From an optimization exercise on the open Yosys and OpenROAD flow, aimed at small area; shortcuts taken in it are not production practice. RTL that was checked went through simulation tests only; none was proved equivalent to the original. The series may have gaps, and a smaller design here may also do less where the tests do not look. Only the layout flow was run in runs 2 and 3; the RTL was not checked for function there. In runs 6 to 14 the design's own scripts or RTL, not TritonCTS, make the clock network. The clock port is modelled as an ideal driver, which makes a skipped or thinned clock tree look cheaper than it is; a real chip needs a root buffer or a tree. Power and IR drop assume default switching activity.

--- flow/design.v ---
module CounterGrp
(
	input clk100khz,
	input rst,
	input mode_set,
	input inc,
	input dec,
	output [3: 0] msb_h,
	output [3: 0] lsb_h,
	output [3: 0] msb_m,
	output [3: 0] lsb_m,
	output [3: 0] msb_s,
	output [3: 0] lsb_s,
	output reg [1: 0] mode_flag
);
	reg clk1hz;
	reg [15: 0] clk1hz_cnt;
	reg mode_set_pre;
	wire c_m, c_s;
	wire inc_h_real = (mode_flag == 2'd3 && ~inc) | c_m;
	wire inc_m_real = (mode_flag == 2'd2 && ~inc) | c_s;
	wire inc_s_real = (mode_flag == 2'd1 && ~inc) | clk1hz;
	wire dec_h_real = mode_flag == 2'd3 && ~dec;
	wire dec_m_real = mode_flag == 2'd2 && ~dec;
	wire dec_s_real = mode_flag == 2'd1 && ~dec;
	Counter #(.max_num(23)) ch(.*, .inc(inc_h_real), .dec(dec_h_real), .msb(msb_h), .lsb(lsb_h), .c());
	Counter #(.max_num(59)) cm(.*, .inc(inc_m_real), .dec(dec_m_real), .msb(msb_m), .lsb(lsb_m), .c(c_m));
	Counter #(.max_num(59)) cs(.*, .inc(inc_s_real), .dec(dec_s_real), .msb(msb_s), .lsb(lsb_s), .c(c_s));
	always@(posedge clk100khz)
		if(rst)
		begin
			clk1hz_cnt <= 0;
			clk1hz <= 0;
		end
		else if(clk1hz_cnt == 16'd50000)
		begin
			clk1hz_cnt <= 0;
			clk1hz <= ~clk1hz;
		end
		else
			clk1hz_cnt <= clk1hz_cnt + 1'b1;
	always@(posedge clk100khz)
	begin
		if(rst)
			mode_flag <= 0;
		else if(mode_set_pre && !mode_set)   
			mode_flag <= mode_flag + 1'b1;
		mode_set_pre <= rst | mode_set;
	end
endmodule
module Counter
	#(parameter integer max_num = 59)
(
	input clk100khz,
	input rst,
	input inc,
	input dec,
	output reg [3: 0] msb,
	output reg [3: 0] lsb,
	output reg c
);
	localparam [3: 0] max_msb = max_num / 10;
	localparam [3: 0] max_lsb = max_num % 10;
	reg inc_pre;
	reg dec_pre;
	always@(posedge clk100khz)
	begin
		if(rst)
		begin
			msb <= 0;
			lsb <= 0;
			c <= 0;
		end
		else if(inc && !inc_pre)   
		begin
			if(msb == max_msb && lsb == max_lsb)
			begin
				msb <= 0;
				lsb <= 0;
				c <= 1;
			end
			else if(lsb == 4'd9)
			begin
				lsb <= 0;
				msb <= msb + 1'b1;
				c <= 0;
			end
			else
			begin
				lsb <= lsb + 1'b1;
				c <= 0;
			end
		end
		else if(dec && !dec_pre)   
		begin
			if(msb == 4'b0 && lsb == 4'b0)
			begin
				msb <= max_msb;
				lsb <= max_lsb;
			end
			else if(lsb == 4'b0)
			begin
				msb <= msb - 1'b1;
				lsb <= 4'd9;
			end
			else
				lsb <= lsb - 1'b1;
			c <= 0;
		end
		inc_pre <= rst ? 1'b0 : inc;
		dec_pre <= rst ? 1'b0 : dec;
	end
endmodule
module KeyFilter
(
	input clk100khz,
	input rst,
	input mode_set_o,
	input inc_o,
	input dec_o,
	output reg mode_set,
	output reg inc,
	output reg dec
);
	reg mode_set_buff;
	reg inc_buff;
	reg dec_buff;
	reg [8: 0] clk100hz_cnt;
	always@(posedge clk100khz)
	begin
		if(rst)
		begin
			clk100hz_cnt <= 0;
			mode_set <= 1;
			inc <= 1;
			dec <= 1;
			mode_set_buff <= 1;
			inc_buff <= 1;
			dec_buff <= 1;
		end
		else if(clk100hz_cnt == 9'd500)
		begin
			clk100hz_cnt <= 0;
			mode_set <= mode_set_buff;
			inc <= inc_buff;
			dec <= dec_buff;
			mode_set_buff <= 1;
			inc_buff <= 1;
			dec_buff <= 1;
		end
		else
		begin
			clk100hz_cnt <= clk100hz_cnt + 1'b1;
			mode_set_buff <= mode_set_buff & mode_set_o;
			inc_buff <= inc_buff & inc_o;
			dec_buff <= dec_buff & dec_o;
		end
	end
endmodule
module LedOutput
(
	input clk100khz,
	input rst,
	input [23: 0] digits,   
	input [1: 0] mode_flag,
	output wire [5: 0] scan,
	output wire [7: 0] dout
);
	function automatic [7: 0] led_num(input [3: 0] d);
		case(d)
			4'd0: led_num = 8'b00111111;   
			4'd1: led_num = 8'b00000110;
			4'd2: led_num = 8'b01011011;
			4'd3: led_num = 8'b01001111;
			4'd4: led_num = 8'b01100110;   
			4'd5: led_num = 8'b01101101;
			4'd6: led_num = 8'b01111101;
			4'd7: led_num = 8'b00000111;
			4'd8: led_num = 8'b01111111;   
			4'd9: led_num = 8'b01101111;
			default: led_num = 8'b0;
		endcase
	endfunction
	localparam [1: 0] SHOW_0 = 2'd0, SHOW_1 = 2'd1, HIDE = 2'd2;
	reg [2: 0] led_choice;
	reg [36: 0] state_cnt;
	reg [1: 0] state;
	wire [3: 0] curDigit =
		led_choice == 3'd0 ? digits[23: 20] :
		led_choice == 3'd1 ? digits[19: 16] :
		led_choice == 3'd2 ? digits[15: 12] :
		led_choice == 3'd3 ? digits[11: 8] :
		led_choice == 3'd4 ? digits[7: 4] :
		digits[3: 0];
	wire [7: 0] rawDigit = led_num(curDigit);
	wire shouldPutDot = led_choice == 3'd1 || led_choice == 3'd3;
	wire shouldHideDigit = state == HIDE && mode_flag == ~led_choice[2: 1];
	wire [7: 0] hidedDigit = shouldHideDigit ? 8'b0 : rawDigit;
	assign scan = 6'h20 >> led_choice;
	assign dout = shouldPutDot ? hidedDigit | 8'h80   : hidedDigit;
	always@(posedge clk100khz)
	if(rst)
	begin
		state <= SHOW_0;
		state_cnt <= 0;
		led_choice <= 0;
	end
	else
	begin
		if(state_cnt == 37'd33333)   
		begin
			state <=
				state == SHOW_0 ? SHOW_1 :
				state == SHOW_1 ? HIDE :
				SHOW_0;
			state_cnt <= 0;
		end
		else
			state_cnt <= state_cnt + 1'b1;
		led_choice <= led_choice == 3'd5 ? 3'b0 : led_choice + 1'b1;
	end
endmodule
module TopEntity
(
	input clk100khz,
	input rst,
	input mode_set_o,
	input inc_o,
	input dec_o,
	output wire [5: 0] scan,
	output wire [7: 0] dout
);
	wire mode_set, inc, dec;
	wire [3: 0] msb_h, lsb_h, msb_m, lsb_m, msb_s, lsb_s;
	wire [23: 0] digits;
	wire [1: 0] mode_flag;
	assign digits = {msb_h, lsb_h, msb_m, lsb_m, msb_s, lsb_s};
	KeyFilter keyFilter(.*);
	CounterGrp CounterGrp(.*);
	LedOutput ledOutput(.*);
endmodule
--- flow/run.sh ---
#!/bin/bash
# synth_recipe.tcl (not shown) runs the flow's synth.tcl, then flattens the netlist and writes it again
# the make line also repeats each setting of config.mk as NAME=value (left out here)
make -C /OpenROAD-flow-scripts/flow DESIGN_CONFIG=/design/flow/config.mk WORK_HOME=/design/flow/orfs CLKGATE_MAP_FILE= SYNTH_SCRIPT=/design/flow/synth_recipe.tcl finish
--- flow/config.mk ---
export PLATFORM = sky130hd
export DESIGN_NAME = TopEntity
export DESIGN_NICKNAME = TopEntity
export VERILOG_FILES = /design/flow/design.v
export SDC_FILE = /design/flow/constraint.sdc
export NUM_CORES = 4
export LEC_CHECK = 0
export CAP_MARGIN = 20
export CORE_MARGIN = 2
export CORE_UTILIZATION = 40
export SLEW_MARGIN = 20
--- flow/constraint.sdc ---
create_clock -name core_clock -period 10.0 [get_ports {clk100khz}]
set_input_delay 2.0000 -clock core_clock [delete_from_list [all_inputs] [get_ports {clk100khz}]]
set_output_delay 2.0000 -clock core_clock [all_outputs]
set_load 0.01 [all_outputs]
==> flow_metrics.tcl, run 1 <==
set metrics [dict create \
    status "complete, no violations" \
    slew-limit-headroom_pct 48.4 \
    fmax_ghz 0.183 \
    floorplan.rows 44 \
    start_kind "register" \
    synth_most_common_cell "nor2_1" \
    wl_met3_um 444 \
    tns_ns 0 \
    grt_pass1_vias 4658 \
    p_comb_share_pct 12.1 \
    clkPwrFrac_pct 39.9 \
    n_fill_cell 1428 \
    crit_fanout 17 \
    synth_largest_area_cell "dfxtp_1" \
    dieHeight_um 126 \
    coreArea_um2 14600 \
    synth_common_cells "nor2_1 (122), dfxtp_1 (109), nand3_1 (44)" \
    worst_slew_pin_slew_ns 0.771 \
    avgSynthCellArea_um2 8.13 \
    place.gp.congestion 0.819 \
    hold_start "keyFilter.inc_buff" \
    holdBufCountCts 0 \
    yosys-top-cells-area "dfxtp_1 (36%), nor2_1 (7.6%), ha_1 (6.9%)" \
    cts_resized 0 \
    cp-startpoint "ledOutput.led_choice[2]" \
    clkTransAtPathRegs_ns 0.08 \
    postCtsSetupRepairBufs 0 \
    drv_cap 0 \
    multi_input_area_share_pct 53.2 \
    p_per_area_nw_per_um2 141 \
    synth_xor_area_share_pct 8.92 \
    met2_usage_pct 25.8 \
    insertion_delay_ns 0.35 \
    use_met3_pct 4.01 \
    portBuffers 18 \
    synthAdderAreaFrac_pct 6.89 \
    async_reset_ff_share_pct 0 \
    setup_slack_ns 4.55 \
    switchingPower_uw 225 \
    clk_path_buf_depth 2 \
    htree_num_levels 3 \
    synth_compound_area_share_pct 13.2 \
    grt.met1_usage_pct 21.5 \
    drt_iter0_markers 239 \
    vdd_drop_max_v 0.000108 \
    place_area_um2 6290 \
    p_comb_uw 113 \
    holdWs_ns 0.461 \
    num_vias 4989 \
    crit_path_end_kind "primary output" \
    antenna_found_initial 0 \
    ys_seq_area_share_pct 36.4 \
]
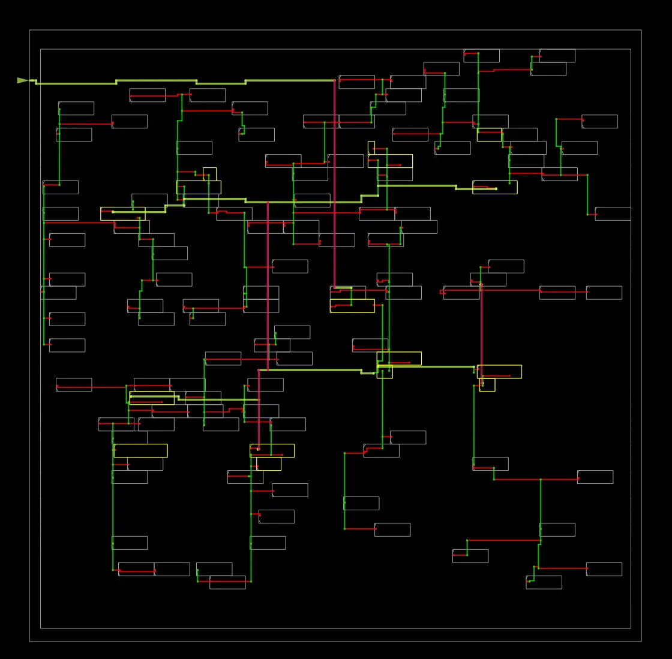
*Clock routing, run 1*
CTS sink count: 109
cts bufs inserted: 9
number of sequential cells: 109
clock buf count: 12
Clock net power: 371 uW

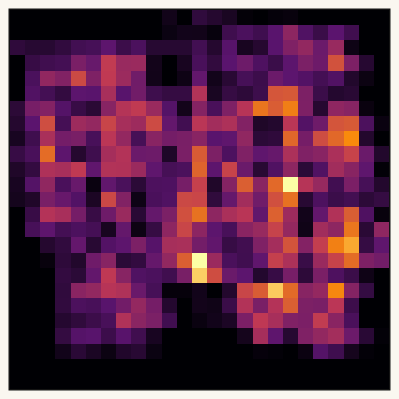
*Routed metal per tile, run 1*
(3 px per um) The die is cut into 25 by 25 equal tiles; black is low, pale yellow is high, scaled to the fullest tile. Values are wire area over tile area, all layers added.
9.8% of the tiles are over half the peak. The emptiest ninth of the die: bottom left. The densest ninth of the die: right middle. 24% of the tiles are nearly empty. The mean over all tiles is 0.12.
Routed WL: 12300 um
post-DR wirelength/cell: 13.2 um

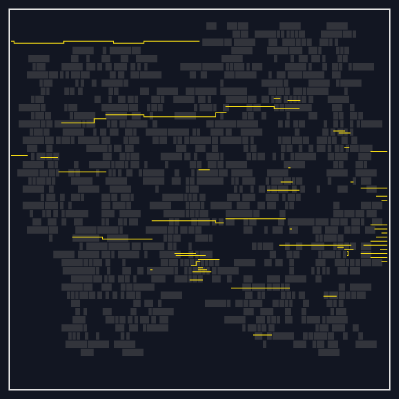
*The metal 3 layer, run 1*
(3 px per um)
The longest straight run is 23.9 um. The layer holds 3.6% of the routed length. 41 nets have wire on it. The wires run mostly horizontal. The layer carries 445 um of wire.

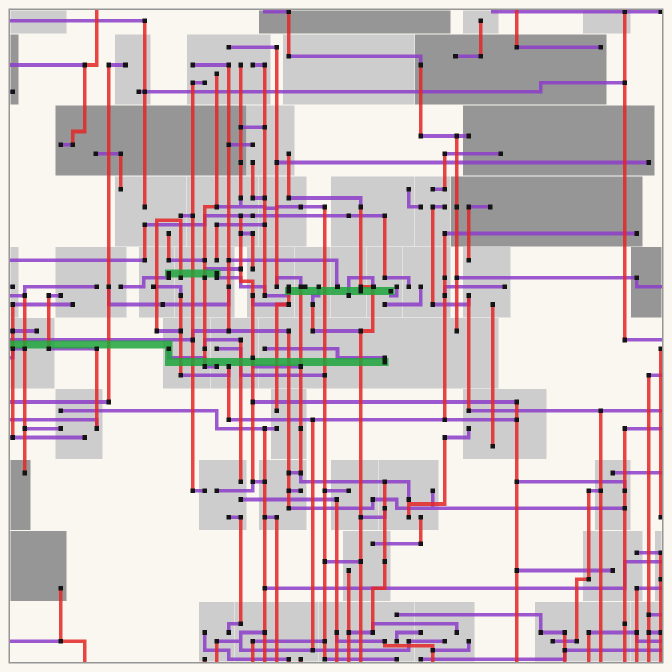
*A small window of the routed layout, run 1*
Window x 82 to 107, y 82 to 107 um. Cells in grey, sequential cells in the stronger grey; small squares are vias.
met2: in red. met3: in green. met1: in purple.
42 logic cells have their middle in the window. Most frequent: nor2_1 (7), a21oi_1 (5), dfxtp_1 (4). Sequential cells in the window: 4. Netlist names of flops here include CounterGrp.cm.lsb (3), keyFilter.clk100hz_cnt (1).

## Run 2: files that changed since run 1, shown whole
==> flow/design.v <==
module CounterGrp
(
	input clk100khz,
	input rst,
	input mode_set,
	input inc,
	input dec,
	input clk1hz,
	output [3: 0] msb_h,
	output [3: 0] lsb_h,
	output [3: 0] msb_m,
	output [3: 0] lsb_m,
	output [3: 0] msb_s,
	output [3: 0] lsb_s,
	output reg [1: 0] mode_flag
);
	reg mode_set_pre;
	wire c_m, c_s;
	wire inc_h_real = (mode_flag == 2'd3 && ~inc) | c_m;
	wire inc_m_real = (mode_flag == 2'd2 && ~inc) | c_s;
	wire inc_s_real = (mode_flag == 2'd1 && ~inc) | clk1hz;
	wire dec_h_real = mode_flag == 2'd3 && ~dec;
	wire dec_m_real = mode_flag == 2'd2 && ~dec;
	wire dec_s_real = mode_flag == 2'd1 && ~dec;
	Counter #(.max_num(23), .msb_w(2)) ch(.*, .inc(inc_h_real), .dec(dec_h_real), .msb(msb_h), .lsb(lsb_h), .c());
	Counter #(.max_num(59), .msb_w(3)) cm(.*, .inc(inc_m_real), .dec(dec_m_real), .msb(msb_m), .lsb(lsb_m), .c(c_m));
	Counter #(.max_num(59), .msb_w(3)) cs(.*, .inc(inc_s_real), .dec(dec_s_real), .msb(msb_s), .lsb(lsb_s), .c(c_s));
	always@(posedge clk100khz)
	begin
		if(rst)
			mode_flag <= 0;
		else if(mode_set_pre && !mode_set)   
			mode_flag <= mode_flag + 1'b1;
		mode_set_pre <= rst | mode_set;
	end
endmodule
module Counter
	#(parameter integer max_num = 59, parameter integer msb_w = 3)
(
	input clk100khz,
	input rst,
	input inc,
	input dec,
	output [3: 0] msb,
	output reg [3: 0] lsb,
	output reg c
);
	localparam [msb_w - 1: 0] max_msb = max_num / 10;
	localparam [3: 0] max_lsb = max_num % 10;
	reg [msb_w - 1: 0] m;
	reg inc_pre;
	reg dec_pre;
	assign msb = m;
	always@(posedge clk100khz)
	begin
		if(rst)
		begin
			m <= 0;
			lsb <= 0;
			c <= 0;
		end
		else if(inc && !inc_pre)   
		begin
			if(m == max_msb && lsb == max_lsb)
			begin
				m <= 0;
				lsb <= 0;
				c <= 1;
			end
			else if(lsb == 4'd9)
			begin
				lsb <= 0;
				m <= m + 1'b1;
				c <= 0;
			end
			else
			begin
				lsb <= lsb + 1'b1;
				c <= 0;
			end
		end
		else if(dec && !dec_pre)   
		begin
			if(m == 0 && lsb == 4'b0)
			begin
				m <= max_msb;
				lsb <= max_lsb;
			end
			else if(lsb == 4'b0)
			begin
				m <= m - 1'b1;
				lsb <= 4'd9;
			end
			else
				lsb <= lsb - 1'b1;
			c <= 0;
		end
		inc_pre <= rst ? 1'b0 : inc;
		dec_pre <= rst ? 1'b0 : dec;
	end
endmodule
module KeyFilter
(
	input clk100khz,
	input rst,
	input phase2,
	input mode_set_o,
	input inc_o,
	input dec_o,
	output reg mode_set,
	output reg inc,
	output reg dec
);
	reg mode_set_buff;
	reg inc_buff;
	reg dec_buff;
	reg [7: 0] lfsr;
	wire last167 = (lfsr & 8'hd3) == 8'h00;
	wire wrap = last167 & phase2;
	always@(posedge clk100khz)
	begin
		if(rst | last167)
			lfsr <= 8'h0e;
		else
			lfsr <= {lfsr[6: 0], ~(lfsr[7] ^ lfsr[2])};
		if(rst)
		begin
			mode_set <= 1;
			inc <= 1;
			dec <= 1;
			mode_set_buff <= 1;
			inc_buff <= 1;
			dec_buff <= 1;
		end
		else if(wrap)
		begin
			mode_set <= mode_set_buff;
			inc <= inc_buff;
			dec <= dec_buff;
			mode_set_buff <= 1;
			inc_buff <= 1;
			dec_buff <= 1;
		end
		else
		begin
			mode_set_buff <= mode_set_buff & mode_set_o;
			inc_buff <= inc_buff & inc_o;
			dec_buff <= dec_buff & dec_o;
		end
	end
endmodule
module LedOutput
(
	input clk100khz,
	input rst,
	input [23: 0] digits,   
	input [1: 0] mode_flag,
	output wire [5: 0] scan,
	output wire [7: 0] dout,
	output wire clk1hz,
	output wire phase2
);
	function automatic [6: 0] led_num(input [3: 0] d);
		case(d)
			4'd0: led_num = 7'b0111111;   
			4'd1: led_num = 7'b0000110;
			4'd2: led_num = 7'b1011011;
			4'd3: led_num = 7'b1001111;
			4'd4: led_num = 7'b1100110;   
			4'd5: led_num = 7'b1101101;
			4'd6: led_num = 7'b1111101;
			4'd7: led_num = 7'b0000111;
			4'd8: led_num = 7'b1111111;   
			4'd9: led_num = 7'b1101111;
			default: led_num = 7'bx;
		endcase
	endfunction
	reg [2: 0] ptr;
	reg [2: 0] tick;
	reg [14: 0] lfsr;
	wire [5: 0] p1h = {~ptr[1] & ptr[2], ~ptr[0] & ptr[1], ptr[0] & ptr[2],
		~ptr[2] & ptr[1], ptr[0] & ~ptr[1], ~ptr[0] & ~ptr[2]};
	wire last16667 = (lfsr & 15'h1e3f) == 15'h1e3e;
	assign phase2 = p1h[2] | p1h[5];
	assign clk1hz = tick[2];
	wire hide = tick[2] & ~tick[0];
	wire [3: 0] curDigit =
		({4{p1h[0]}} & digits[23: 20]) |
		({4{p1h[1]}} & digits[19: 16]) |
		({4{p1h[2]}} & digits[15: 12]) |
		({4{p1h[3]}} & digits[11: 8]) |
		({4{p1h[4]}} & digits[7: 4]) |
		({4{p1h[5]}} & digits[3: 0]);
	wire field =
		(mode_flag == 2'd3 & (p1h[0] | p1h[1])) |
		(mode_flag == 2'd2 & (p1h[2] | p1h[3])) |
		(mode_flag == 2'd1 & (p1h[4] | p1h[5]));
	assign scan = {p1h[0], p1h[1], p1h[2], p1h[3], p1h[4], p1h[5]};
	assign dout = {p1h[1] | p1h[3], (hide & field) ? 7'b0 : led_num(curDigit)};
	always@(posedge clk100khz)
	if(rst)
	begin
		ptr <= 0;
		tick <= 0;
		lfsr <= 15'h0849;
	end
	else
	begin
		ptr <= {ptr[1: 0], ~ptr[2]};
		if(last16667)
		begin
			lfsr <= 15'h0849;
			tick <= {tick[1: 0], ~tick[2]};
		end
		else
			lfsr <= {lfsr[13: 0], ~(lfsr[14] ^ lfsr[6])};
	end
endmodule
module TopEntity
(
	input clk100khz,
	input rst,
	input mode_set_o,
	input inc_o,
	input dec_o,
	output wire [5: 0] scan,
	output wire [7: 0] dout
);
	wire mode_set, inc, dec;
	wire [3: 0] msb_h, lsb_h, msb_m, lsb_m, msb_s, lsb_s;
	wire [23: 0] digits;
	wire [1: 0] mode_flag;
	wire clk1hz;      
	wire phase2;      
	assign digits = {msb_h, lsb_h, msb_m, lsb_m, msb_s, lsb_s};
	KeyFilter keyFilter(.*);
	CounterGrp CounterGrp(.*);
	LedOutput ledOutput(.*);
endmodule
==> run 2 against run 1 <==
Compared with the run above:
- sequential share of layout area is 0.47 points lower
- critical path depth up 3
- wire length down 34%
- synthesized cell count decreased by 42%
- design area down 39%
- synthesized area decreased by 40%
- worst setup slack improved by 0.18 ns
- global-route usage rose by 0.95 points
- combinational power shrank 68%
==> flow_metrics.tcl, run 2 <==
set metrics [dict create \
    clkbuf_count 10 \
    synth_common_cells "dfxtp_1 (66), nor2_1 (37), ha_1 (31), nand2_1 (31)" \
    holdWs_ns 0.430 \
    async_reset_ff_share_pct 0 \
    drt_iter0_markers 102 \
    coreArea_um2 8760 \
    place.gp.congestion 0.845 \
    seq_cells 66 \
    clk_path_buf_depth 2 \
    holdBufCountCts 0 \
    antenna_found_initial 0 \
    avgSynthCellArea_um2 8.50 \
    status "complete, no violations" \
    clkPwrFrac_pct 40.6 \
    num_vias 3020 \
    hold_start "ledOutput.lfsr[7]" \
    clkTransAtPathRegs_ns 0.08 \
    grt_pass1_vias 2813 \
    setup_slack_ns 4.73 \
    cts_buffers 9 \
    p_comb_uw 35.9 \
    switchingPower_uw 143 \
    p_comb_share_pct 6.7 \
    synth_compound_area_share_pct 21.0 \
    crit_path_end_kind "primary output" \
    synthAdderAreaFrac_pct 10.7 \
    tns_ns 0 \
    dieHeight_um 99.1 \
    clock_power_uw 216 \
    slew-limit-headroom_pct 36.0 \
    wl_met3_um 253 \
    portBuffers 18 \
    start_kind "register" \
    wl_um 8100 \
    yosys-top-cells-area "dfxtp_1 (36%), ha_1 (11%), a21oi_1 (4.0%)" \
    fmax_ghz 0.190 \
    ys_seq_area_share_pct 36.5 \
    synth_xor_area_share_pct 0.726 \
    cts_resized 0 \
    crit_fanout 9 \
    htree_num_levels 3 \
    cp-startpoint "ledOutput.ptr[1]" \
    vdd_drop_max_v 0.0000846 \
    postCtsSetupRepairBufs 0 \
    drv_cap 0 \
    use_met3_pct 3.58 \
    multi_input_area_share_pct 52.1 \
    insertion_delay_ns 0.34 \
    p_per_area_nw_per_um2 131 \
    synth_most_common_cell "dfxtp_1" \
]
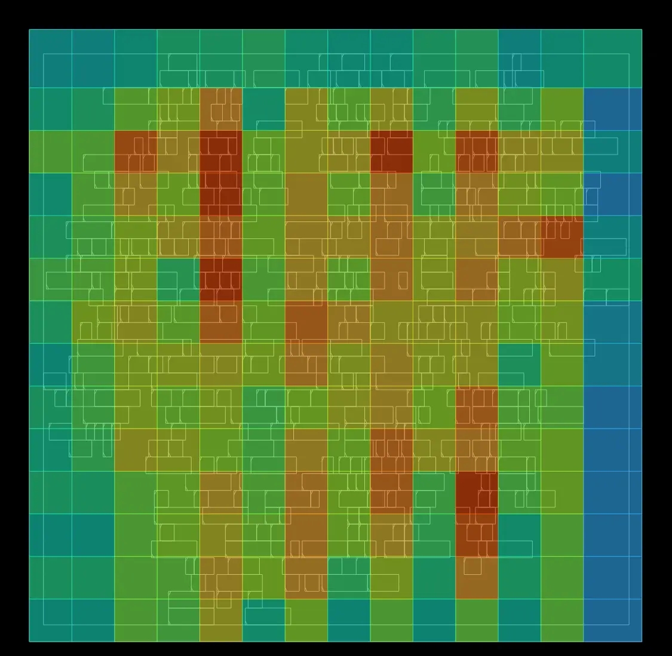
*Congestion heat map, run 2*
post-layout util: 46.3%
M1 GR Usage: 22.4%
grt met2 use: 27.1%
post-DR wirelength/cell: 14.7 um

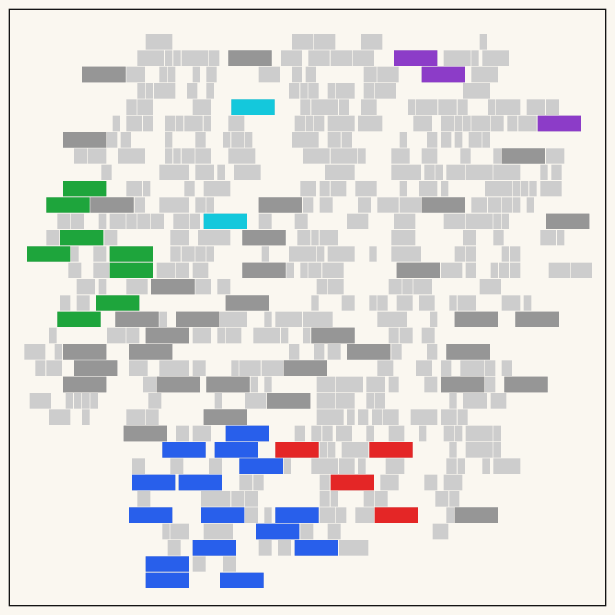
*Register map, names as in the netlist, run 2*
(6 px per um)
CounterGrp.cm.lsb: in red, flops 4, where bottom middle. CounterGrp.ch.m: in cyan, flops 2. keyFilter.lfsr: in green, flops 8, where left middle. CounterGrp.cs.m: in purple, flops 3. ledOutput.lfsr: in blue, flops 15.
Another 34 sequential cells are not coloured.
proportion of cell area occupied by registers: 32.6%
Sequential Area: 1320 um2
Seq power: 280 uW

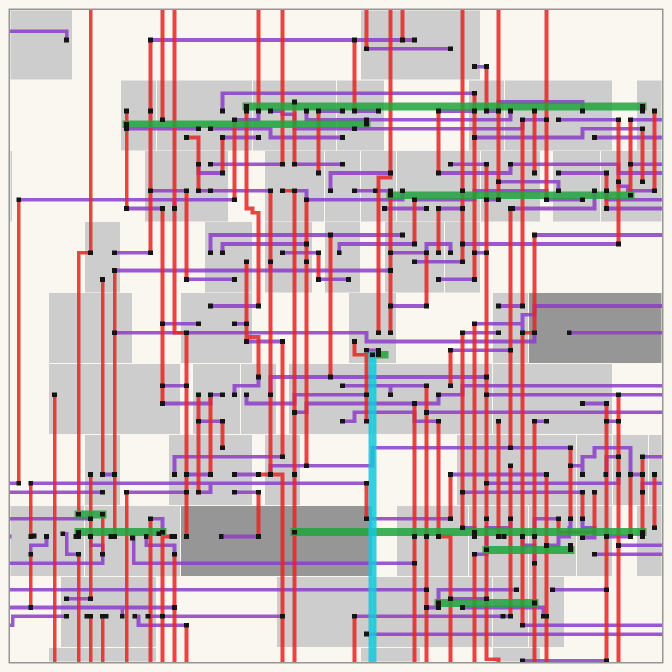
*A small window of the routed layout, run 2*
Window x 62 to 87, y 62 to 87 um. Cells in grey, sequential cells in the stronger grey; small squares are vias.
met1: in purple. met3: in green. met2: in red. met4: in cyan.
Sequential cells in the window: 2. 52 logic cells have their middle in the window. Netlist names of flops here include CounterGrp.cs.lsb (2). Most frequent: nand2_1 (9).

## Run 3: what changed since run 2
--- a/flow/config.mk
+++ b/flow/config.mk
@@ -7,2 +7,3 @@
 export LEC_CHECK = 0
+export ABC_AREA = 1
 export CAP_MARGIN = 20
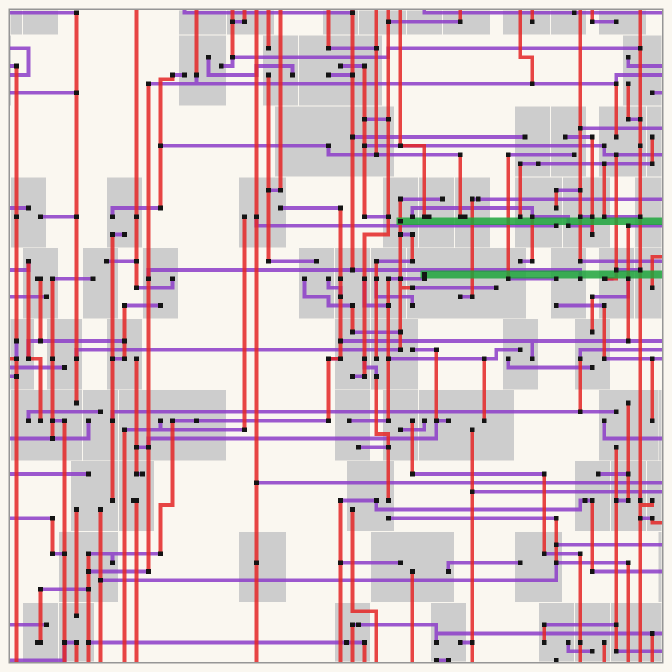
*A small window of the routed layout, run 3*
Window x 63 to 88, y 63 to 88 um. Cells in grey, sequential cells in the stronger grey; small squares are vias.
met2: in red. met1: in purple. met3: in green.
55 logic cells have their middle in the window. Sequential cells in the window: 0. Most frequent: nand2_1 (12), inv_1 (11), nor2_1 (11).

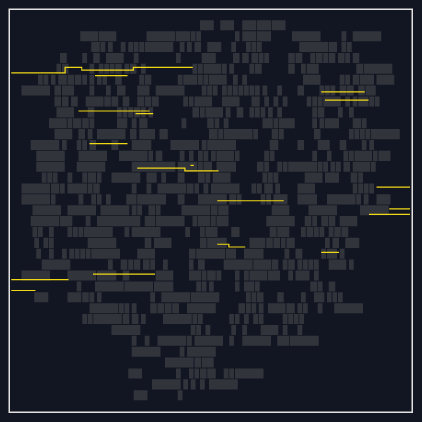
*The metal 3 layer, run 3*
(4 px per um)
The longest straight run is 17.5 um. The wires run mostly horizontal. The layer holds 2.7% of the routed length. 13 nets have wire on it.
grt met3 use: 4.11%
Routed WL: 7940 um
via count: 3236

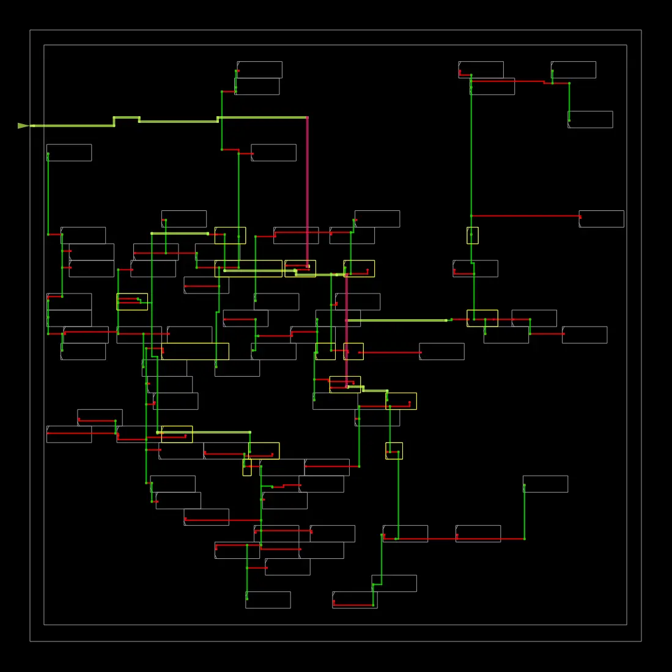
*Clock routing, run 3*
Max Clock Skew: 0.0122 ns
Clock net power: 248 uW
worst-skew pair later-pin latency: 0.34 ns

==> run 3 against run 2 <==
Compared with the run above:
- final cell count rose by 23%
- non-clock buffer count fell by 2
- via count rose by 7.2%
- core utilization barely moved
- register-to-register slack improved by 0.58 ns
- critical path type unchanged
- die area rose by 2.5%
- hold slack got worse by 0.016 ns
- still clean on timing, DRC and antenna
- largest power group unchanged
==> flow_metrics.tcl, run 3 <==
set metrics [dict create \
    holdWs_ns 0.414 \
    p_per_area_nw_per_um2 134 \
    clk_path_buf_depth 2 \
    status "complete, no violations" \
    grt_pass1_vias 3029 \
    synthAdderAreaFrac_pct 10.4 \
    fmax_ghz 0.202 \
    place.gp.congestion 0.832 \
    crit_path_end_kind "primary output" \
    slew-limit-headroom_pct 43.5 \
    tns_ns 0 \
    seq-power_uw 279 \
    hold_start "keyFilter.lfsr[3]" \
    portBuffers 18 \
    post-route-util_pct 46.3 \
    setup_slack_ns 5.05 \
    drt_iter0_markers 173 \
    cp-startpoint "ledOutput.ptr[1]" \
    worst_slew_pin_slew_ns 0.847 \
    clkbuf_count 10 \
    avgSynthCellArea_um2 6.83 \
    antenna_found_initial 0 \
    wl_met3_um 214 \
    place_area_um2 4000 \
    drv_cap 0 \
    floorplan.rows 35 \
    n_fill_cell 949 \
    seq_cells 66 \
    vdd_drop_max_v 0.000103 \
    clkTransAtPathRegs_ns 0.08 \
    synth_compound_area_share_pct 9.36 \
    switchingPower_uw 137 \
    clkPwrFrac_pct 43.9 \
    synth_common_cells "nand2_1 (120), inv_1 (95), nor2_1 (75)" \
    cts_buffers 9 \
    synth_xor_area_share_pct 2.36 \
    ys_seq_area_share_pct 35.6 \
]
## Run 4: what changed since run 3
--- a/flow/design.v
+++ b/flow/design.v
@@ -47,4 +47,3 @@
 );
-	localparam [msb_w - 1: 0] max_msb = max_num / 10;
-	localparam [3: 0] max_lsb = max_num % 10;
+	localparam hours = max_num == 23;
 	reg [msb_w - 1: 0] m;
@@ -53,2 +52,26 @@
 	assign msb = m;
+	wire [3: 0] l = lsb;
+	wire inc_e = inc & ~inc_pre;
+	wire dec_e = dec & ~dec_pre;
+	wire l9 = l[3] & l[0];
+	wire l0 = ~(l[3] | l[2] | l[1] | l[0]);
+	wire m0 = ~|m;
+	wire at_max = hours ? m[msb_w - 1] & l[1] & l[0] : m[2] & m[0] & l9;
+	wire [3: 0] l_up = {(l[3] & ~l[0]) | (l[2] & l[1] & l[0]), l[2] ^ (l[1] & l[0]),
+		(l[1] ^ l[0]) & ~l[3], ~l[0]};
+	wire [3: 0] l_dn = {(l[3] & l[0]) | l0, (l[2] & (l[1] | l[0])) | (l[3] & ~l[0]),
+		~(l[1] ^ l[0]) & ~l0, ~l[0]};
+	wire [msb_w - 1: 0] m_up, m_dn;
+	generate
+		if(hours)
+		begin : g_h
+			assign m_up = {m[0], ~m[1] & ~m[0]};
+			assign m_dn = {m0, m[1]};
+		end
+		else
+		begin : g_ms
+			assign m_up = {(m[2] & ~m[0]) | (m[1] & m[0]), (m[1] ^ m[0]) & ~m[2], ~m[0]};
+			assign m_dn = {(m[2] & m[0]) | m0, (m[1] & m[0]) | (m[2] & ~m[0]), ~m[0]};
+		end
+	endgenerate
 	always@(posedge clk100khz)
@@ -61,36 +84,14 @@
 		end
-		else if(inc && !inc_pre)   
-		begin
-			if(m == max_msb && lsb == max_lsb)
-			begin
-				m <= 0;
-				lsb <= 0;
-				c <= 1;
-			end
-			else if(lsb == 4'd9)
-			begin
-				lsb <= 0;
-				m <= m + 1'b1;
-				c <= 0;
-			end
-			else
-			begin
-				lsb <= lsb + 1'b1;
-				c <= 0;
-			end
-		end
-		else if(dec && !dec_pre)   
-		begin
-			if(m == 0 && lsb == 4'b0)
-			begin
-				m <= max_msb;
-				lsb <= max_lsb;
-			end
-			else if(lsb == 4'b0)
-			begin
-				m <= m - 1'b1;
-				lsb <= 4'd9;
-			end
-			else
-				lsb <= lsb - 1'b1;
+		else if(inc_e)
+		begin
+			lsb <= (hours && at_max) ? 4'd0 : l_up;
+			if(l9 | at_max)
+				m <= m_up;
+			c <= at_max;
+		end
+		else if(dec_e)
+		begin
+			lsb <= (hours && m0 && l0) ? 4'd3 : l_dn;
+			if(l0)
+				m <= m_dn;
 			c <= 0;
--- a/flow/config.mk
+++ b/flow/config.mk
@@ -7,3 +7,2 @@
 export LEC_CHECK = 0
-export ABC_AREA = 1
 export CAP_MARGIN = 20
@@ -11,2 +10,4 @@
 export CORE_UTILIZATION = 40
+export CTS_CLUSTER_DIAMETER = 300
+export CTS_CLUSTER_SIZE = 40
 export SLEW_MARGIN = 20
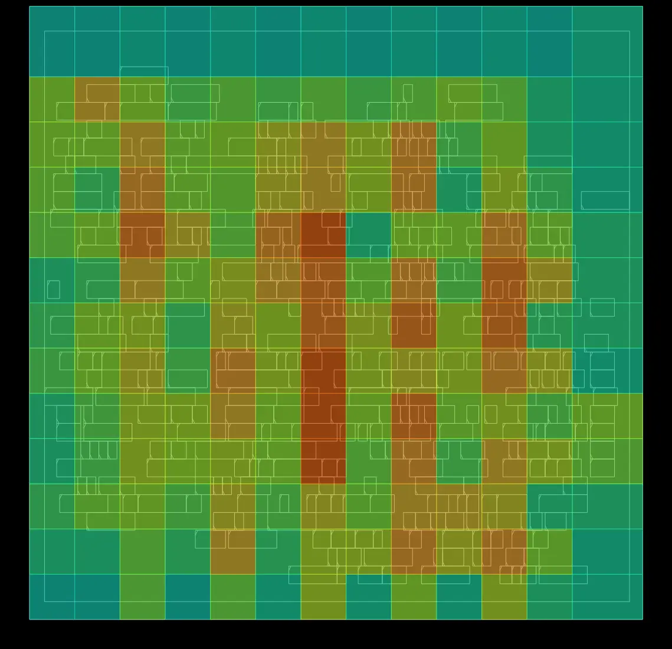
*Congestion heat map, run 4*
post-layout util: 47.6%
grt met2 use: 24.0%
grt peak-use layer: met2

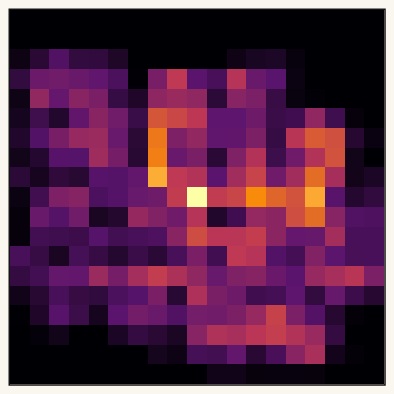
*Routed metal per tile, run 4*
(4 px per um) The die is cut into 19 by 19 equal tiles; black is low, pale yellow is high, scaled to the fullest tile. Values are wire area over tile area, all layers added.
The emptiest ninth of the die: top right. The fullest tile reaches 0.57. The mean over all tiles is 0.12. The densest ninth of the die: middle.
Routed WL: 6500 um
post-DR wirelength/cell: 13.4 um
Total GRT Usage: 15.3%
via count: 2530

==> run 4 against run 3 <==
Compared with the run above:
- non-clock buffer count did not move
- critical path depth is 2 lower
- global-route usage shrank 1.4 points
- die area shrank 13%
- clock skew down 0.0061 ns
- hold slack gained 0.016 ns
- combinational power down 21%
- first-iteration DRC count is 29% lower
- flip-flop and latch count is the same
- final cell count down 29%
- total power grew 2.8%
- via count shrank 22%
- critical path type unchanged
- largest cell class unchanged
- largest power group unchanged
==> flow_metrics.tcl, run 4 <==
set metrics [dict create \
    status "complete, no violations" \
    hold_start "keyFilter.lfsr[5]" \
    cts_buffers 9 \
    drv_cap 0 \
    floorplan.rows 32 \
    async_reset_ff_share_pct 0 \
    clkTransAtPathRegs_ns 0.07 \
    synth_most_common_cell "dfxtp_1" \
    ys_seq_area_share_pct 41.2 \
    coreArea_um2 7770 \
    synth_compound_area_share_pct 18.3 \
    setup_slack_ns 4.68 \
    place_area_um2 3450 \
    place.gp.congestion 0.765 \
    synth_largest_area_cell "dfxtp_1" \
    cts_resized 0 \
    crit_path_end_kind "primary output" \
    portBuffers 18 \
    synth_common_cells "dfxtp_1 (66), nor2_1 (36), inv_1 (29)" \
    clkbuf_count 10 \
    grt_pass1_vias 2255 \
    worst_slew_pin_slew_ns 0.976 \
    clkPwrFrac_pct 46.7 \
    seq_cells 66 \
    p_per_area_nw_per_um2 157 \
    synth_xor_area_share_pct 2.18 \
    slew-limit-headroom_pct 34.9 \
    wl_met3_um 335 \
    tns_ns 0 \
    clk_path_buf_depth 2 \
    crit_fanout 10 \
    drt_iter0_markers 123 \
    postCtsSetupRepairBufs 0 \
    antenna_found_initial 0 \
    avgSynthCellArea_um2 8.88 \
    vdd_drop_max_v 0.000121 \
    use_met3_pct 4.67 \
    clock_power_uw 271 \
    synthAdderAreaFrac_pct 7.02 \
    seqCellArea_um2 1320 \
    yosys-top-cells-area "dfxtp_1 (41%), ha_1 (7.0%), nor2_1 (4.2%)" \
    fmax_ghz 0.188 \
    holdWs_ns 0.430 \
    grt.met1_usage_pct 20.8 \
    cp-startpoint "ledOutput.ptr[1]" \
    htree_num_levels 3 \
    p_comb_uw 30.4 \
    seq-power_uw 280 \
    multi_input_area_share_pct 46.5 \
    cts_sinks 66 \
]
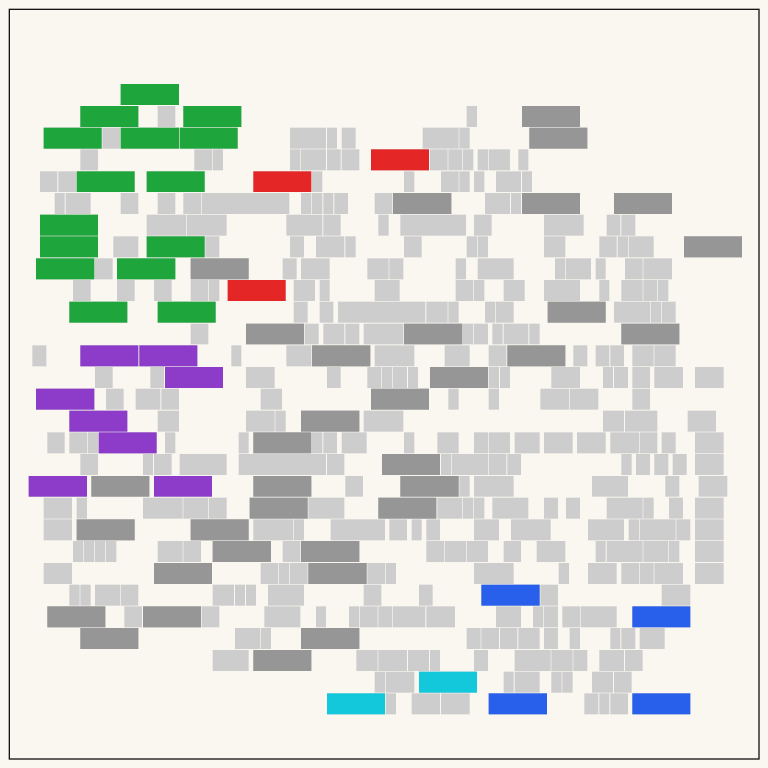
*Register map, names as in the netlist, run 4*
(8 px per um)
ledOutput.lfsr: in green, flops 15, where top left. keyFilter.lfsr: in purple, flops 8, where left middle. CounterGrp.cm.lsb: in red, flops 3. CounterGrp.ch.lsb: in blue, flops 4, where bottom right. CounterGrp.ch.m: in cyan, flops 2.
Another 34 sequential cells are not coloured.

## Run 5: what changed since run 4
--- a/flow/config.mk
+++ b/flow/config.mk
@@ -10,4 +10,2 @@
 export CORE_UTILIZATION = 40
-export CTS_CLUSTER_DIAMETER = 300
-export CTS_CLUSTER_SIZE = 40
 export SLEW_MARGIN = 20
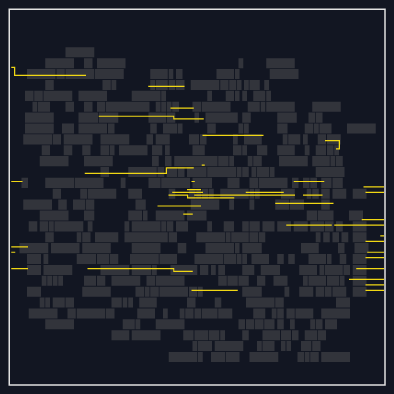
*The metal 3 layer, run 5*
(4 px per um)
28 nets have wire on it. The layer holds 5.2% of the routed length. The layer carries 336 um of wire.
grt met3 use: 4.67%

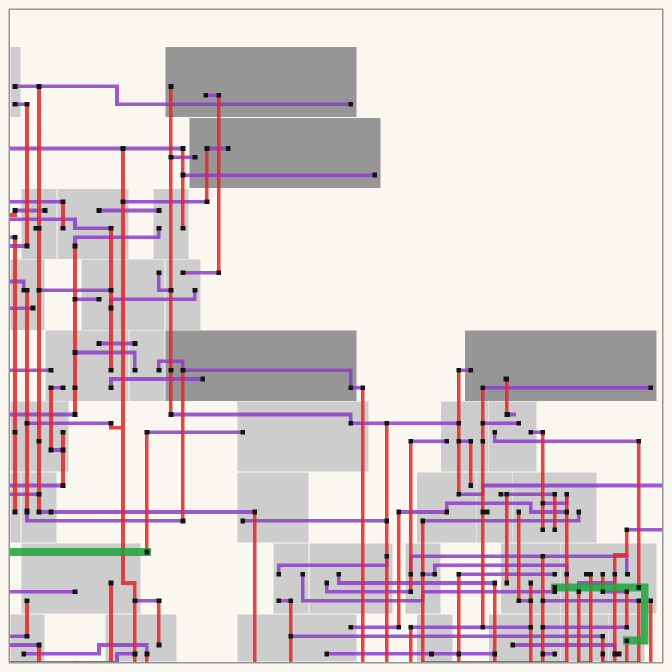
*A small window of the routed layout, run 5*
Window x 58 to 83, y 58 to 83 um. Cells in grey, sequential cells in the stronger grey; small squares are vias.
met3: in green. met2: in red. met1: in purple.
Most frequent: inv_1 (6), nor2_1 (5), dfxtp_1 (4). Netlist names of flops here include CounterGrp.cm.m (3), CounterGrp.cs.lsb (1). 34 logic cells have their middle in the window. Sequential cells in the window: 4.

==> run 5 against run 4 <==
Compared with the run above:
- still clean on timing, DRC and antenna
- synthesized cell count stayed put
- clock power hardly changed
- non-clock buffer count stayed put
- wire length stayed put
- synthesized area stayed put
- critical path depth stayed put
- via count stayed put
- largest power group unchanged
==> flow_metrics.tcl, run 5 <==
set metrics [dict create \
    cts_buffers 9 \
    drv_cap 0 \
    p_per_area_nw_per_um2 157 \
    antenna_found_initial 0 \
    p_comb_uw 30.4 \
    setup_slack_ns 4.68 \
    place_area_um2 3450 \
    wl_met3_um 335 \
    cp-startpoint "ledOutput.ptr[1]" \
    floorplan.rows 32 \
    track_usage_pct 15.3 \
    vdd_drop_max_v 0.000121 \
    grt.met1_usage_pct 20.8 \
    synth_compound_area_share_pct 18.3 \
    hold_start "keyFilter.lfsr[5]" \
    clkPwrFrac_pct 46.7 \
    slew-limit-headroom_pct 34.9 \
    clkTransAtPathRegs_ns 0.07 \
    switchingPower_uw 128 \
    total_power_uw 581 \
    holdWs_ns 0.430 \
    dieHeight_um 93.5 \
    fmax_ghz 0.188 \
    worst_slew_pin_slew_ns 0.976 \
    clk_path_buf_depth 2 \
    drt_iter0_markers 123 \
    portBuffers 18 \
    status "complete, no violations" \
    postCtsSetupRepairBufs 0 \
    start_kind "register" \
    wl_um 6500 \
    seqCellArea_um2 1320 \
    seq-power_uw 280 \
    num_vias 2530 \
    multi_input_area_share_pct 46.5 \
    p_comb_share_pct 5.2 \
    ys_seq_area_share_pct 41.2 \
    synthAdderAreaFrac_pct 7.02 \
    tns_ns 0 \
    synth_common_cells "dfxtp_1 (66), nor2_1 (36), inv_1 (29)" \
    synth_most_common_cell "dfxtp_1" \
    cts_resized 0 \
    synth_xor_area_share_pct 2.18 \
    synth_largest_area_cell "dfxtp_1" \
    grt_pass1_vias 2255 \
    crit_path_end_kind "primary output" \
    post-route-util_pct 47.6 \
    holdBufCountCts 0 \
    place.gp.congestion 0.765 \
    met2_usage_pct 24.0 \
    wl_per_cell_um 13.4 \
]
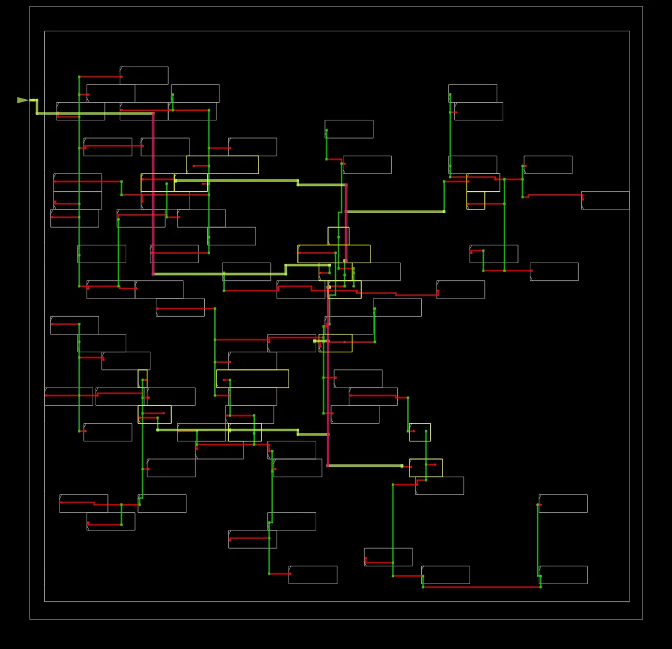
*Clock routing, run 5*
Max Clock Skew: 0.00607 ns
clock buf count: 10
Clock net power: 271 uW
CTS sink count: 66
number of sequential cells: 66

## Run 6: what changed since run 5
==> flow/flow/run.sh (new file) <==
#!/bin/bash
# Own layout flow: the standard flow (standard.sh) with three changes,
# made through ORFS's own hooks and variables:
#  - input/output ports are buffered with sky130_fd_sc_hd__buf_1;
#  - the clock tree is built by flow/manual_cts.tcl (a few clock buffers,
#    each driving one cluster of flip-flops) instead of TritonCTS;
#  - after global routing, repair_timing -recover_power downsizes gates
#    that have slack.
# Each tool's output is in the ORFS logs under orfs/logs/; make's own output
# is in standard.log here.
set -euo pipefail
here=$(pwd)
export BUFFER_PORTS_ARGS="-buffer_cell sky130_fd_sc_hd__buf_1"
export PRE_CTS_TCL="$here/flow/manual_cts.tcl"
export MCTS_K=${MCTS_K:-3}
export MCTS_CELL=${MCTS_CELL:-sky130_fd_sc_hd__clkbuf_16}
export RECOVER_POWER=${RECOVER_POWER:-100}
bash standard.sh > standard.log 2>&1
==> flow/flow/manual_cts.tcl (new file) <==
# Manual clock tree: the clock port drives a few clock buffers directly, each
# feeding one cluster of flip-flops (k-means on the flip-flop positions).
# Sourced as PRE_CTS_TCL; replaces TritonCTS for this small design.
proc mcts_build {k cell} {
  set block [ord::get_db_block]
  set clknet [$block findNet clk100khz]
  set pts {}
  foreach it [$clknet getITerms] {
    set inst [$it getInst]
    set bb [$inst getBBox]
    set x [expr {([$bb xMin] + [$bb xMax]) / 2.0}]
    set y [expr {([$bb yMin] + [$bb yMax]) / 2.0}]
    lappend pts [list [$inst getName] [$it getMTerm] $x $y]
  }
  set n [llength $pts]
  # initial centres: spread along the sorted x order
  set sorted [lsort -real -index 2 $pts]
  set cx {}; set cy {}
  for {set i 0} {$i < $k} {incr i} {
    set p [lindex $sorted [expr {int(($i + 0.5) * $n / $k)}]]
    lappend cx [lindex $p 2]; lappend cy [lindex $p 3]
  }
  for {set iter 0} {$iter < 50} {incr iter} {
    set assign {}
    foreach p $pts {
      set best 0; set bd 1e30
      for {set i 0} {$i < $k} {incr i} {
        set dx [expr {[lindex $p 2] - [lindex $cx $i]}]
        set dy [expr {[lindex $p 3] - [lindex $cy $i]}]
        set d [expr {abs($dx) + abs($dy)}]
        if {$d < $bd} { set bd $d; set best $i }
      }
      lappend assign $best
    }
    set ncx {}; set ncy {}
    for {set i 0} {$i < $k} {incr i} {
      set sx 0; set sy 0; set c 0
      foreach p $pts a $assign {
        if {$a == $i} { set sx [expr {$sx + [lindex $p 2]}]; set sy [expr {$sy + [lindex $p 3]}]; incr c }
      }
      if {$c > 0} { lappend ncx [expr {$sx / $c}]; lappend ncy [expr {$sy / $c}] } else { lappend ncx [lindex $cx $i]; lappend ncy [lindex $cy $i] }
    }
    set cx $ncx; set cy $ncy
  }
  set dbu [$block getDbUnitsPerMicron]
  for {set i 0} {$i < $k} {incr i} {
    set pins {}
    foreach p $pts a $assign {
      if {$a == $i} { lappend pins [get_pins "[lindex $p 0]/[[lindex $p 1] getName]"] }
    }
    if {[llength $pins] == 0} { continue }
    set lx [expr {[lindex $cx $i] / $dbu}]
    set ly [expr {[lindex $cy $i] / $dbu}]
    puts "mcts: buffer $i drives [llength $pins] sinks at ($lx, $ly)"
    insert_buffer -buffer_cell $cell -net clk100khz -load_pins $pins \
      -location [list $lx $ly] -buffer_name clkbuf_m$i -net_name clknet_m$i
    set nn [get_full_name [get_nets -of_objects [lindex $pins 0]]]
    [$block findNet $nn] setSigType CLOCK
  }
  [$block findNet clk100khz] setSigType CLOCK
  set_propagated_clock [all_clocks]
}

rename clock_tree_synthesis tritoncts_clock_tree_synthesis
proc clock_tree_synthesis {args} {
  set k 3
  set cell sky130_fd_sc_hd__clkbuf_8
  if {[info exists ::env(MCTS_K)]} { set k $::env(MCTS_K) }
  if {[info exists ::env(MCTS_CELL)]} { set cell $::env(MCTS_CELL) }
  mcts_build $k $cell
}
==> flow/standard.sh (new file) <==
#!/bin/bash
# synth_recipe.tcl (not shown) runs the flow's synth.tcl, then flattens the netlist and writes it again
# the make line also repeats each setting of config.mk as NAME=value (left out here)
make -C /OpenROAD-flow-scripts/flow DESIGN_CONFIG=/design/flow/config.mk WORK_HOME=/design/flow/orfs CLKGATE_MAP_FILE= SYNTH_SCRIPT=/design/flow/synth_recipe.tcl "${@:-finish}"
removed: flow/run.sh
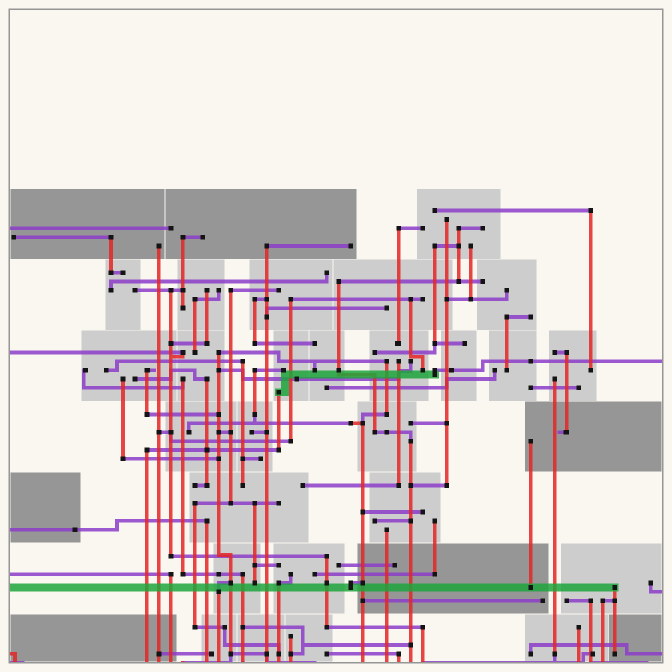
*A small window of the routed layout, run 6*
Window x 58 to 83, y 58 to 83 um. Cells in grey, sequential cells in the stronger grey; small squares are vias.
met2: in red. met3: in green. met1: in purple.
Most frequent: dfxtp_1 (5), inv_1 (4). Netlist names of flops here include CounterGrp.cs.lsb (3), CounterGrp.cm.m (1). Sequential cells in the window: 5. 31 logic cells have their middle in the window.

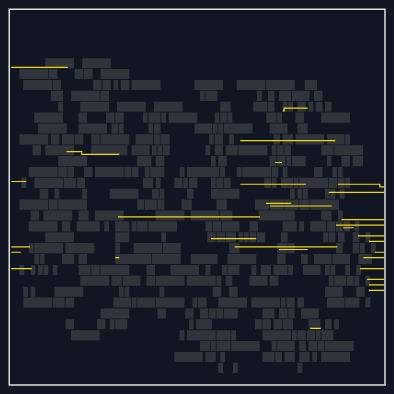
*The metal 3 layer, run 6*
(4 px per um)
The longest straight run is 35.2 um. The layer carries 275 um of wire. 27 nets have wire on it.
grt met3 use: 0.967%
Routed WL: 6130 um

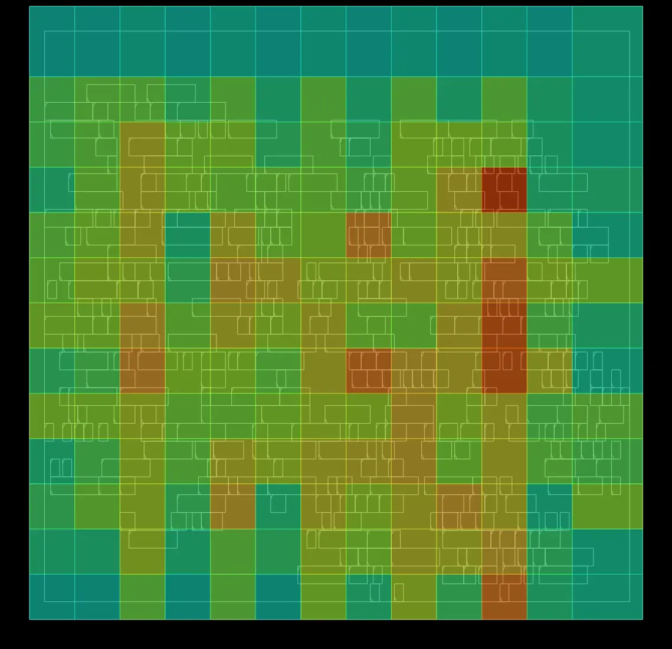
*Congestion heat map, run 6*
Total GRT Usage: 13.9%
post-layout util: 43.8%

==> run 6 against run 5 <==
Compared with the run above:
- the layout now fails its checks (max-capacitance violations, max-slew violations)
- largest power group unchanged
- final cell count is 2.7% lower
- worst setup slack gained 0.57 ns
- largest cell class unchanged
- register-to-register slack got worse by 0.02 ns
- via count is 1.5% lower
==> flow_metrics.tcl, run 6 <==
set metrics [dict create \
    seq_share_pct 38.9 \
    cp-startpoint "ledOutput.ptr[1]" \
    holdWs_ns 0.429 \
    gr-max-usage-layer "met2" \
    seqCellArea_um2 1320 \
    wl_met3_um 275 \
    avgSynthCellArea_um2 8.88 \
    seq-power_uw 279 \
    multi_input_area_share_pct 50.0 \
    grt.met1_usage_pct 20.6 \
    p_per_area_nw_per_um2 125 \
    tns_ns 0 \
    synth_common_cells "dfxtp_1 (66), nor2_1 (36), inv_1 (29)" \
    insertion_delay_ns 0.15 \
    met2_usage_pct 23.1 \
    portBuffers 18 \
    yosys-top-cells-area "dfxtp_1 (41%), ha_1 (7.0%), nor2_1 (4.2%)" \
    clkTransAtPathRegs_ns 0.08 \
    clock_power_uw 120 \
    switchingPower_uw 87.8 \
    min_to "ledOutput.lfsr[8]" \
    postCtsSetupRepairBufs 0 \
    drt_iter0_markers 104 \
    seq_cells 66 \
    n_fill_cell 787 \
    crit_fanout 10 \
    coreArea_um2 7770 \
    crit_path_end_kind "primary output" \
    fmax_ghz 0.210 \
    dieHeight_um 93.5 \
    crit_required_ns 8.00 \
    clkPwrFrac_pct 28.2 \
    cts_resized 0 \
    drv_cap 1 \
    total_power_uw 426 \
    failed_checks "max-capacitance violations, max-slew violations" \
    slew-limit-headroom_pct -50.9 \
    synth_xor_area_share_pct 2.18 \
    place.gp.congestion 0.790 \
    setup_slack_ns 5.25 \
    status "complete, but fails checks" \
    floorplan.rows 32 \
    holdBufCountCts 0 \
    p_comb_uw 27.0 \
    synth_largest_area_cell "dfxtp_1" \
    drv_slew 53 \
    fin_skew_ns 0.00986 \
    antenna_found_initial 0 \
    async_reset_ff_share_pct 0 \
    p_comb_share_pct 6.3 \
    num_vias 2493 \
    ys_seq_area_share_pct 41.2 \
    wl_per_cell_um 13.0 \
    vdd_drop_max_v 0.000107 \
    grt_pass1_vias 2237 \
    synth_most_common_cell "dfxtp_1" \
    hold_start "ledOutput.lfsr[7]" \
]
## Run 7: what changed since run 6
--- a/flow/flow/run.sh
+++ b/flow/flow/run.sh
@@ -16,3 +16,3 @@
 export MCTS_CELL=${MCTS_CELL:-sky130_fd_sc_hd__clkbuf_16}
-export RECOVER_POWER=${RECOVER_POWER:-100}
+export RECOVER_POWER=${RECOVER_POWER:-0}
 bash standard.sh > standard.log 2>&1
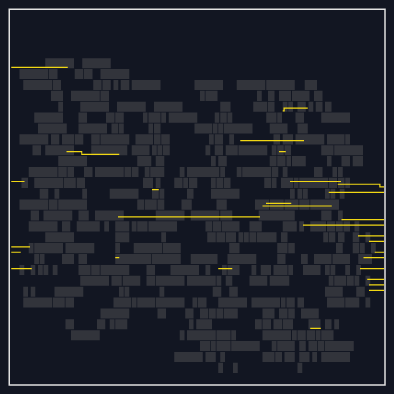
*The metal 3 layer, run 7*
(4 px per um)
26 nets have wire on it. The longest straight run is 35.2 um. The wires run mostly horizontal.

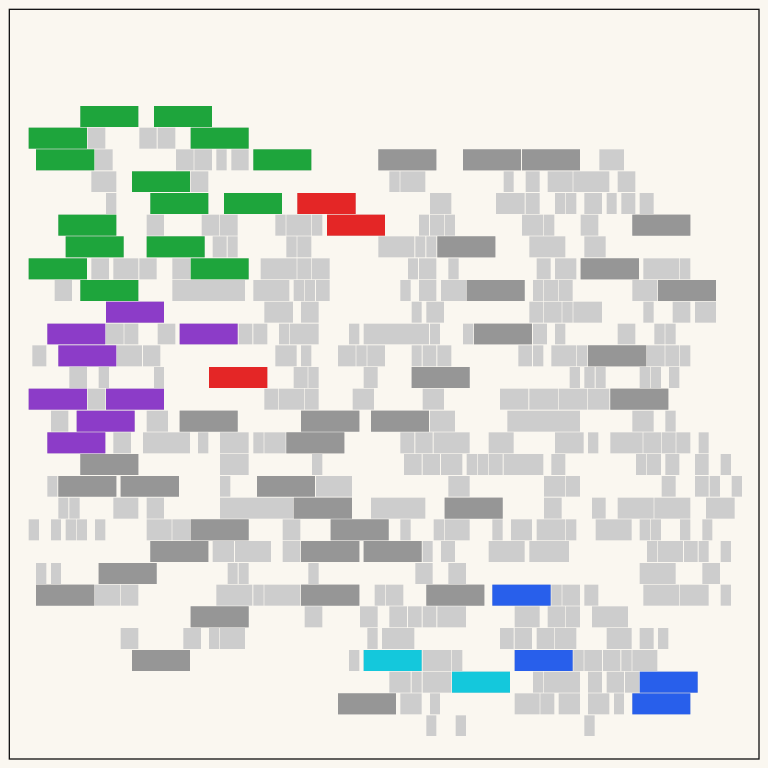
*Register map, names as in the netlist, run 7*
(8 px per um)
CounterGrp.ch.m: in cyan, flops 2. CounterGrp.ch.lsb: in blue, flops 4, where bottom right. keyFilter.lfsr: in purple, flops 8, where left middle. ledOutput.lfsr: in green, flops 15, where top left. CounterGrp.cm.lsb: in red, flops 3.
Seq power: 279 uW
proportion of cell area occupied by registers: 38.6%
post-layout util: 44.0%

==> run 7 against run 6 <==
Compared with the run above:
- now clean on timing, DRC and antenna
- final cell count unchanged
- core utilization increased by 0.24 points
- combinational power increased by 2%
- maximum frequency decreased by 1.4%
- register-to-register slack about the same
- sequential share of layout area decreased by 0.21 points
- global-route usage unchanged
- synthesized cell count unchanged
- sequential power about the same
- flip-flop and latch count unchanged
- critical path type unchanged
- largest cell class unchanged
- largest power group unchanged
==> flow_metrics.tcl, run 7 <==
set metrics [dict create \
    clock_power_uw 121 \
    grt.met1_usage_pct 20.6 \
    start_kind "register" \
    clkTransAtPathRegs_ns 0.08 \
    holdWs_ns 0.430 \
    status "complete, no violations" \
    crit_fanout 10 \
    drt_iter0_markers 107 \
    fin_skew_ns 0.00875 \
    ys_seq_area_share_pct 41.2 \
    clkPwrFrac_pct 28.2 \
    min_to "ledOutput.lfsr[8]" \
    synthAdderAreaFrac_pct 7.02 \
    antenna_found_initial 0 \
    total_power_uw 428 \
    postCtsSetupRepairBufs 0 \
    p_per_area_nw_per_um2 125 \
    floorplan.rows 32 \
    drv_slew 0 \
    crit_path_end_kind "primary output" \
    seqCellArea_um2 1320 \
    track_usage_pct 13.9 \
    wl_um 6150 \
    coreArea_um2 7770 \
    p_comb_share_pct 6.5 \
    vdd_drop_max_v 0.000108 \
    insertion_delay_ns 0.15 \
    slew-limit-headroom_pct 29.1 \
    switchingPower_uw 88.9 \
    synth_compound_area_share_pct 18.3 \
    wl_per_cell_um 13.0 \
    multi_input_area_share_pct 50.2 \
    hold_start "ledOutput.lfsr[7]" \
    synth_common_cells "dfxtp_1 (66), nor2_1 (36), inv_1 (29)" \
    synth_xor_area_share_pct 2.18 \
    use_met3_pct 0.967 \
    yosys-top-cells-area "dfxtp_1 (41%), ha_1 (7.0%), nor2_1 (4.2%)" \
    dieHeight_um 93.5 \
    place_area_um2 3340 \
    drv_cap 0 \
    cp-startpoint "ledOutput.ptr[1]" \
    setup_slack_ns 5.18 \
    wl_met3_um 232 \
    fmax_ghz 0.207 \
]
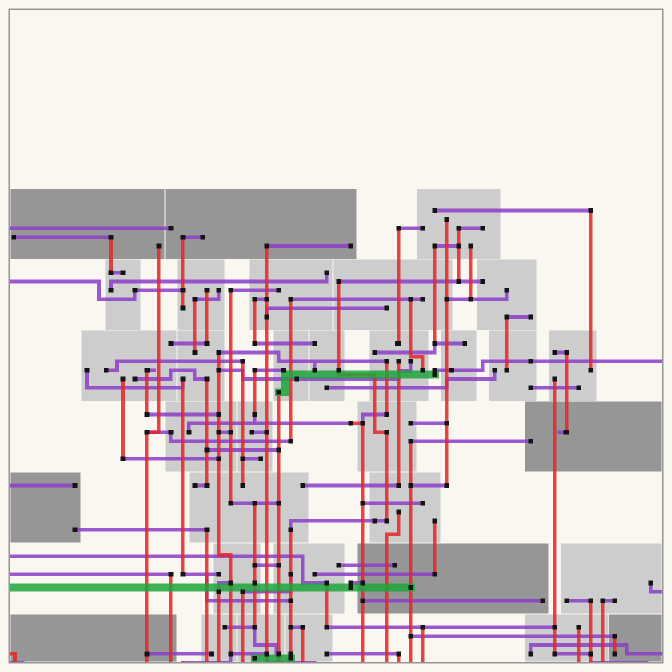
*A small window of the routed layout, run 7*
Window x 58 to 83, y 58 to 83 um. Cells in grey, sequential cells in the stronger grey; small squares are vias.
met2: in red. met3: in green. met1: in purple.
Sequential cells in the window: 5. Netlist names of flops here include CounterGrp.cs.lsb (3), CounterGrp.cm.m (1). 31 logic cells have their middle in the window. Most frequent: dfxtp_1 (5), inv_1 (4).

### Clock routing, run 7

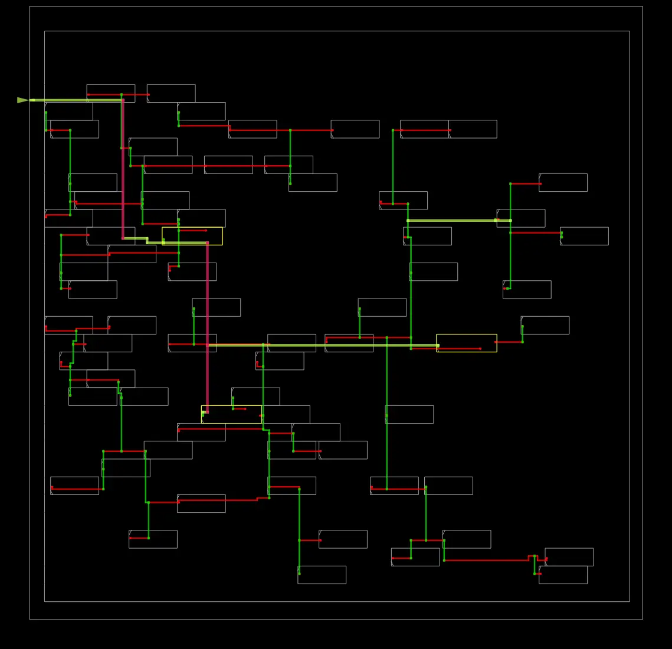

## Run 8: what changed since run 7
--- a/flow/design.v
+++ b/flow/design.v
@@ -17,2 +17,3 @@
 	reg mode_set_pre;
+	reg [1: 0] dec_pre;
 	wire c_m, c_s;
@@ -21,8 +22,9 @@
 	wire inc_s_real = (mode_flag == 2'd1 && ~inc) | clk1hz;
-	wire dec_h_real = mode_flag == 2'd3 && ~dec;
-	wire dec_m_real = mode_flag == 2'd2 && ~dec;
-	wire dec_s_real = mode_flag == 2'd1 && ~dec;
-	Counter #(.max_num(23), .msb_w(2)) ch(.*, .inc(inc_h_real), .dec(dec_h_real), .msb(msb_h), .lsb(lsb_h), .c());
-	Counter #(.max_num(59), .msb_w(3)) cm(.*, .inc(inc_m_real), .dec(dec_m_real), .msb(msb_m), .lsb(lsb_m), .c(c_m));
-	Counter #(.max_num(59), .msb_w(3)) cs(.*, .inc(inc_s_real), .dec(dec_s_real), .msb(msb_s), .lsb(lsb_s), .c(c_s));
+	wire dec_edge = ~dec & (dec_pre != mode_flag);   
+	wire dec_h_e = dec_edge && mode_flag == 2'd3;
+	wire dec_m_e = dec_edge && mode_flag == 2'd2;
+	wire dec_s_e = dec_edge && mode_flag == 2'd1;
+	Counter #(.max_num(23), .msb_w(2)) ch(.*, .inc(inc_h_real), .dec_e(dec_h_e), .msb(msb_h), .lsb(lsb_h), .c());
+	Counter #(.max_num(59), .msb_w(3)) cm(.*, .inc(inc_m_real), .dec_e(dec_m_e), .msb(msb_m), .lsb(lsb_m), .c(c_m));
+	Counter #(.max_num(59), .msb_w(3)) cs(.*, .inc(inc_s_real), .dec_e(dec_s_e), .msb(msb_s), .lsb(lsb_s), .c(c_s));
 	always@(posedge clk100khz)
@@ -34,2 +36,3 @@
 		mode_set_pre <= rst | mode_set;
+		dec_pre <= (rst | dec) ? 2'd0 : mode_flag;
 	end
@@ -42,6 +45,6 @@
 	input inc,
-	input dec,
+	input dec_e,
 	output [3: 0] msb,
 	output reg [3: 0] lsb,
-	output reg c
+	output c
 );
@@ -50,3 +53,2 @@
 	reg inc_pre;
-	reg dec_pre;
 	assign msb = m;
@@ -54,10 +56,10 @@
 	wire inc_e = inc & ~inc_pre;
-	wire dec_e = dec & ~dec_pre;
 	wire l9 = l[3] & l[0];
-	wire l0 = ~(l[3] | l[2] | l[1] | l[0]);
+	wire l0 = ~l[2] & ~l[0] & ~(l[3] ^ l[1]);
 	wire m0 = ~|m;
+	assign c = l[3] & l[1];
 	wire at_max = hours ? m[msb_w - 1] & l[1] & l[0] : m[2] & m[0] & l9;
-	wire [3: 0] l_up = {(l[3] & ~l[0]) | (l[2] & l[1] & l[0]), l[2] ^ (l[1] & l[0]),
+	wire [3: 0] l_up = {(l[3] & ~l[0] & ~l[1]) | (l[2] & l[1] & l[0]), l[2] ^ (l[1] & l[0]),
 		(l[1] ^ l[0]) & ~l[3], ~l[0]};
-	wire [3: 0] l_dn = {(l[3] & l[0]) | l0, (l[2] & (l[1] | l[0])) | (l[3] & ~l[0]),
+	wire [3: 0] l_dn = {(l[3] & l[0]) | l0, (l[2] & (l[1] | l[0])) | (l[3] & ~l[0] & ~l[1]),
 		~(l[1] ^ l[0]) & ~l0, ~l[0]};
@@ -82,3 +84,2 @@
 			lsb <= 0;
-			c <= 0;
 		end
@@ -86,6 +87,5 @@
 		begin
-			lsb <= (hours && at_max) ? 4'd0 : l_up;
+			lsb <= at_max ? (hours ? 4'd0 : 4'b1010) : l_up;
 			if(l9 | at_max)
 				m <= m_up;
-			c <= at_max;
 		end
@@ -96,6 +96,4 @@
 				m <= m_dn;
-			c <= 0;
 		end
 		inc_pre <= rst ? 1'b0 : inc;
-		dec_pre <= rst ? 1'b0 : dec;
 	end
@@ -175,2 +173,3 @@
 			4'd9: led_num = 7'b1101111;
+			4'd10: led_num = 7'b0111111;   
 			default: led_num = 7'bx;
==> flow/flow/run.sh (replaced) <==
#!/bin/bash
# Own layout flow: the standard flow with these changes, made through
# ORFS's own variables and hooks:
#  - synthesis is the standard flow's synthesis script with an area-oriented ABC script
#    (flow/area.abc) and without Yosys's adder extraction (ADDER_MAP_FILE
#    empty), so ABC maps all the logic itself;
#  - input/output ports are buffered with sky130_fd_sc_hd__buf_1;
#  - the clock tree is built by flow/manual_cts.tcl (a few clock buffers,
#    each driving one cluster of flip-flops) instead of TritonCTS.
# The tools' own logs are in orfs/logs/; make's output is in synth.log and
# standard.log here.
set -euo pipefail
here=$(pwd)
export FLOW_WORK="$here"
export MY_ABC_SCRIPT="$here/flow/area.abc"
export BUFFER_PORTS_ARGS="-buffer_cell sky130_fd_sc_hd__buf_1"
export PRE_CTS_TCL="$here/flow/manual_cts.tcl"
export MCTS_K=${MCTS_K:-3}
export MCTS_CELL=${MCTS_CELL:-sky130_fd_sc_hd__buf_12}

# synthesis (same make call as standard.sh, with the synthesis script and
# adder mapping changed)
make -C "$FLOW_HOME" DESIGN_CONFIG="$here/config.mk" WORK_HOME="$here/orfs" \
  CLKGATE_MAP_FILE= ADDER_MAP_FILE= SYNTH_SCRIPT="$here/flow/synth_wrap.tcl" \
  synth > synth.log 2>&1
grep -q "area.abc" abc_script_used.txt

# the rest of the standard flow, from the synthesised netlist
bash standard.sh > standard.log 2>&1
==> flow/flow/area.abc (new file) <==
strash
balance
rewrite
refactor
balance
rewrite
rewrite -z
balance
refactor -z
rewrite -z
balance
balance
rewrite
refactor
balance
rewrite
rewrite -z
balance
refactor -z
rewrite -z
balance
balance
rewrite
refactor
balance
rewrite
rewrite -z
balance
refactor -z
rewrite -z
balance
&get -n
&dch -f
&nf -p -R 1000 -F 8 -A 4
&put
topo
dnsize
==> flow/flow/synth_wrap.tcl (new file) <==
# Synthesis for this flow: the standard flow's own synthesis script (synth_recipe.tcl, in
# the flow's work folder), with ABC's technology mapping run with the script
# given in MY_ABC_SCRIPT instead of ORFS's speed script. Everything else,
# including the flip-flop mapping and register names, is left as it is.
proc abc {args} {
  set i [lsearch -exact $args -script]
  if {$i >= 0 && [info exists ::env(MY_ABC_SCRIPT)]} {
    set args [lreplace $args [expr {$i + 1}] [expr {$i + 1}] $::env(MY_ABC_SCRIPT)]
    set f [open $::env(FLOW_WORK)/abc_script_used.txt w]
    puts $f $::env(MY_ABC_SCRIPT)
    close $f
  }
  yosys abc {*}$args
}
source $::env(FLOW_WORK)/synth_recipe.tcl
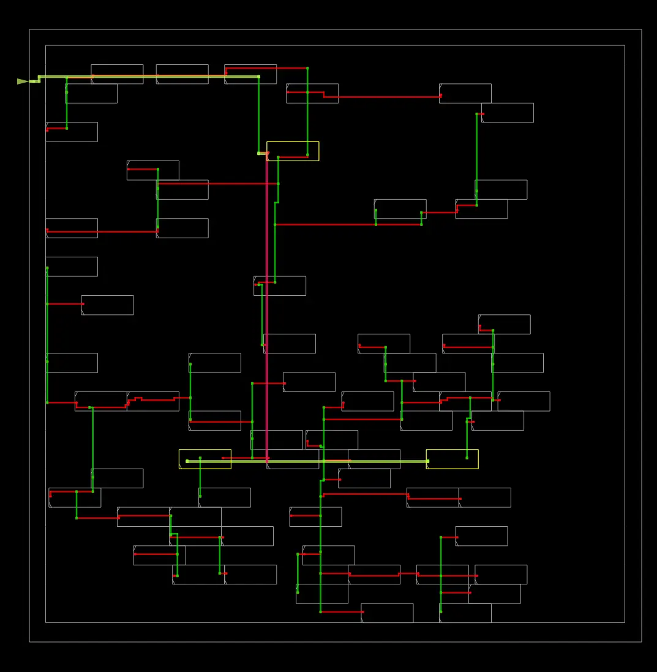
*Clock routing, run 8*
Clock net power: 113 uW
number of sequential cells: 63
worst-skew pair later-pin latency: 0.13 ns

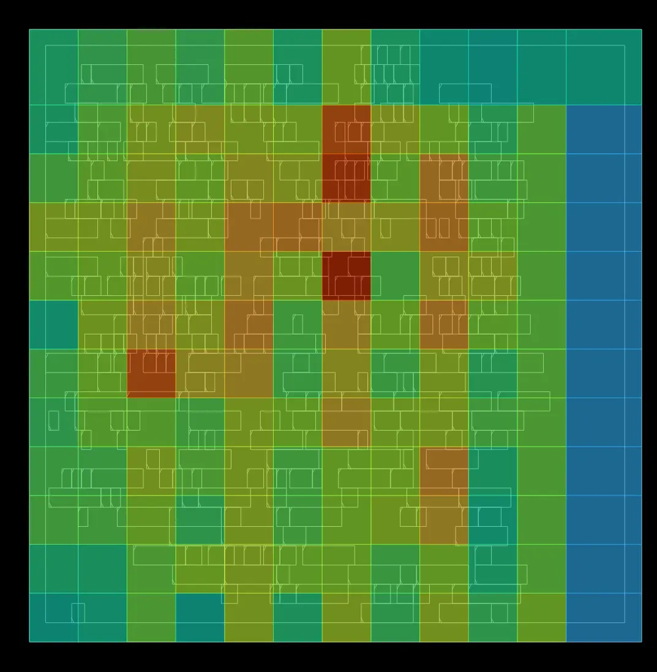
*Congestion heat map, run 8*
grt met3 use: 1.81%
post-DR wirelength/cell: 13.3 um
grt met2 use: 24.5%

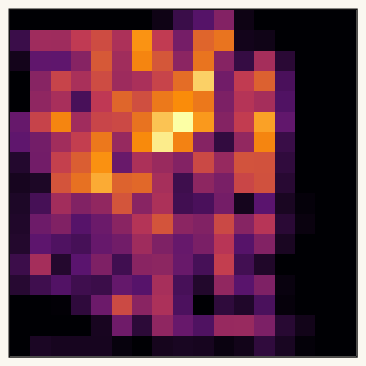
*Routed metal per tile, run 8*
(4 px per um) The die is cut into 17 by 17 equal tiles; black is low, pale yellow is high, scaled to the fullest tile. Values are wire area over tile area, all layers added.
25% of the tiles are nearly empty. The mean over all tiles is 0.12. The emptiest ninth of the die: bottom right. The fullest tile reaches 0.43. The densest ninth of the die: top middle. 20% of the tiles are over half the peak.

==> run 8 against run 7 <==
Compared with the run above:
- clock power is 7% lower
- synthesized cell count decreased by 11%
- total power shrank 6.6%
- largest cell class unchanged
- worst setup slack gained 0.46 ns
- highest routed layer unchanged
- still clean
- core utilization is 0.23 points higher
- design area fell by 14%
- critical path depth is 2 lower
- first-iteration DRC count is 72% higher
- clock skew is 0.0091 ns higher
- register-to-register slack got worse by 0.47 ns
- critical endpoint unchanged
==> flow_metrics.tcl, run 8 <==
set metrics [dict create \
    clkTransAtPathRegs_ns 0.08 \
    yosys-top-cells-area "dfxtp_1 (46%), nor2_1 (6.5%), nor2b_1 (4.8%)" \
    avgSynthCellArea_um2 8.50 \
    slew-limit-headroom_pct 34.1 \
    seq-power_uw 265 \
    grt.met1_usage_pct 23.0 \
    worst_slew_pin_slew_ns 0.975 \
    place_area_um2 2900 \
    num_vias 2275 \
    holdBufCountCts 0 \
    antenna_found_initial 0 \
    switchingPower_uw 83.1 \
    fin_skew_ns 0.0178 \
    postCtsSetupRepairBufs 0 \
    cts_resized 0 \
    ys_seq_area_share_pct 46.2 \
    clkPwrFrac_pct 28.3 \
    drt_iter0_markers 184 \
    post-route-util_pct 44.3 \
    cp-startpoint "ledOutput.ptr[2]" \
    drv_cap 0 \
    dieHeight_um 86.6 \
    crit_fanout 8 \
    wl_met3_um 174 \
    place.gp.congestion 0.820 \
    status "complete, no violations" \
    synthAdderAreaFrac_pct 0 \
    synth_compound_area_share_pct 17.3 \
    coreArea_um2 6680 \
    crit_required_ns 8.00 \
    p_comb_share_pct 5.4 \
    drv_slew 0 \
    synth_xor_area_share_pct 5.46 \
]
## Run 9: what changed since run 8
--- a/flow/design.v
+++ b/flow/design.v
@@ -116,3 +116,3 @@
 	reg [7: 0] lfsr;
-	wire last167 = (lfsr & 8'hd3) == 8'h00;
+	wire last167 = (lfsr & 8'hd7) == 8'h86;
 	wire wrap = last167 & phase2;
@@ -121,5 +121,5 @@
 		if(rst | last167)
-			lfsr <= 8'h0e;
-		else
-			lfsr <= {lfsr[6: 0], ~(lfsr[7] ^ lfsr[2])};
+			lfsr <= 8'h00;
+		else
+			lfsr <= {~lfsr[6: 0], ~(lfsr[7] ^ lfsr[2])};
 		if(rst)
@@ -182,3 +182,3 @@
 		~ptr[2] & ptr[1], ptr[0] & ~ptr[1], ~ptr[0] & ~ptr[2]};
-	wire last16667 = (lfsr & 15'h1e3f) == 15'h1e3e;
+	wire last16667 = (lfsr & 15'h35ff) == 15'h25ac;
 	assign phase2 = p1h[2] | p1h[5];
@@ -204,3 +204,3 @@
 		tick <= 0;
-		lfsr <= 15'h0849;
+		lfsr <= 15'h0000;
 	end
@@ -211,3 +211,3 @@
 		begin
-			lfsr <= 15'h0849;
+			lfsr <= 15'h0000;
 			tick <= {tick[1: 0], ~tick[2]};
@@ -215,3 +215,3 @@
 		else
-			lfsr <= {lfsr[13: 0], ~(lfsr[14] ^ lfsr[6])};
+			lfsr <= {~lfsr[13: 0], ~(lfsr[14] ^ lfsr[0])};
 	end
--- a/flow/flow/area.abc
+++ b/flow/flow/area.abc
@@ -21,12 +21,5 @@
 balance
-balance
-rewrite
-refactor
-balance
-rewrite
-rewrite -z
-balance
-refactor -z
-rewrite -z
-balance
+&get -n
+&deepsyn -T 120 -S 4
+&put
 &get -n
==> run 9 against run 8 <==
Compared with the run above:
- global-route usage shrank 1.2 points
- worst setup slack lost 0.051 ns
- via count shrank 6.3%
- maximum frequency shrank 1.1%
- hold slack lost 0.049 ns
- clock skew shrank 0.0022 ns
- register-to-register slack gained 0.22 ns
- wire length shrank 7.7%
- critical endpoint is now dout[5]
- total power shrank 1.7%
- critical path type unchanged
==> flow_metrics.tcl, run 9 <==
set metrics [dict create \
    status "complete, no violations" \
    fmax_ghz 0.226 \
    place_area_um2 2720 \
    grt_pass1_vias 1844 \
    slew-limit-headroom_pct 57.6 \
    holdBufCountCts 0 \
    drv_slew 0 \
    synth_compound_area_share_pct 17.7 \
    synth_largest_area_cell "dfxtp_1" \
    avgSynthCellArea_um2 8.50 \
    seq_share_pct 45.3 \
    holdWs_ns 0.382 \
    gr-max-usage-layer "met2" \
    hold_start "keyFilter.lfsr[3]" \
    crit_fanout 7 \
    seq_cells 63 \
    floorplan.rows 29 \
    wl_um 5190 \
    clkTransAtPathRegs_ns 0.08 \
    multi_input_area_share_pct 45.1 \
    cp-startpoint "ledOutput.ptr[2]" \
    switchingPower_uw 77.7 \
    seq-power_uw 265 \
    min_to "keyFilter.lfsr[4]" \
    num_vias 2132 \
    seqCellArea_um2 1260 \
]
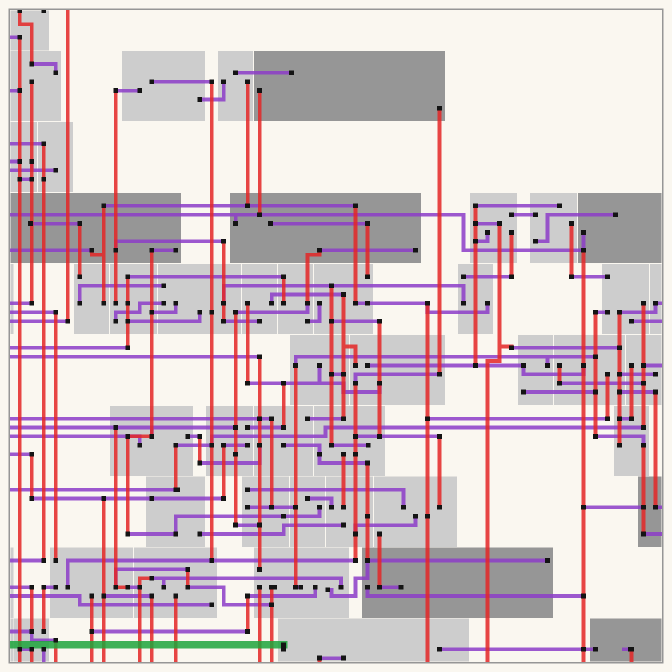
*A small window of the routed layout, run 9*
Window x 50 to 75, y 50 to 75 um. Cells in grey, sequential cells in the stronger grey; small squares are vias.
met3: in green. met1: in purple. met2: in red.
Sequential cells in the window: 4. 39 logic cells have their middle in the window. Netlist names of flops here include CounterGrp.cs.lsb (3), CounterGrp.cs.m (1). Most frequent: nor2_1 (7), dfxtp_1 (4).

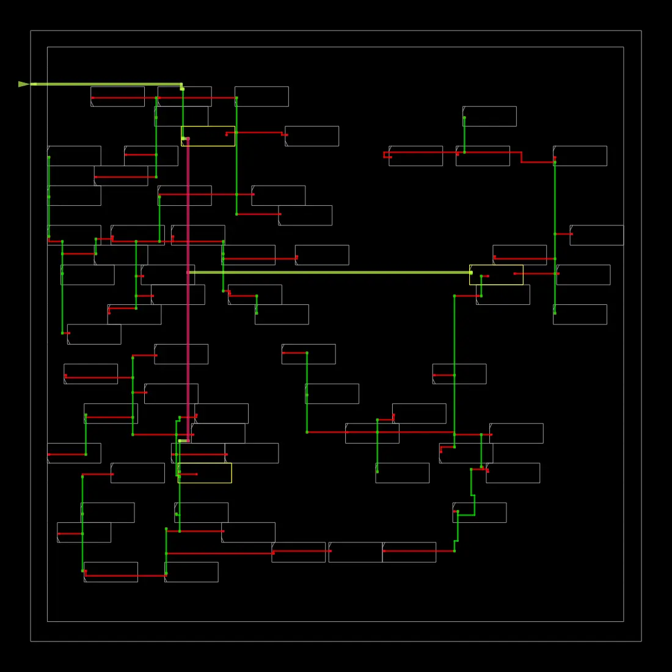
*Clock routing, run 9*
Max Clock Skew: 0.0157 ns
Clock net power: 110 uW

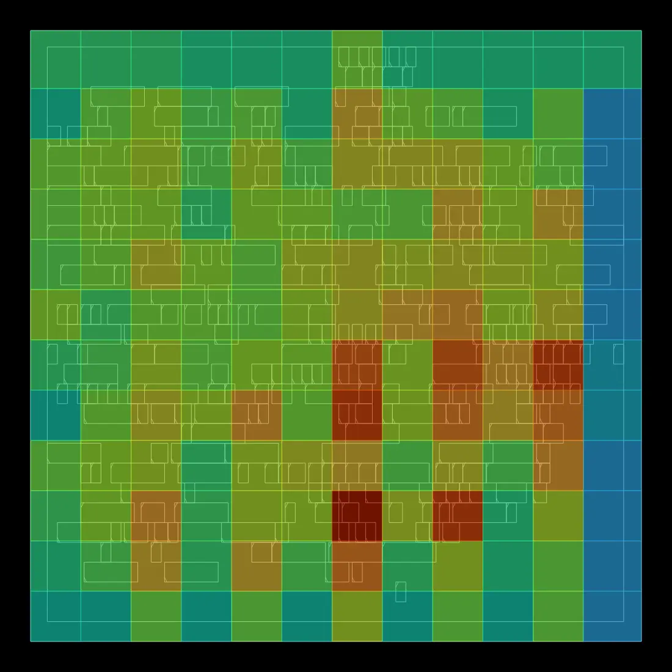
*Congestion heat map, run 9*
grt met3 use: 0.989%
M1 GR Usage: 21.3%
Total GRT Usage: 14.1%
post-layout util: 44.6%
post-DR wirelength/cell: 13.0 um

### Register map, names as in the netlist, run 9

(8 px per um)
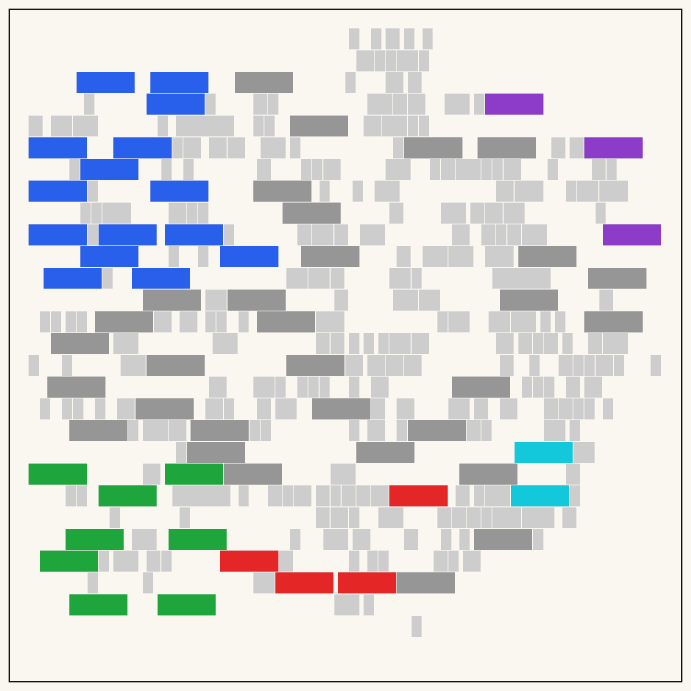

## Run 10: what changed since run 9
--- a/flow/design.v
+++ b/flow/design.v
@@ -174,3 +174,7 @@
 			4'd10: led_num = 7'b0111111;   
-			default: led_num = 7'bx;
+			4'd11: led_num = 7'h07;
+			4'd12: led_num = 7'h27;
+			4'd13: led_num = 7'h2d;
+			4'd14: led_num = 7'h3d;
+			default: led_num = 7'h07;
 		endcase
--- a/flow/flow/run.sh
+++ b/flow/flow/run.sh
@@ -8,3 +8,4 @@
 #  - the clock tree is built by flow/manual_cts.tcl (a few clock buffers,
-#    each driving one cluster of flip-flops) instead of TritonCTS.
+#    each driving one cluster of flip-flops and sized for its load) instead
+#    of TritonCTS.
 # The tools' own logs are in orfs/logs/; make's output is in synth.log and
@@ -18,3 +19,7 @@
 export MCTS_K=${MCTS_K:-3}
-export MCTS_CELL=${MCTS_CELL:-sky130_fd_sc_hd__buf_12}
+export MCTS_CELL=${MCTS_CELL:-sky130_fd_sc_hd__buf_16}
+# each clock buffer is then downsized to the smallest of these that keeps its
+# flip-flops' estimated clock slew within MCTS_SLEW ns
+export MCTS_SIZES="sky130_fd_sc_hd__buf_4 sky130_fd_sc_hd__buf_6 sky130_fd_sc_hd__buf_8 sky130_fd_sc_hd__buf_12 sky130_fd_sc_hd__buf_16"
+export MCTS_SLEW=0.100
 
--- a/flow/flow/area.abc
+++ b/flow/flow/area.abc
@@ -22,3 +22,3 @@
 &get -n
-&deepsyn -T 120 -S 4
+&deepsyn -J 500 -S 4 -T 300
 &put
--- a/flow/flow/manual_cts.tcl
+++ b/flow/flow/manual_cts.tcl
@@ -61,2 +61,29 @@
   set_propagated_clock [all_clocks]
+  if {[info exists ::env(MCTS_SIZES)]} { mcts_downsize $::env(MCTS_SIZES) $::env(MCTS_SLEW) }
+}
+
+# Swap each clock buffer for the smallest cell in sizes (smallest first) that
+# keeps the estimated slew at every flip-flop clock pin it drives within
+# target (ns), with placement-based parasitics.
+proc mcts_downsize {sizes target} {
+  foreach inst [get_cells clkbuf_m*] {
+    set name [get_full_name $inst]
+    set orig [get_property $inst ref_name]
+    set out [get_pins -of_objects $inst -filter "direction==output"]
+    set sinks [get_pins -of_objects [get_nets -of_objects $out] -filter "direction==input"]
+    set chosen $orig
+    foreach cell $sizes {
+      replace_cell $inst $cell
+      estimate_parasitics -placement
+      set worst 0
+      foreach p $sinks {
+        set sl [get_property $p slew_max]
+        if {$sl > $worst} { set worst $sl }
+      }
+      if {$worst <= $target} { set chosen $cell; break }
+    }
+    replace_cell $inst $chosen
+    puts "mcts: $name uses $chosen"
+  }
+  estimate_parasitics -placement
 }
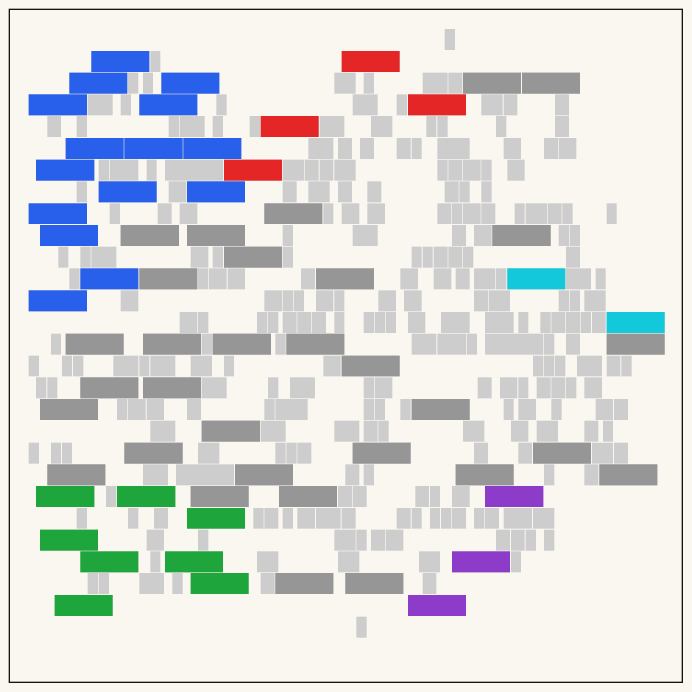
*Register map, names as in the netlist, run 10*
(8 px per um)
CounterGrp.cs.m: in purple, flops 3. ledOutput.lfsr: in blue, flops 15, where top left. CounterGrp.cm.lsb: in red, flops 4, where top middle. CounterGrp.ch.m: in cyan, flops 2. keyFilter.lfsr: in green, flops 8, where bottom left.
Seq power: 265 uW
post-layout util: 44.3%
proportion of cell area occupied by registers: 45.3%
Sequential Area: 1260 um2

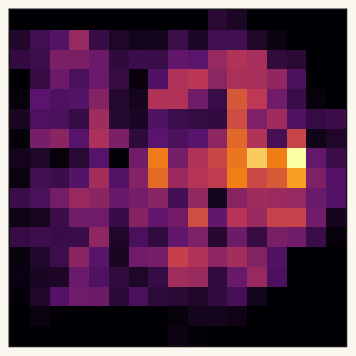
*Routed metal per tile, run 10*
(4 px per um) The die is cut into 17 by 17 equal tiles; black is low, pale yellow is high, scaled to the fullest tile. Values are wire area over tile area, all layers added.
7.3% of the tiles are over half the peak. The emptiest ninth of the die: bottom right. The fullest tile reaches 0.59. The densest ninth of the die: right middle. 24% of the tiles are nearly empty.

==> run 10 against run 9 <==
Compared with the run above:
- flip-flop and latch count unchanged
- worst setup slack got worse by 0.085 ns
- final cell count grew 0.75%
- register-to-register slack got worse by 0.10 ns
- sequential share of layout area barely moved
- via count grew 2.8%
- sequential power about the same
- combinational power about the same
- synthesized area is 0.20% higher
- clock skew shrank 0.011 ns
- critical endpoint is now dout[3]
- highest routed layer unchanged
==> flow_metrics.tcl, run 10 <==
set metrics [dict create \
    fmax_ghz 0.222 \
    slew-limit-headroom_pct 41.6 \
    cts_resized 0 \
    start_kind "register" \
    p_comb_share_pct 4.4 \
    total_power_uw 394 \
    grt_pass1_vias 1995 \
    drv_cap 0 \
    n_fill_cell 627 \
    floorplan.rows 29 \
    crit_required_ns 8.00 \
    coreArea_um2 6280 \
    place.gp.congestion 0.852 \
    setup_slack_ns 5.50 \
    synth_compound_area_share_pct 19.6 \
    seq_cells 63 \
    clkPwrFrac_pct 28.2 \
    crit_path_end_kind "primary output" \
    num_vias 2192 \
    gr-max-usage-layer "met2" \
    drt_iter0_markers 109 \
    switchingPower_uw 78.6 \
    status "complete, no violations" \
    min_to "keyFilter.lfsr[6]" \
    avgSynthCellArea_um2 8.41 \
    synth_largest_area_cell "dfxtp_1" \
]
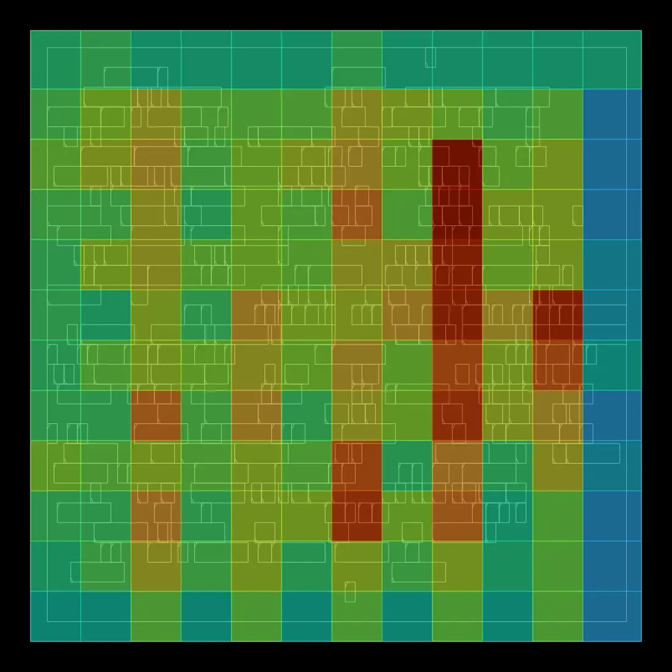
*Congestion heat map, run 10*
M1 GR Usage: 21.5%
Total GRT Usage: 14.9%
grt met3 use: 1.58%
grt met2 use: 24.6%
post-DR wirelength/cell: 13.4 um

## Run 11: what changed since run 10
--- a/flow/design.v
+++ b/flow/design.v
@@ -116,3 +116,3 @@
 	reg [7: 0] lfsr;
-	wire last167 = (lfsr & 8'hd7) == 8'h86;
+	wire last167 = (lfsr & 8'hd3) == 8'h51;
 	wire wrap = last167 & phase2;
@@ -121,3 +121,3 @@
 		if(rst | last167)
-			lfsr <= 8'h00;
+			lfsr <= 8'h5b;
 		else
@@ -186,3 +186,3 @@
 		~ptr[2] & ptr[1], ptr[0] & ~ptr[1], ~ptr[0] & ~ptr[2]};
-	wire last16667 = (lfsr & 15'h35ff) == 15'h25ac;
+	wire last16667 = (lfsr & 15'h1e3f) == 15'h1414;
 	assign phase2 = p1h[2] | p1h[5];
@@ -208,3 +208,3 @@
 		tick <= 0;
-		lfsr <= 15'h0000;
+		lfsr <= 15'h22e3;
 	end
@@ -215,3 +215,3 @@
 		begin
-			lfsr <= 15'h0000;
+			lfsr <= 15'h22e3;
 			tick <= {tick[1: 0], ~tick[2]};
@@ -219,3 +219,3 @@
 		else
-			lfsr <= {~lfsr[13: 0], ~(lfsr[14] ^ lfsr[0])};
+			lfsr <= {~lfsr[13: 0], ~(lfsr[14] ^ lfsr[6])};
 	end
--- a/flow/config.mk
+++ b/flow/config.mk
@@ -9,3 +9,4 @@
 export CORE_MARGIN = 2
-export CORE_UTILIZATION = 40
+export CORE_UTILIZATION = 65
+export PLACE_DENSITY = 0.85
 export SLEW_MARGIN = 20
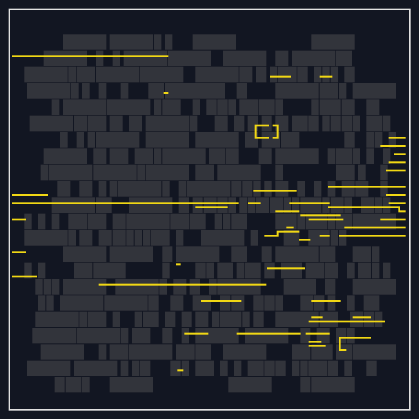
*The metal 3 layer, run 11*
(6 px per um)
43 nets have wire on it. The longest straight run is 37.5 um. The layer carries 300 um of wire.
Routed WL: 5240 um
grt met3 use: 3.04%
via count: 2205

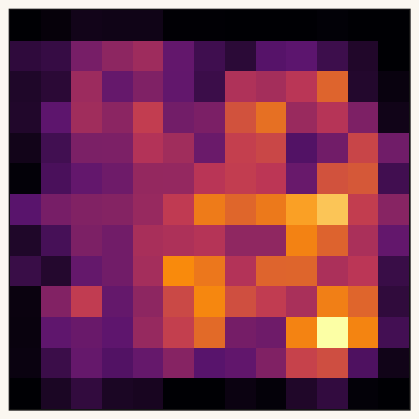
*Routed metal per tile, run 11*
(6 px per um) The die is cut into 13 by 13 equal tiles; black is low, pale yellow is high, scaled to the fullest tile. Values are wire area over tile area, all layers added.
The fullest tile reaches 0.60. 11% of the tiles are nearly empty. The mean over all tiles is 0.19. 22% of the tiles are over half the peak.

==> run 11 against run 10 <==
Compared with the run above:
- still clean on timing, DRC and antenna
- via count increased by 0.59%
- flip-flop and latch count unchanged
- global-route usage increased by 9.7 points
- largest cell class is now flip-flops and latches
- highest routed layer unchanged
==> flow_metrics.tcl, run 11 <==
set metrics [dict create \
    synth_common_cells "dfxtp_1 (63), nor2_1 (48), nand2_1 (41)" \
    seq_cells 63 \
    p_per_area_nw_per_um2 143 \
    synth_largest_area_cell "dfxtp_1" \
    slew-limit-headroom_pct 54.1 \
    synthAdderAreaFrac_pct 0 \
    fin_skew_ns 0.0158 \
    worst_slew_pin_slew_ns 0.680 \
    cp-startpoint "ledOutput.ptr[1]" \
    p_comb_uw 18.7 \
    synth_xor_area_share_pct 2.07 \
    track_usage_pct 24.6 \
    vdd_drop_max_v 0.000120 \
    p_comb_share_pct 4.8 \
    tns_ns 0 \
    setup_slack_ns 5.56 \
    wl_per_cell_um 14.4 \
    crit_required_ns 8.00 \
    grt_pass1_vias 2041 \
    holdBufCountCts 0 \
    status "complete, no violations" \
    portBuffers 18 \
    antenna_found_initial 0 \
    place_area_um2 2680 \
    met2_usage_pct 42.8 \
    avgSynthCellArea_um2 8.64 \
    min_to "keyFilter.lfsr[6]" \
    synth_compound_area_share_pct 19.1 \
    place.gp.congestion 0.884 \
    floorplan.rows 22 \
    wl_met3_um 299 \
    grt.met1_usage_pct 32.9 \
    drv_cap 0 \
    hold_start "keyFilter.lfsr[5]" \
    gr-max-usage-layer "met2" \
    seqCellArea_um2 1260 \
    switchingPower_uw 79.1 \
    clock_power_uw 108 \
    crit_fanout 7 \
    crit_path_end_kind "primary output" \
]
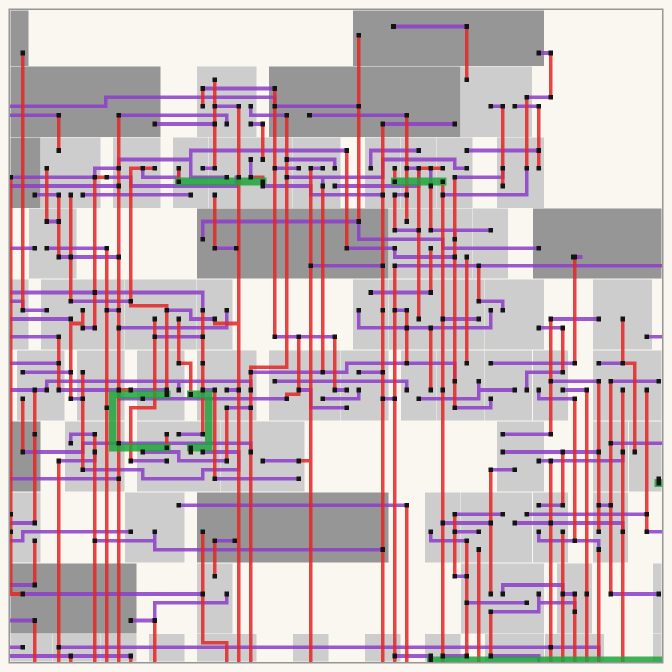
*A small window of the routed layout, run 11*
Window x 37 to 62, y 37 to 62 um. Cells in grey, sequential cells in the stronger grey; small squares are vias.
met1: in purple. met3: in green. met2: in red.
Most frequent: nor2_1 (9), dfxtp_1 (7), nand2_1 (6). Sequential cells in the window: 7. 55 logic cells have their middle in the window. Netlist names of flops here include CounterGrp.cs.m (3), CounterGrp.cs.lsb (2), ledOutput.ptr (2).

### Register map, names as in the netlist, run 11

(10 px per um)
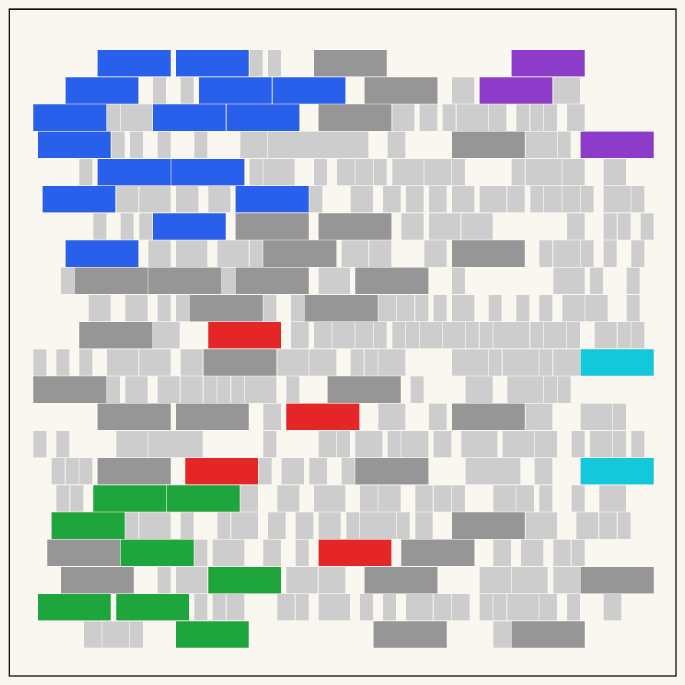

## Run 12: what changed since run 11
--- a/flow/config.mk
+++ b/flow/config.mk
@@ -9,4 +9,3 @@
 export CORE_MARGIN = 2
-export CORE_UTILIZATION = 65
-export PLACE_DENSITY = 0.85
+export CORE_UTILIZATION = 40
 export SLEW_MARGIN = 20
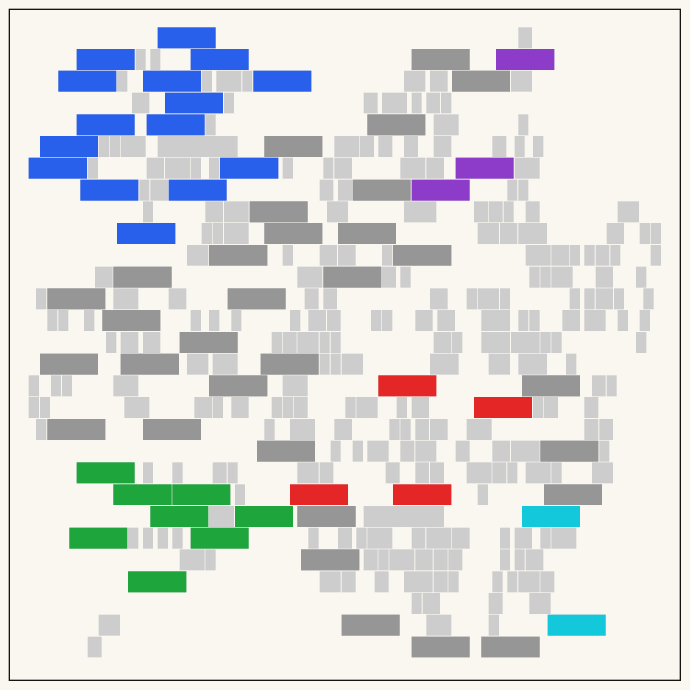
*Register map, names as in the netlist, run 12*
(8 px per um)
CounterGrp.cm.lsb: in red, flops 4. CounterGrp.ch.m: in cyan, flops 2. keyFilter.lfsr: in green, flops 8, where bottom left. CounterGrp.cs.m: in purple, flops 3. ledOutput.lfsr: in blue, flops 15, where top left.
Another 31 sequential cells are not coloured.

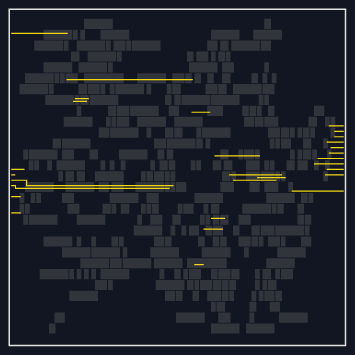
*The metal 3 layer, run 12*
(4 px per um)
The layer carries 249 um of wire. The longest straight run is 38.4 um.

==> run 12 against run 11 <==
Compared with the run above:
- sequential share of layout area down 0.75 points
- core utilization down 29 points
- global-route usage down 10 points
- clock power up 7%
- largest power group unchanged
==> flow_metrics.tcl, run 12 <==
set metrics [dict create \
    fin_skew_ns 0.0145 \
    clkTransAtPathRegs_ns 0.09 \
    seqCellArea_um2 1260 \
    holdBufCountCts 0 \
    status "complete, no violations" \
    synth_most_common_cell "dfxtp_1" \
    gr-max-usage-layer "met2" \
    n_fill_cell 646 \
    seq-power_uw 264 \
    synth_common_cells "dfxtp_1 (63), nor2_1 (48), nand2_1 (41)" \
    dieHeight_um 83.7 \
    p_comb_uw 18.7 \
    clock_power_uw 116 \
    crit_required_ns 8.00 \
    seq_share_pct 45.4 \
    track_usage_pct 14.3 \
    avgSynthCellArea_um2 8.64 \
    grt.met1_usage_pct 21.8 \
    total_power_uw 398 \
    crit_path_end_kind "primary output" \
    fmax_ghz 0.229 \
    wl_met3_um 248 \
    worst_slew_pin_slew_ns 0.589 \
    floorplan.rows 29 \
    drv_cap 0 \
    place.gp.congestion 0.845 \
    seq_cells 63 \
    num_vias 2117 \
    ys_seq_area_share_pct 49.6 \
    insertion_delay_ns 0.13 \
    start_kind "register" \
    setup_slack_ns 5.64 \
    async_reset_ff_share_pct 0 \
    min_to "ledOutput.lfsr[9]" \
]
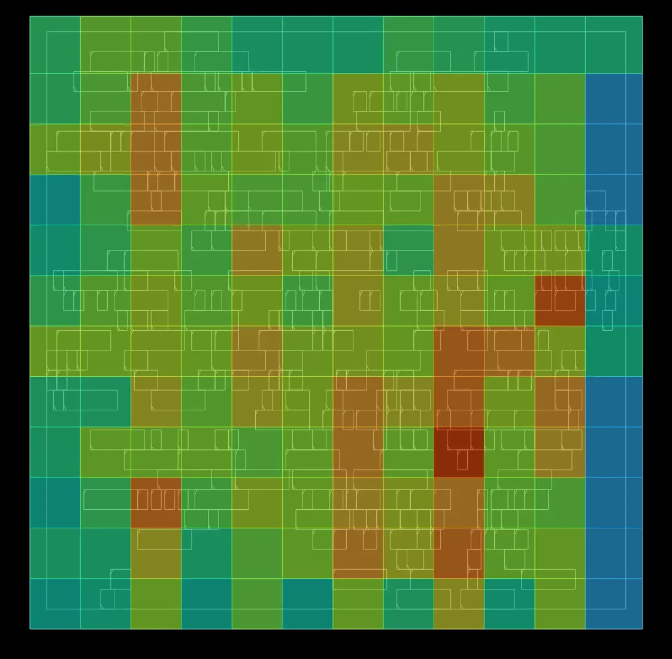
*Congestion heat map, run 12*
grt met3 use: 1.78%
post-DR wirelength/cell: 13.3 um
grt met2 use: 22.5%

## Run 13: what changed since run 12
--- a/flow/config.mk
+++ b/flow/config.mk
@@ -9,3 +9,4 @@
 export CORE_MARGIN = 2
-export CORE_UTILIZATION = 40
+export CORE_UTILIZATION = 80
+export PLACE_DENSITY = 0.92
 export SLEW_MARGIN = 20
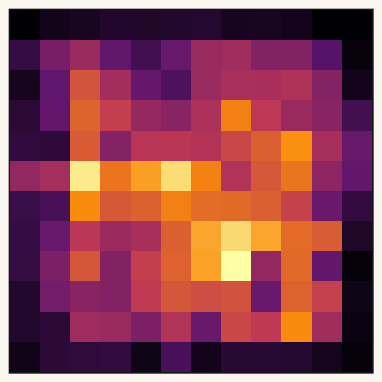
*Routed metal per tile, run 13*
(6 px per um) The die is cut into 12 by 12 equal tiles; black is low, pale yellow is high, scaled to the fullest tile. Values are wire area over tile area, all layers added.
The fullest tile reaches 0.77. 31% of the tiles are over half the peak. The densest ninth of the die: middle. 4.2% of the tiles are nearly empty. The mean over all tiles is 0.29.

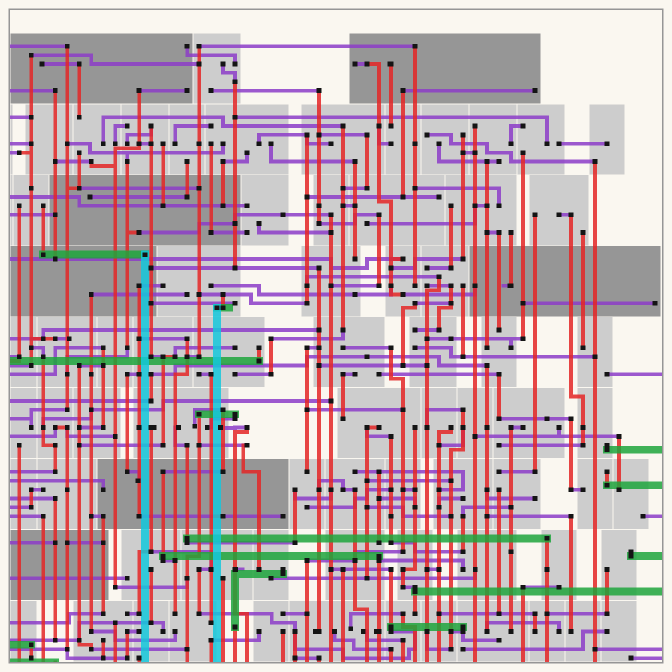
*A small window of the routed layout, run 13*
Window x 33 to 58, y 33 to 58 um. Cells in grey, sequential cells in the stronger grey; small squares are vias.
met1: in purple. met3: in green. met4: in cyan. met2: in red.
75 logic cells have their middle in the window. Netlist names of flops here include CounterGrp.cm.lsb (4), CounterGrp.cm.m (2). Most frequent: nor2_1 (14), buf_1 (8). Sequential cells in the window: 7.

==> run 13 against run 12 <==
Compared with the run above:
- first-iteration DRC count grew to 2.9 times the previous value
- final cell count down 8.4%
- clock power shrank 9%
- core utilization rose by 45 points
- critical path depth is the same
- hold slack improved by 0.0028 ns
- highest routed layer unchanged
- design area down 1.9%
- wire length up 17%
- flip-flop and latch count unchanged
- synthesized cell count is the same
==> flow_metrics.tcl, run 13 <==
set metrics [dict create \
    status "complete, no violations" \
    worst_slew_pin_slew_ns 0.710 \
    clkPwrFrac_pct 27.0 \
    p_per_area_nw_per_um2 143 \
    drv_slew 0 \
    place_area_um2 2670 \
    grt.met1_usage_pct 44.6 \
    slew-limit-headroom_pct 52.0 \
    avgSynthCellArea_um2 8.64 \
    switchingPower_uw 79.7 \
    clkTransAtPathRegs_ns 0.08 \
    floorplan.rows 20 \
    crit_required_ns 8.00 \
    postCtsSetupRepairBufs 0 \
    seq-power_uw 265 \
    async_reset_ff_share_pct 0 \
    holdBufCountCts 0 \
    fmax_ghz 0.225 \
    cp-startpoint "ledOutput.ptr[1]" \
    vdd_drop_max_v 0.000189 \
    crit_fanout 7 \
    cts_resized 0 \
    seq_cells 63 \
    met2_usage_pct 64.4 \
    grt_pass1_vias 2270 \
    p_comb_share_pct 5.1 \
    clock_power_uw 105 \
    track_usage_pct 37.0 \
    crit_path_end_kind "primary output" \
    seq_share_pct 46.3 \
    synthAdderAreaFrac_pct 0 \
    tns_ns 0 \
    hold_start "keyFilter.lfsr[5]" \
    wl_met3_um 521 \
    holdWs_ns 0.379 \
    seqCellArea_um2 1260 \
    ys_seq_area_share_pct 49.6 \
    synth_common_cells "dfxtp_1 (63), nor2_1 (48), nand2_1 (41)" \
    coreArea_um2 3030 \
    fin_skew_ns 0.00704 \
    post-route-util_pct 90.0 \
    synth_largest_area_cell "dfxtp_1" \
    insertion_delay_ns 0.13 \
    drt_iter0_markers 347 \
    p_comb_uw 19.7 \
    start_kind "register" \
    min_to "keyFilter.lfsr[6]" \
    total_power_uw 389 \
    place.gp.congestion 0.922 \
    synth_most_common_cell "dfxtp_1" \
    antenna_found_initial 0 \
    synth_compound_area_share_pct 19.1 \
    synth_xor_area_share_pct 2.07 \
    gr-max-usage-layer "met2" \
]
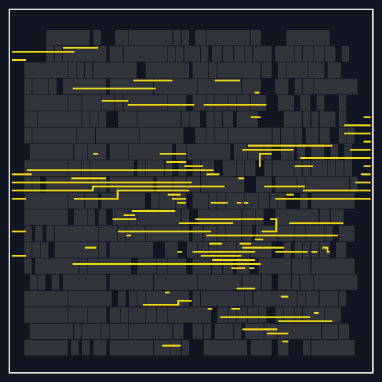
*The metal 3 layer, run 13*
(6 px per um)
The layer carries 522 um of wire. The layer holds 8.5% of the routed length. The wires run mostly horizontal.
grt met3 use: 6.18%
Routed WL: 6140 um
via count: 2351

## Run 14: what changed since run 13
--- a/flow/flow/run.sh
+++ b/flow/flow/run.sh
@@ -8,4 +8,4 @@
 #  - the clock tree is built by flow/manual_cts.tcl (a few clock buffers,
-#    each driving one cluster of flip-flops and sized for its load) instead
-#    of TritonCTS.
+#    each driving one cluster of flip-flops and sized for its load; the
+#    cluster count with the least buffer area is kept) instead of TritonCTS.
 # The tools' own logs are in orfs/logs/; make's output is in synth.log and
@@ -18,4 +18,3 @@
 export PRE_CTS_TCL="$here/flow/manual_cts.tcl"
-export MCTS_K=${MCTS_K:-3}
-export MCTS_CELL=${MCTS_CELL:-sky130_fd_sc_hd__buf_16}
+export MCTS_K=${MCTS_K:-"2 3 4"}
 # each clock buffer is then downsized to the smallest of these that keeps its
--- a/flow/flow/area.abc
+++ b/flow/flow/area.abc
@@ -28,2 +28,10 @@
 &put
+strash
+&get -n
+&deepsyn -J 500 -S 4 -T 300
+&put
+&get -n
+&dch -f
+&nf -p -R 1000 -F 8 -A 4
+&put
 topo
==> flow/flow/manual_cts.tcl (replaced) <==
# Manual clock tree, sourced as PRE_CTS_TCL: it replaces TritonCTS for this
# small design. The clock port drives a few clock buffers directly; each
# buffer drives one cluster of flip-flops (k-means on their positions) and is
# the smallest cell in MCTS_SIZES that keeps the estimated slew at its
# flip-flops' clock pins within MCTS_SLEW ns. Each cluster count in MCTS_K,
# with four k-means starts, is tried in a child OpenROAD run on a copy of the
# design (logged in the ORFS log folder, mcts_trial_*.log); the tree with
# the least buffer area
# is then built here.

# flip-flop clock pins on the clock net: {inst mterm x y}, sorted by name
proc mcts_sinks {} {
  set block [ord::get_db_block]
  set pts {}
  foreach it [[$block findNet clk100khz] getITerms] {
    set inst [$it getInst]
    set bb [$inst getBBox]
    lappend pts [list [$inst getName] [[$it getMTerm] getName] \
      [expr {([$bb xMin] + [$bb xMax]) / 2.0}] [expr {([$bb yMin] + [$bb yMax]) / 2.0}]]
  }
  return [lsort -index 0 $pts]
}

# k-means with centres started at quantiles of the points sorted by key
# (0: x, 1: y, 2: x + y, 3: x - y); returns a list of lists of points
proc mcts_kmeans {pts k key} {
  set n [llength $pts]
  set keyed {}
  foreach p $pts {
    set x [lindex $p 2]; set y [lindex $p 3]
    set v [lindex [list $x $y [expr {$x + $y}] [expr {$x - $y}]] $key]
    lappend keyed [list $v $p]
  }
  set keyed [lsort -real -index 0 $keyed]
  set cx {}; set cy {}
  for {set i 0} {$i < $k} {incr i} {
    set p [lindex [lindex $keyed [expr {int(($i + 0.5) * $n / $k)}]] 1]
    lappend cx [lindex $p 2]; lappend cy [lindex $p 3]
  }
  for {set iter 0} {$iter < 50} {incr iter} {
    set assign {}
    foreach p $pts {
      set best 0; set bd 1e30
      for {set i 0} {$i < $k} {incr i} {
        set d [expr {abs([lindex $p 2] - [lindex $cx $i]) + abs([lindex $p 3] - [lindex $cy $i])}]
        if {$d < $bd} { set bd $d; set best $i }
      }
      lappend assign $best
    }
    set ncx {}; set ncy {}
    for {set i 0} {$i < $k} {incr i} {
      set sx 0; set sy 0; set c 0
      foreach p $pts a $assign {
        if {$a == $i} { set sx [expr {$sx + [lindex $p 2]}]; set sy [expr {$sy + [lindex $p 3]}]; incr c }
      }
      if {$c > 0} { lappend ncx [expr {$sx / $c}]; lappend ncy [expr {$sy / $c}] } else { lappend ncx [lindex $cx $i]; lappend ncy [lindex $cy $i] }
    }
    set cx $ncx; set cy $ncy
  }
  set groups {}
  for {set i 0} {$i < $k} {incr i} {
    set g {}
    foreach p $pts a $assign { if {$a == $i} { lappend g $p } }
    if {[llength $g] > 0} { lappend groups $g }
  }
  return $groups
}

# Insert one buffer per group at the group's centre and size it. Returns
# {area feasible}; feasible is 0 when a group misses the slew target even
# with the largest cell.
proc mcts_insert {groups sizes target} {
  set block [ord::get_db_block]
  set dbu [$block getDbUnitsPerMicron]
  set i 0
  set bufs {}
  foreach g $groups {
    set pins {}
    set sx 0; set sy 0
    foreach p $g {
      lappend pins [get_pins "[lindex $p 0]/[lindex $p 1]"]
      set sx [expr {$sx + [lindex $p 2]}]; set sy [expr {$sy + [lindex $p 3]}]
    }
    set lx [expr {$sx / [llength $g] / $dbu}]
    set ly [expr {$sy / [llength $g] / $dbu}]
    insert_buffer -buffer_cell [lindex $sizes end] -net clk100khz -load_pins $pins \
      -location [list $lx $ly] -buffer_name clkbuf_m$i -net_name clknet_m$i
    set nn [get_full_name [get_nets -of_objects [lindex $pins 0]]]
    [$block findNet $nn] setSigType CLOCK
    set drv [get_pins -of_objects [get_nets $nn] -filter "direction==output"]
    lappend bufs [list [get_cells -of_objects $drv] $pins]
    incr i
  }
  [$block findNet clk100khz] setSigType CLOCK
  set_propagated_clock [all_clocks]
  set area 0
  set feasible 1
  foreach b $bufs {
    lassign $b inst sinks
    set chosen ""
    foreach cell $sizes {
      replace_cell $inst $cell
      estimate_parasitics -placement
      set worst 0
      foreach p $sinks {
        set sl [get_property $p slew_max]
        if {$sl > $worst} { set worst $sl }
      }
      if {$worst <= $target} { set chosen $cell; break }
    }
    if {$chosen eq ""} { set chosen [lindex $sizes end]; set feasible 0 }
    replace_cell $inst $chosen
    puts "mcts: [get_full_name $inst] $chosen drives [llength $sinks] sinks"
    set area [expr {$area + [get_property [get_lib_cells $chosen] area]}]
  }
  estimate_parasitics -placement
  return [list $area $feasible]
}

if {[info exists ::env(MCTS_TRIAL)]} {
  # child run: one trial on the saved copy of the design
  lassign $::env(MCTS_TRIAL) k key
  set groups [mcts_kmeans [mcts_sinks] $k $key]
  lassign [mcts_insert $groups $::env(MCTS_SIZES) $::env(MCTS_SLEW)] a ok
  puts "MCTS_RESULT $k $key $a $ok"
} else {
  rename clock_tree_synthesis tritoncts_clock_tree_synthesis
  proc clock_tree_synthesis {args} {
    set here $::env(OBJECTS_DIR)
    set logs $::env(LOG_DIR)
    set odb $here/mcts_place.odb
    set sdc $here/mcts_place.sdc
    write_db $odb
    write_sdc $sdc
    set tcl $here/mcts_trial.tcl
    set f [open $tcl w]
    puts $f "read_db $odb"
    foreach lib $::env(LIB_FILES) { puts $f "read_liberty $lib" }
    puts $f "read_sdc $sdc"
    puts $f "source $::env(PLATFORM_DIR)/setRC.tcl"
    puts $f "source $::env(PRE_CTS_TCL)"
    close $f
    set best {}
    set best_a 1e30
    foreach k $::env(MCTS_K) {
      foreach key {0 1 2 3} {
        set log $logs/mcts_trial_${k}_${key}.log
        set ::env(MCTS_TRIAL) "$k $key"
        catch {exec openroad -no_init -exit $tcl > $log 2>@1}
        unset ::env(MCTS_TRIAL)
        set res ""
        set fh [open $log r]
        foreach line [split [read $fh] "\n"] {
          if {[string match "MCTS_RESULT *" $line]} { set res $line }
        }
        close $fh
        puts "mcts: trial $k clusters, start $key: $res"
        if {$res eq ""} { continue }
        lassign $res tag rk rkey a ok
        if {$ok && $a < $best_a} { set best_a $a; set best [list $k $key] }
      }
    }
    if {$best eq {}} { error "mcts: no clock tree meets the slew target" }
    lassign $best k key
    puts "mcts: building $k clusters, start $key"
    set groups [mcts_kmeans [mcts_sinks] $k $key]
    lassign [mcts_insert $groups $::env(MCTS_SIZES) $::env(MCTS_SLEW)] a ok
    puts "mcts: kept [llength $groups] buffers, $a um2, feasible $ok"
  }
}
==> run 14 against run 13 <==
Compared with the run above:
- synthesized cell count did not move
- via count fell by 0.68%
- critical path depth did not move
- die area fell by 0.31%
- total power fell by 1.1%
- sequential power barely moved
- synthesized area fell by 0.34%
- design area fell by 0.18%
- clock skew rose by 0.0040 ns
- final cell count rose by 0.28%
- critical endpoint unchanged
==> flow_metrics.tcl, run 14 <==
set metrics [dict create \
    status "complete, no violations" \
    min_to "keyFilter.lfsr[4]" \
    wl_per_cell_um 17.1 \
    drv_slew 0 \
    clkTransAtPathRegs_ns 0.10 \
    async_reset_ff_share_pct 0 \
    seq_share_pct 46.3 \
    dieHeight_um 60.3 \
    ys_seq_area_share_pct 49.8 \
    synth_xor_area_share_pct 2.77 \
    start_kind "register" \
    drt_iter0_markers 237 \
    antenna_found_initial 0 \
    clock_power_uw 100 \
    holdBufCountCts 0 \
    n_fill_cell 145 \
    crit_path_end_kind "primary output" \
    seqCellArea_um2 1260 \
    place_area_um2 2670 \
    drv_cap 0 \
    floorplan.rows 20 \
    synth_largest_area_cell "dfxtp_1" \
    synthAdderAreaFrac_pct 0 \
    p_per_area_nw_per_um2 141 \
    multi_input_area_share_pct 45.7 \
    crit_required_ns 8.00 \
    holdWs_ns 0.376 \
    tns_ns 0 \
    setup_slack_ns 5.24 \
    insertion_delay_ns 0.13 \
    cts_resized 0 \
    crit_fanout 7 \
    synth_common_cells "dfxtp_1 (63), nor2_1 (56), nand2_1 (34)" \
    p_comb_share_pct 5.2 \
    fmax_ghz 0.210 \
    worst_slew_pin_slew_ns 0.663 \
    wl_met3_um 436 \
    slew-limit-headroom_pct 55.2 \
    switchingPower_uw 78.9 \
    postCtsSetupRepairBufs 0 \
    synth_most_common_cell "dfxtp_1" \
    avgSynthCellArea_um2 8.61 \
    seq-power_uw 265 \
    vdd_drop_max_v 0.000223 \
    yosys-top-cells-area "dfxtp_1 (50%), nor2_1 (8.3%), nand2_1 (5.0%)" \
    portBuffers 18 \
    clkPwrFrac_pct 26.0 \
    coreArea_um2 3030 \
    worstRegToRegCells 12 \
    place.gp.congestion 0.857 \
    p_comb_uw 19.9 \
    grt_pass1_vias 2125 \
]
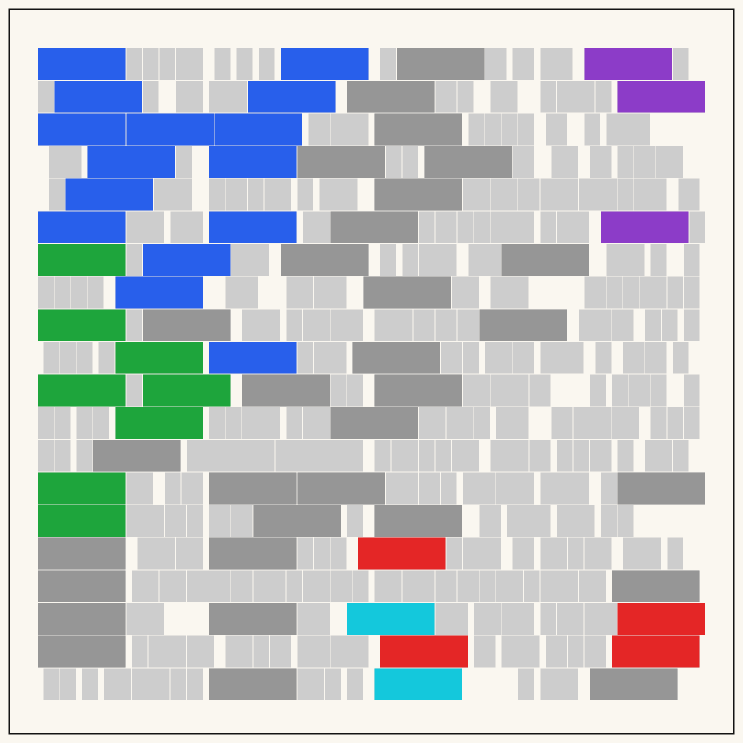
*Register map, names as in the netlist, run 14*
(12 px per um)
CounterGrp.cm.lsb: in red, flops 4. ledOutput.lfsr: in blue, flops 15, where top left. CounterGrp.ch.m: in cyan, flops 2. keyFilter.lfsr: in green, flops 8, where left middle. CounterGrp.cs.m: in purple, flops 3.

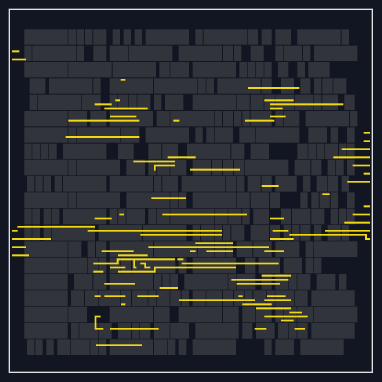
*The metal 3 layer, run 14*
(6 px per um)
The layer holds 7.1% of the routed length. The longest straight run is 22.1 um. 66 nets have wire on it.
Routed WL: 6170 um
via count: 2335
grt met3 use: 2.81%

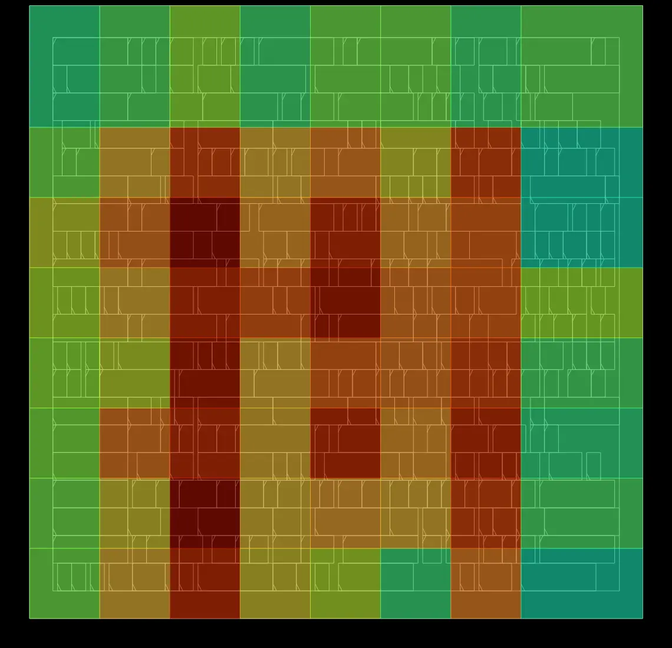
*Congestion heat map, run 14*
post-layout util: 89.9%
Total GRT Usage: 35.1%
grt met2 use: 64.0%
M1 GR Usage: 42.9%

[re-timing with driven ports]
How much do the figures lean on ideal ports? The routed layouts below were timed once more, with nothing changed but the port constraints.
Step 1 assumes that a clkbuf_16 drives the clock port and a buf_2 every other input.
Step 2 moves the port delays by t, midway between the first and last clock arrival at a register: inputs arrive t later, outputs are due t later. That takes back most of the time a late clock gives input paths.
Three values: no drivers, after step 1, after step 2; two values: the first two.
run	t, ns	setup slack, ns	worst setup path after step 2
run 1	0.389	4.546 / 4.506 / 4.895	register to output
run 2	0.374	4.728 / 4.696 / 5.070	register to output
run 3	0.366	5.052 / 5.020 / 5.386	register to output
run 4	0.362	4.677 / 4.648 / 5.010	register to output
run 5	0.362	4.677 / 4.648 / 5.010	register to output
run 6	0.209	5.248 / 5.189 / 5.372	input to register
run 7	0.209	5.179 / 5.119 / 5.329	register to output
run 8	0.189	5.634 / 5.569 / 5.757	register to output
run 9	0.183	5.584 / 5.520 / 5.703	register to output
run 10	0.185	5.499 / 5.434 / 5.619	register to output
run 11	0.193	5.565 / 5.502 / 5.694	register to output
run 12	0.192	5.637 / 5.568 / 5.760	register to output
run 13	0.185	5.554 / 5.493 / 5.678	register to output
run 14	0.181	5.238 / 5.182 / 5.363	register to output
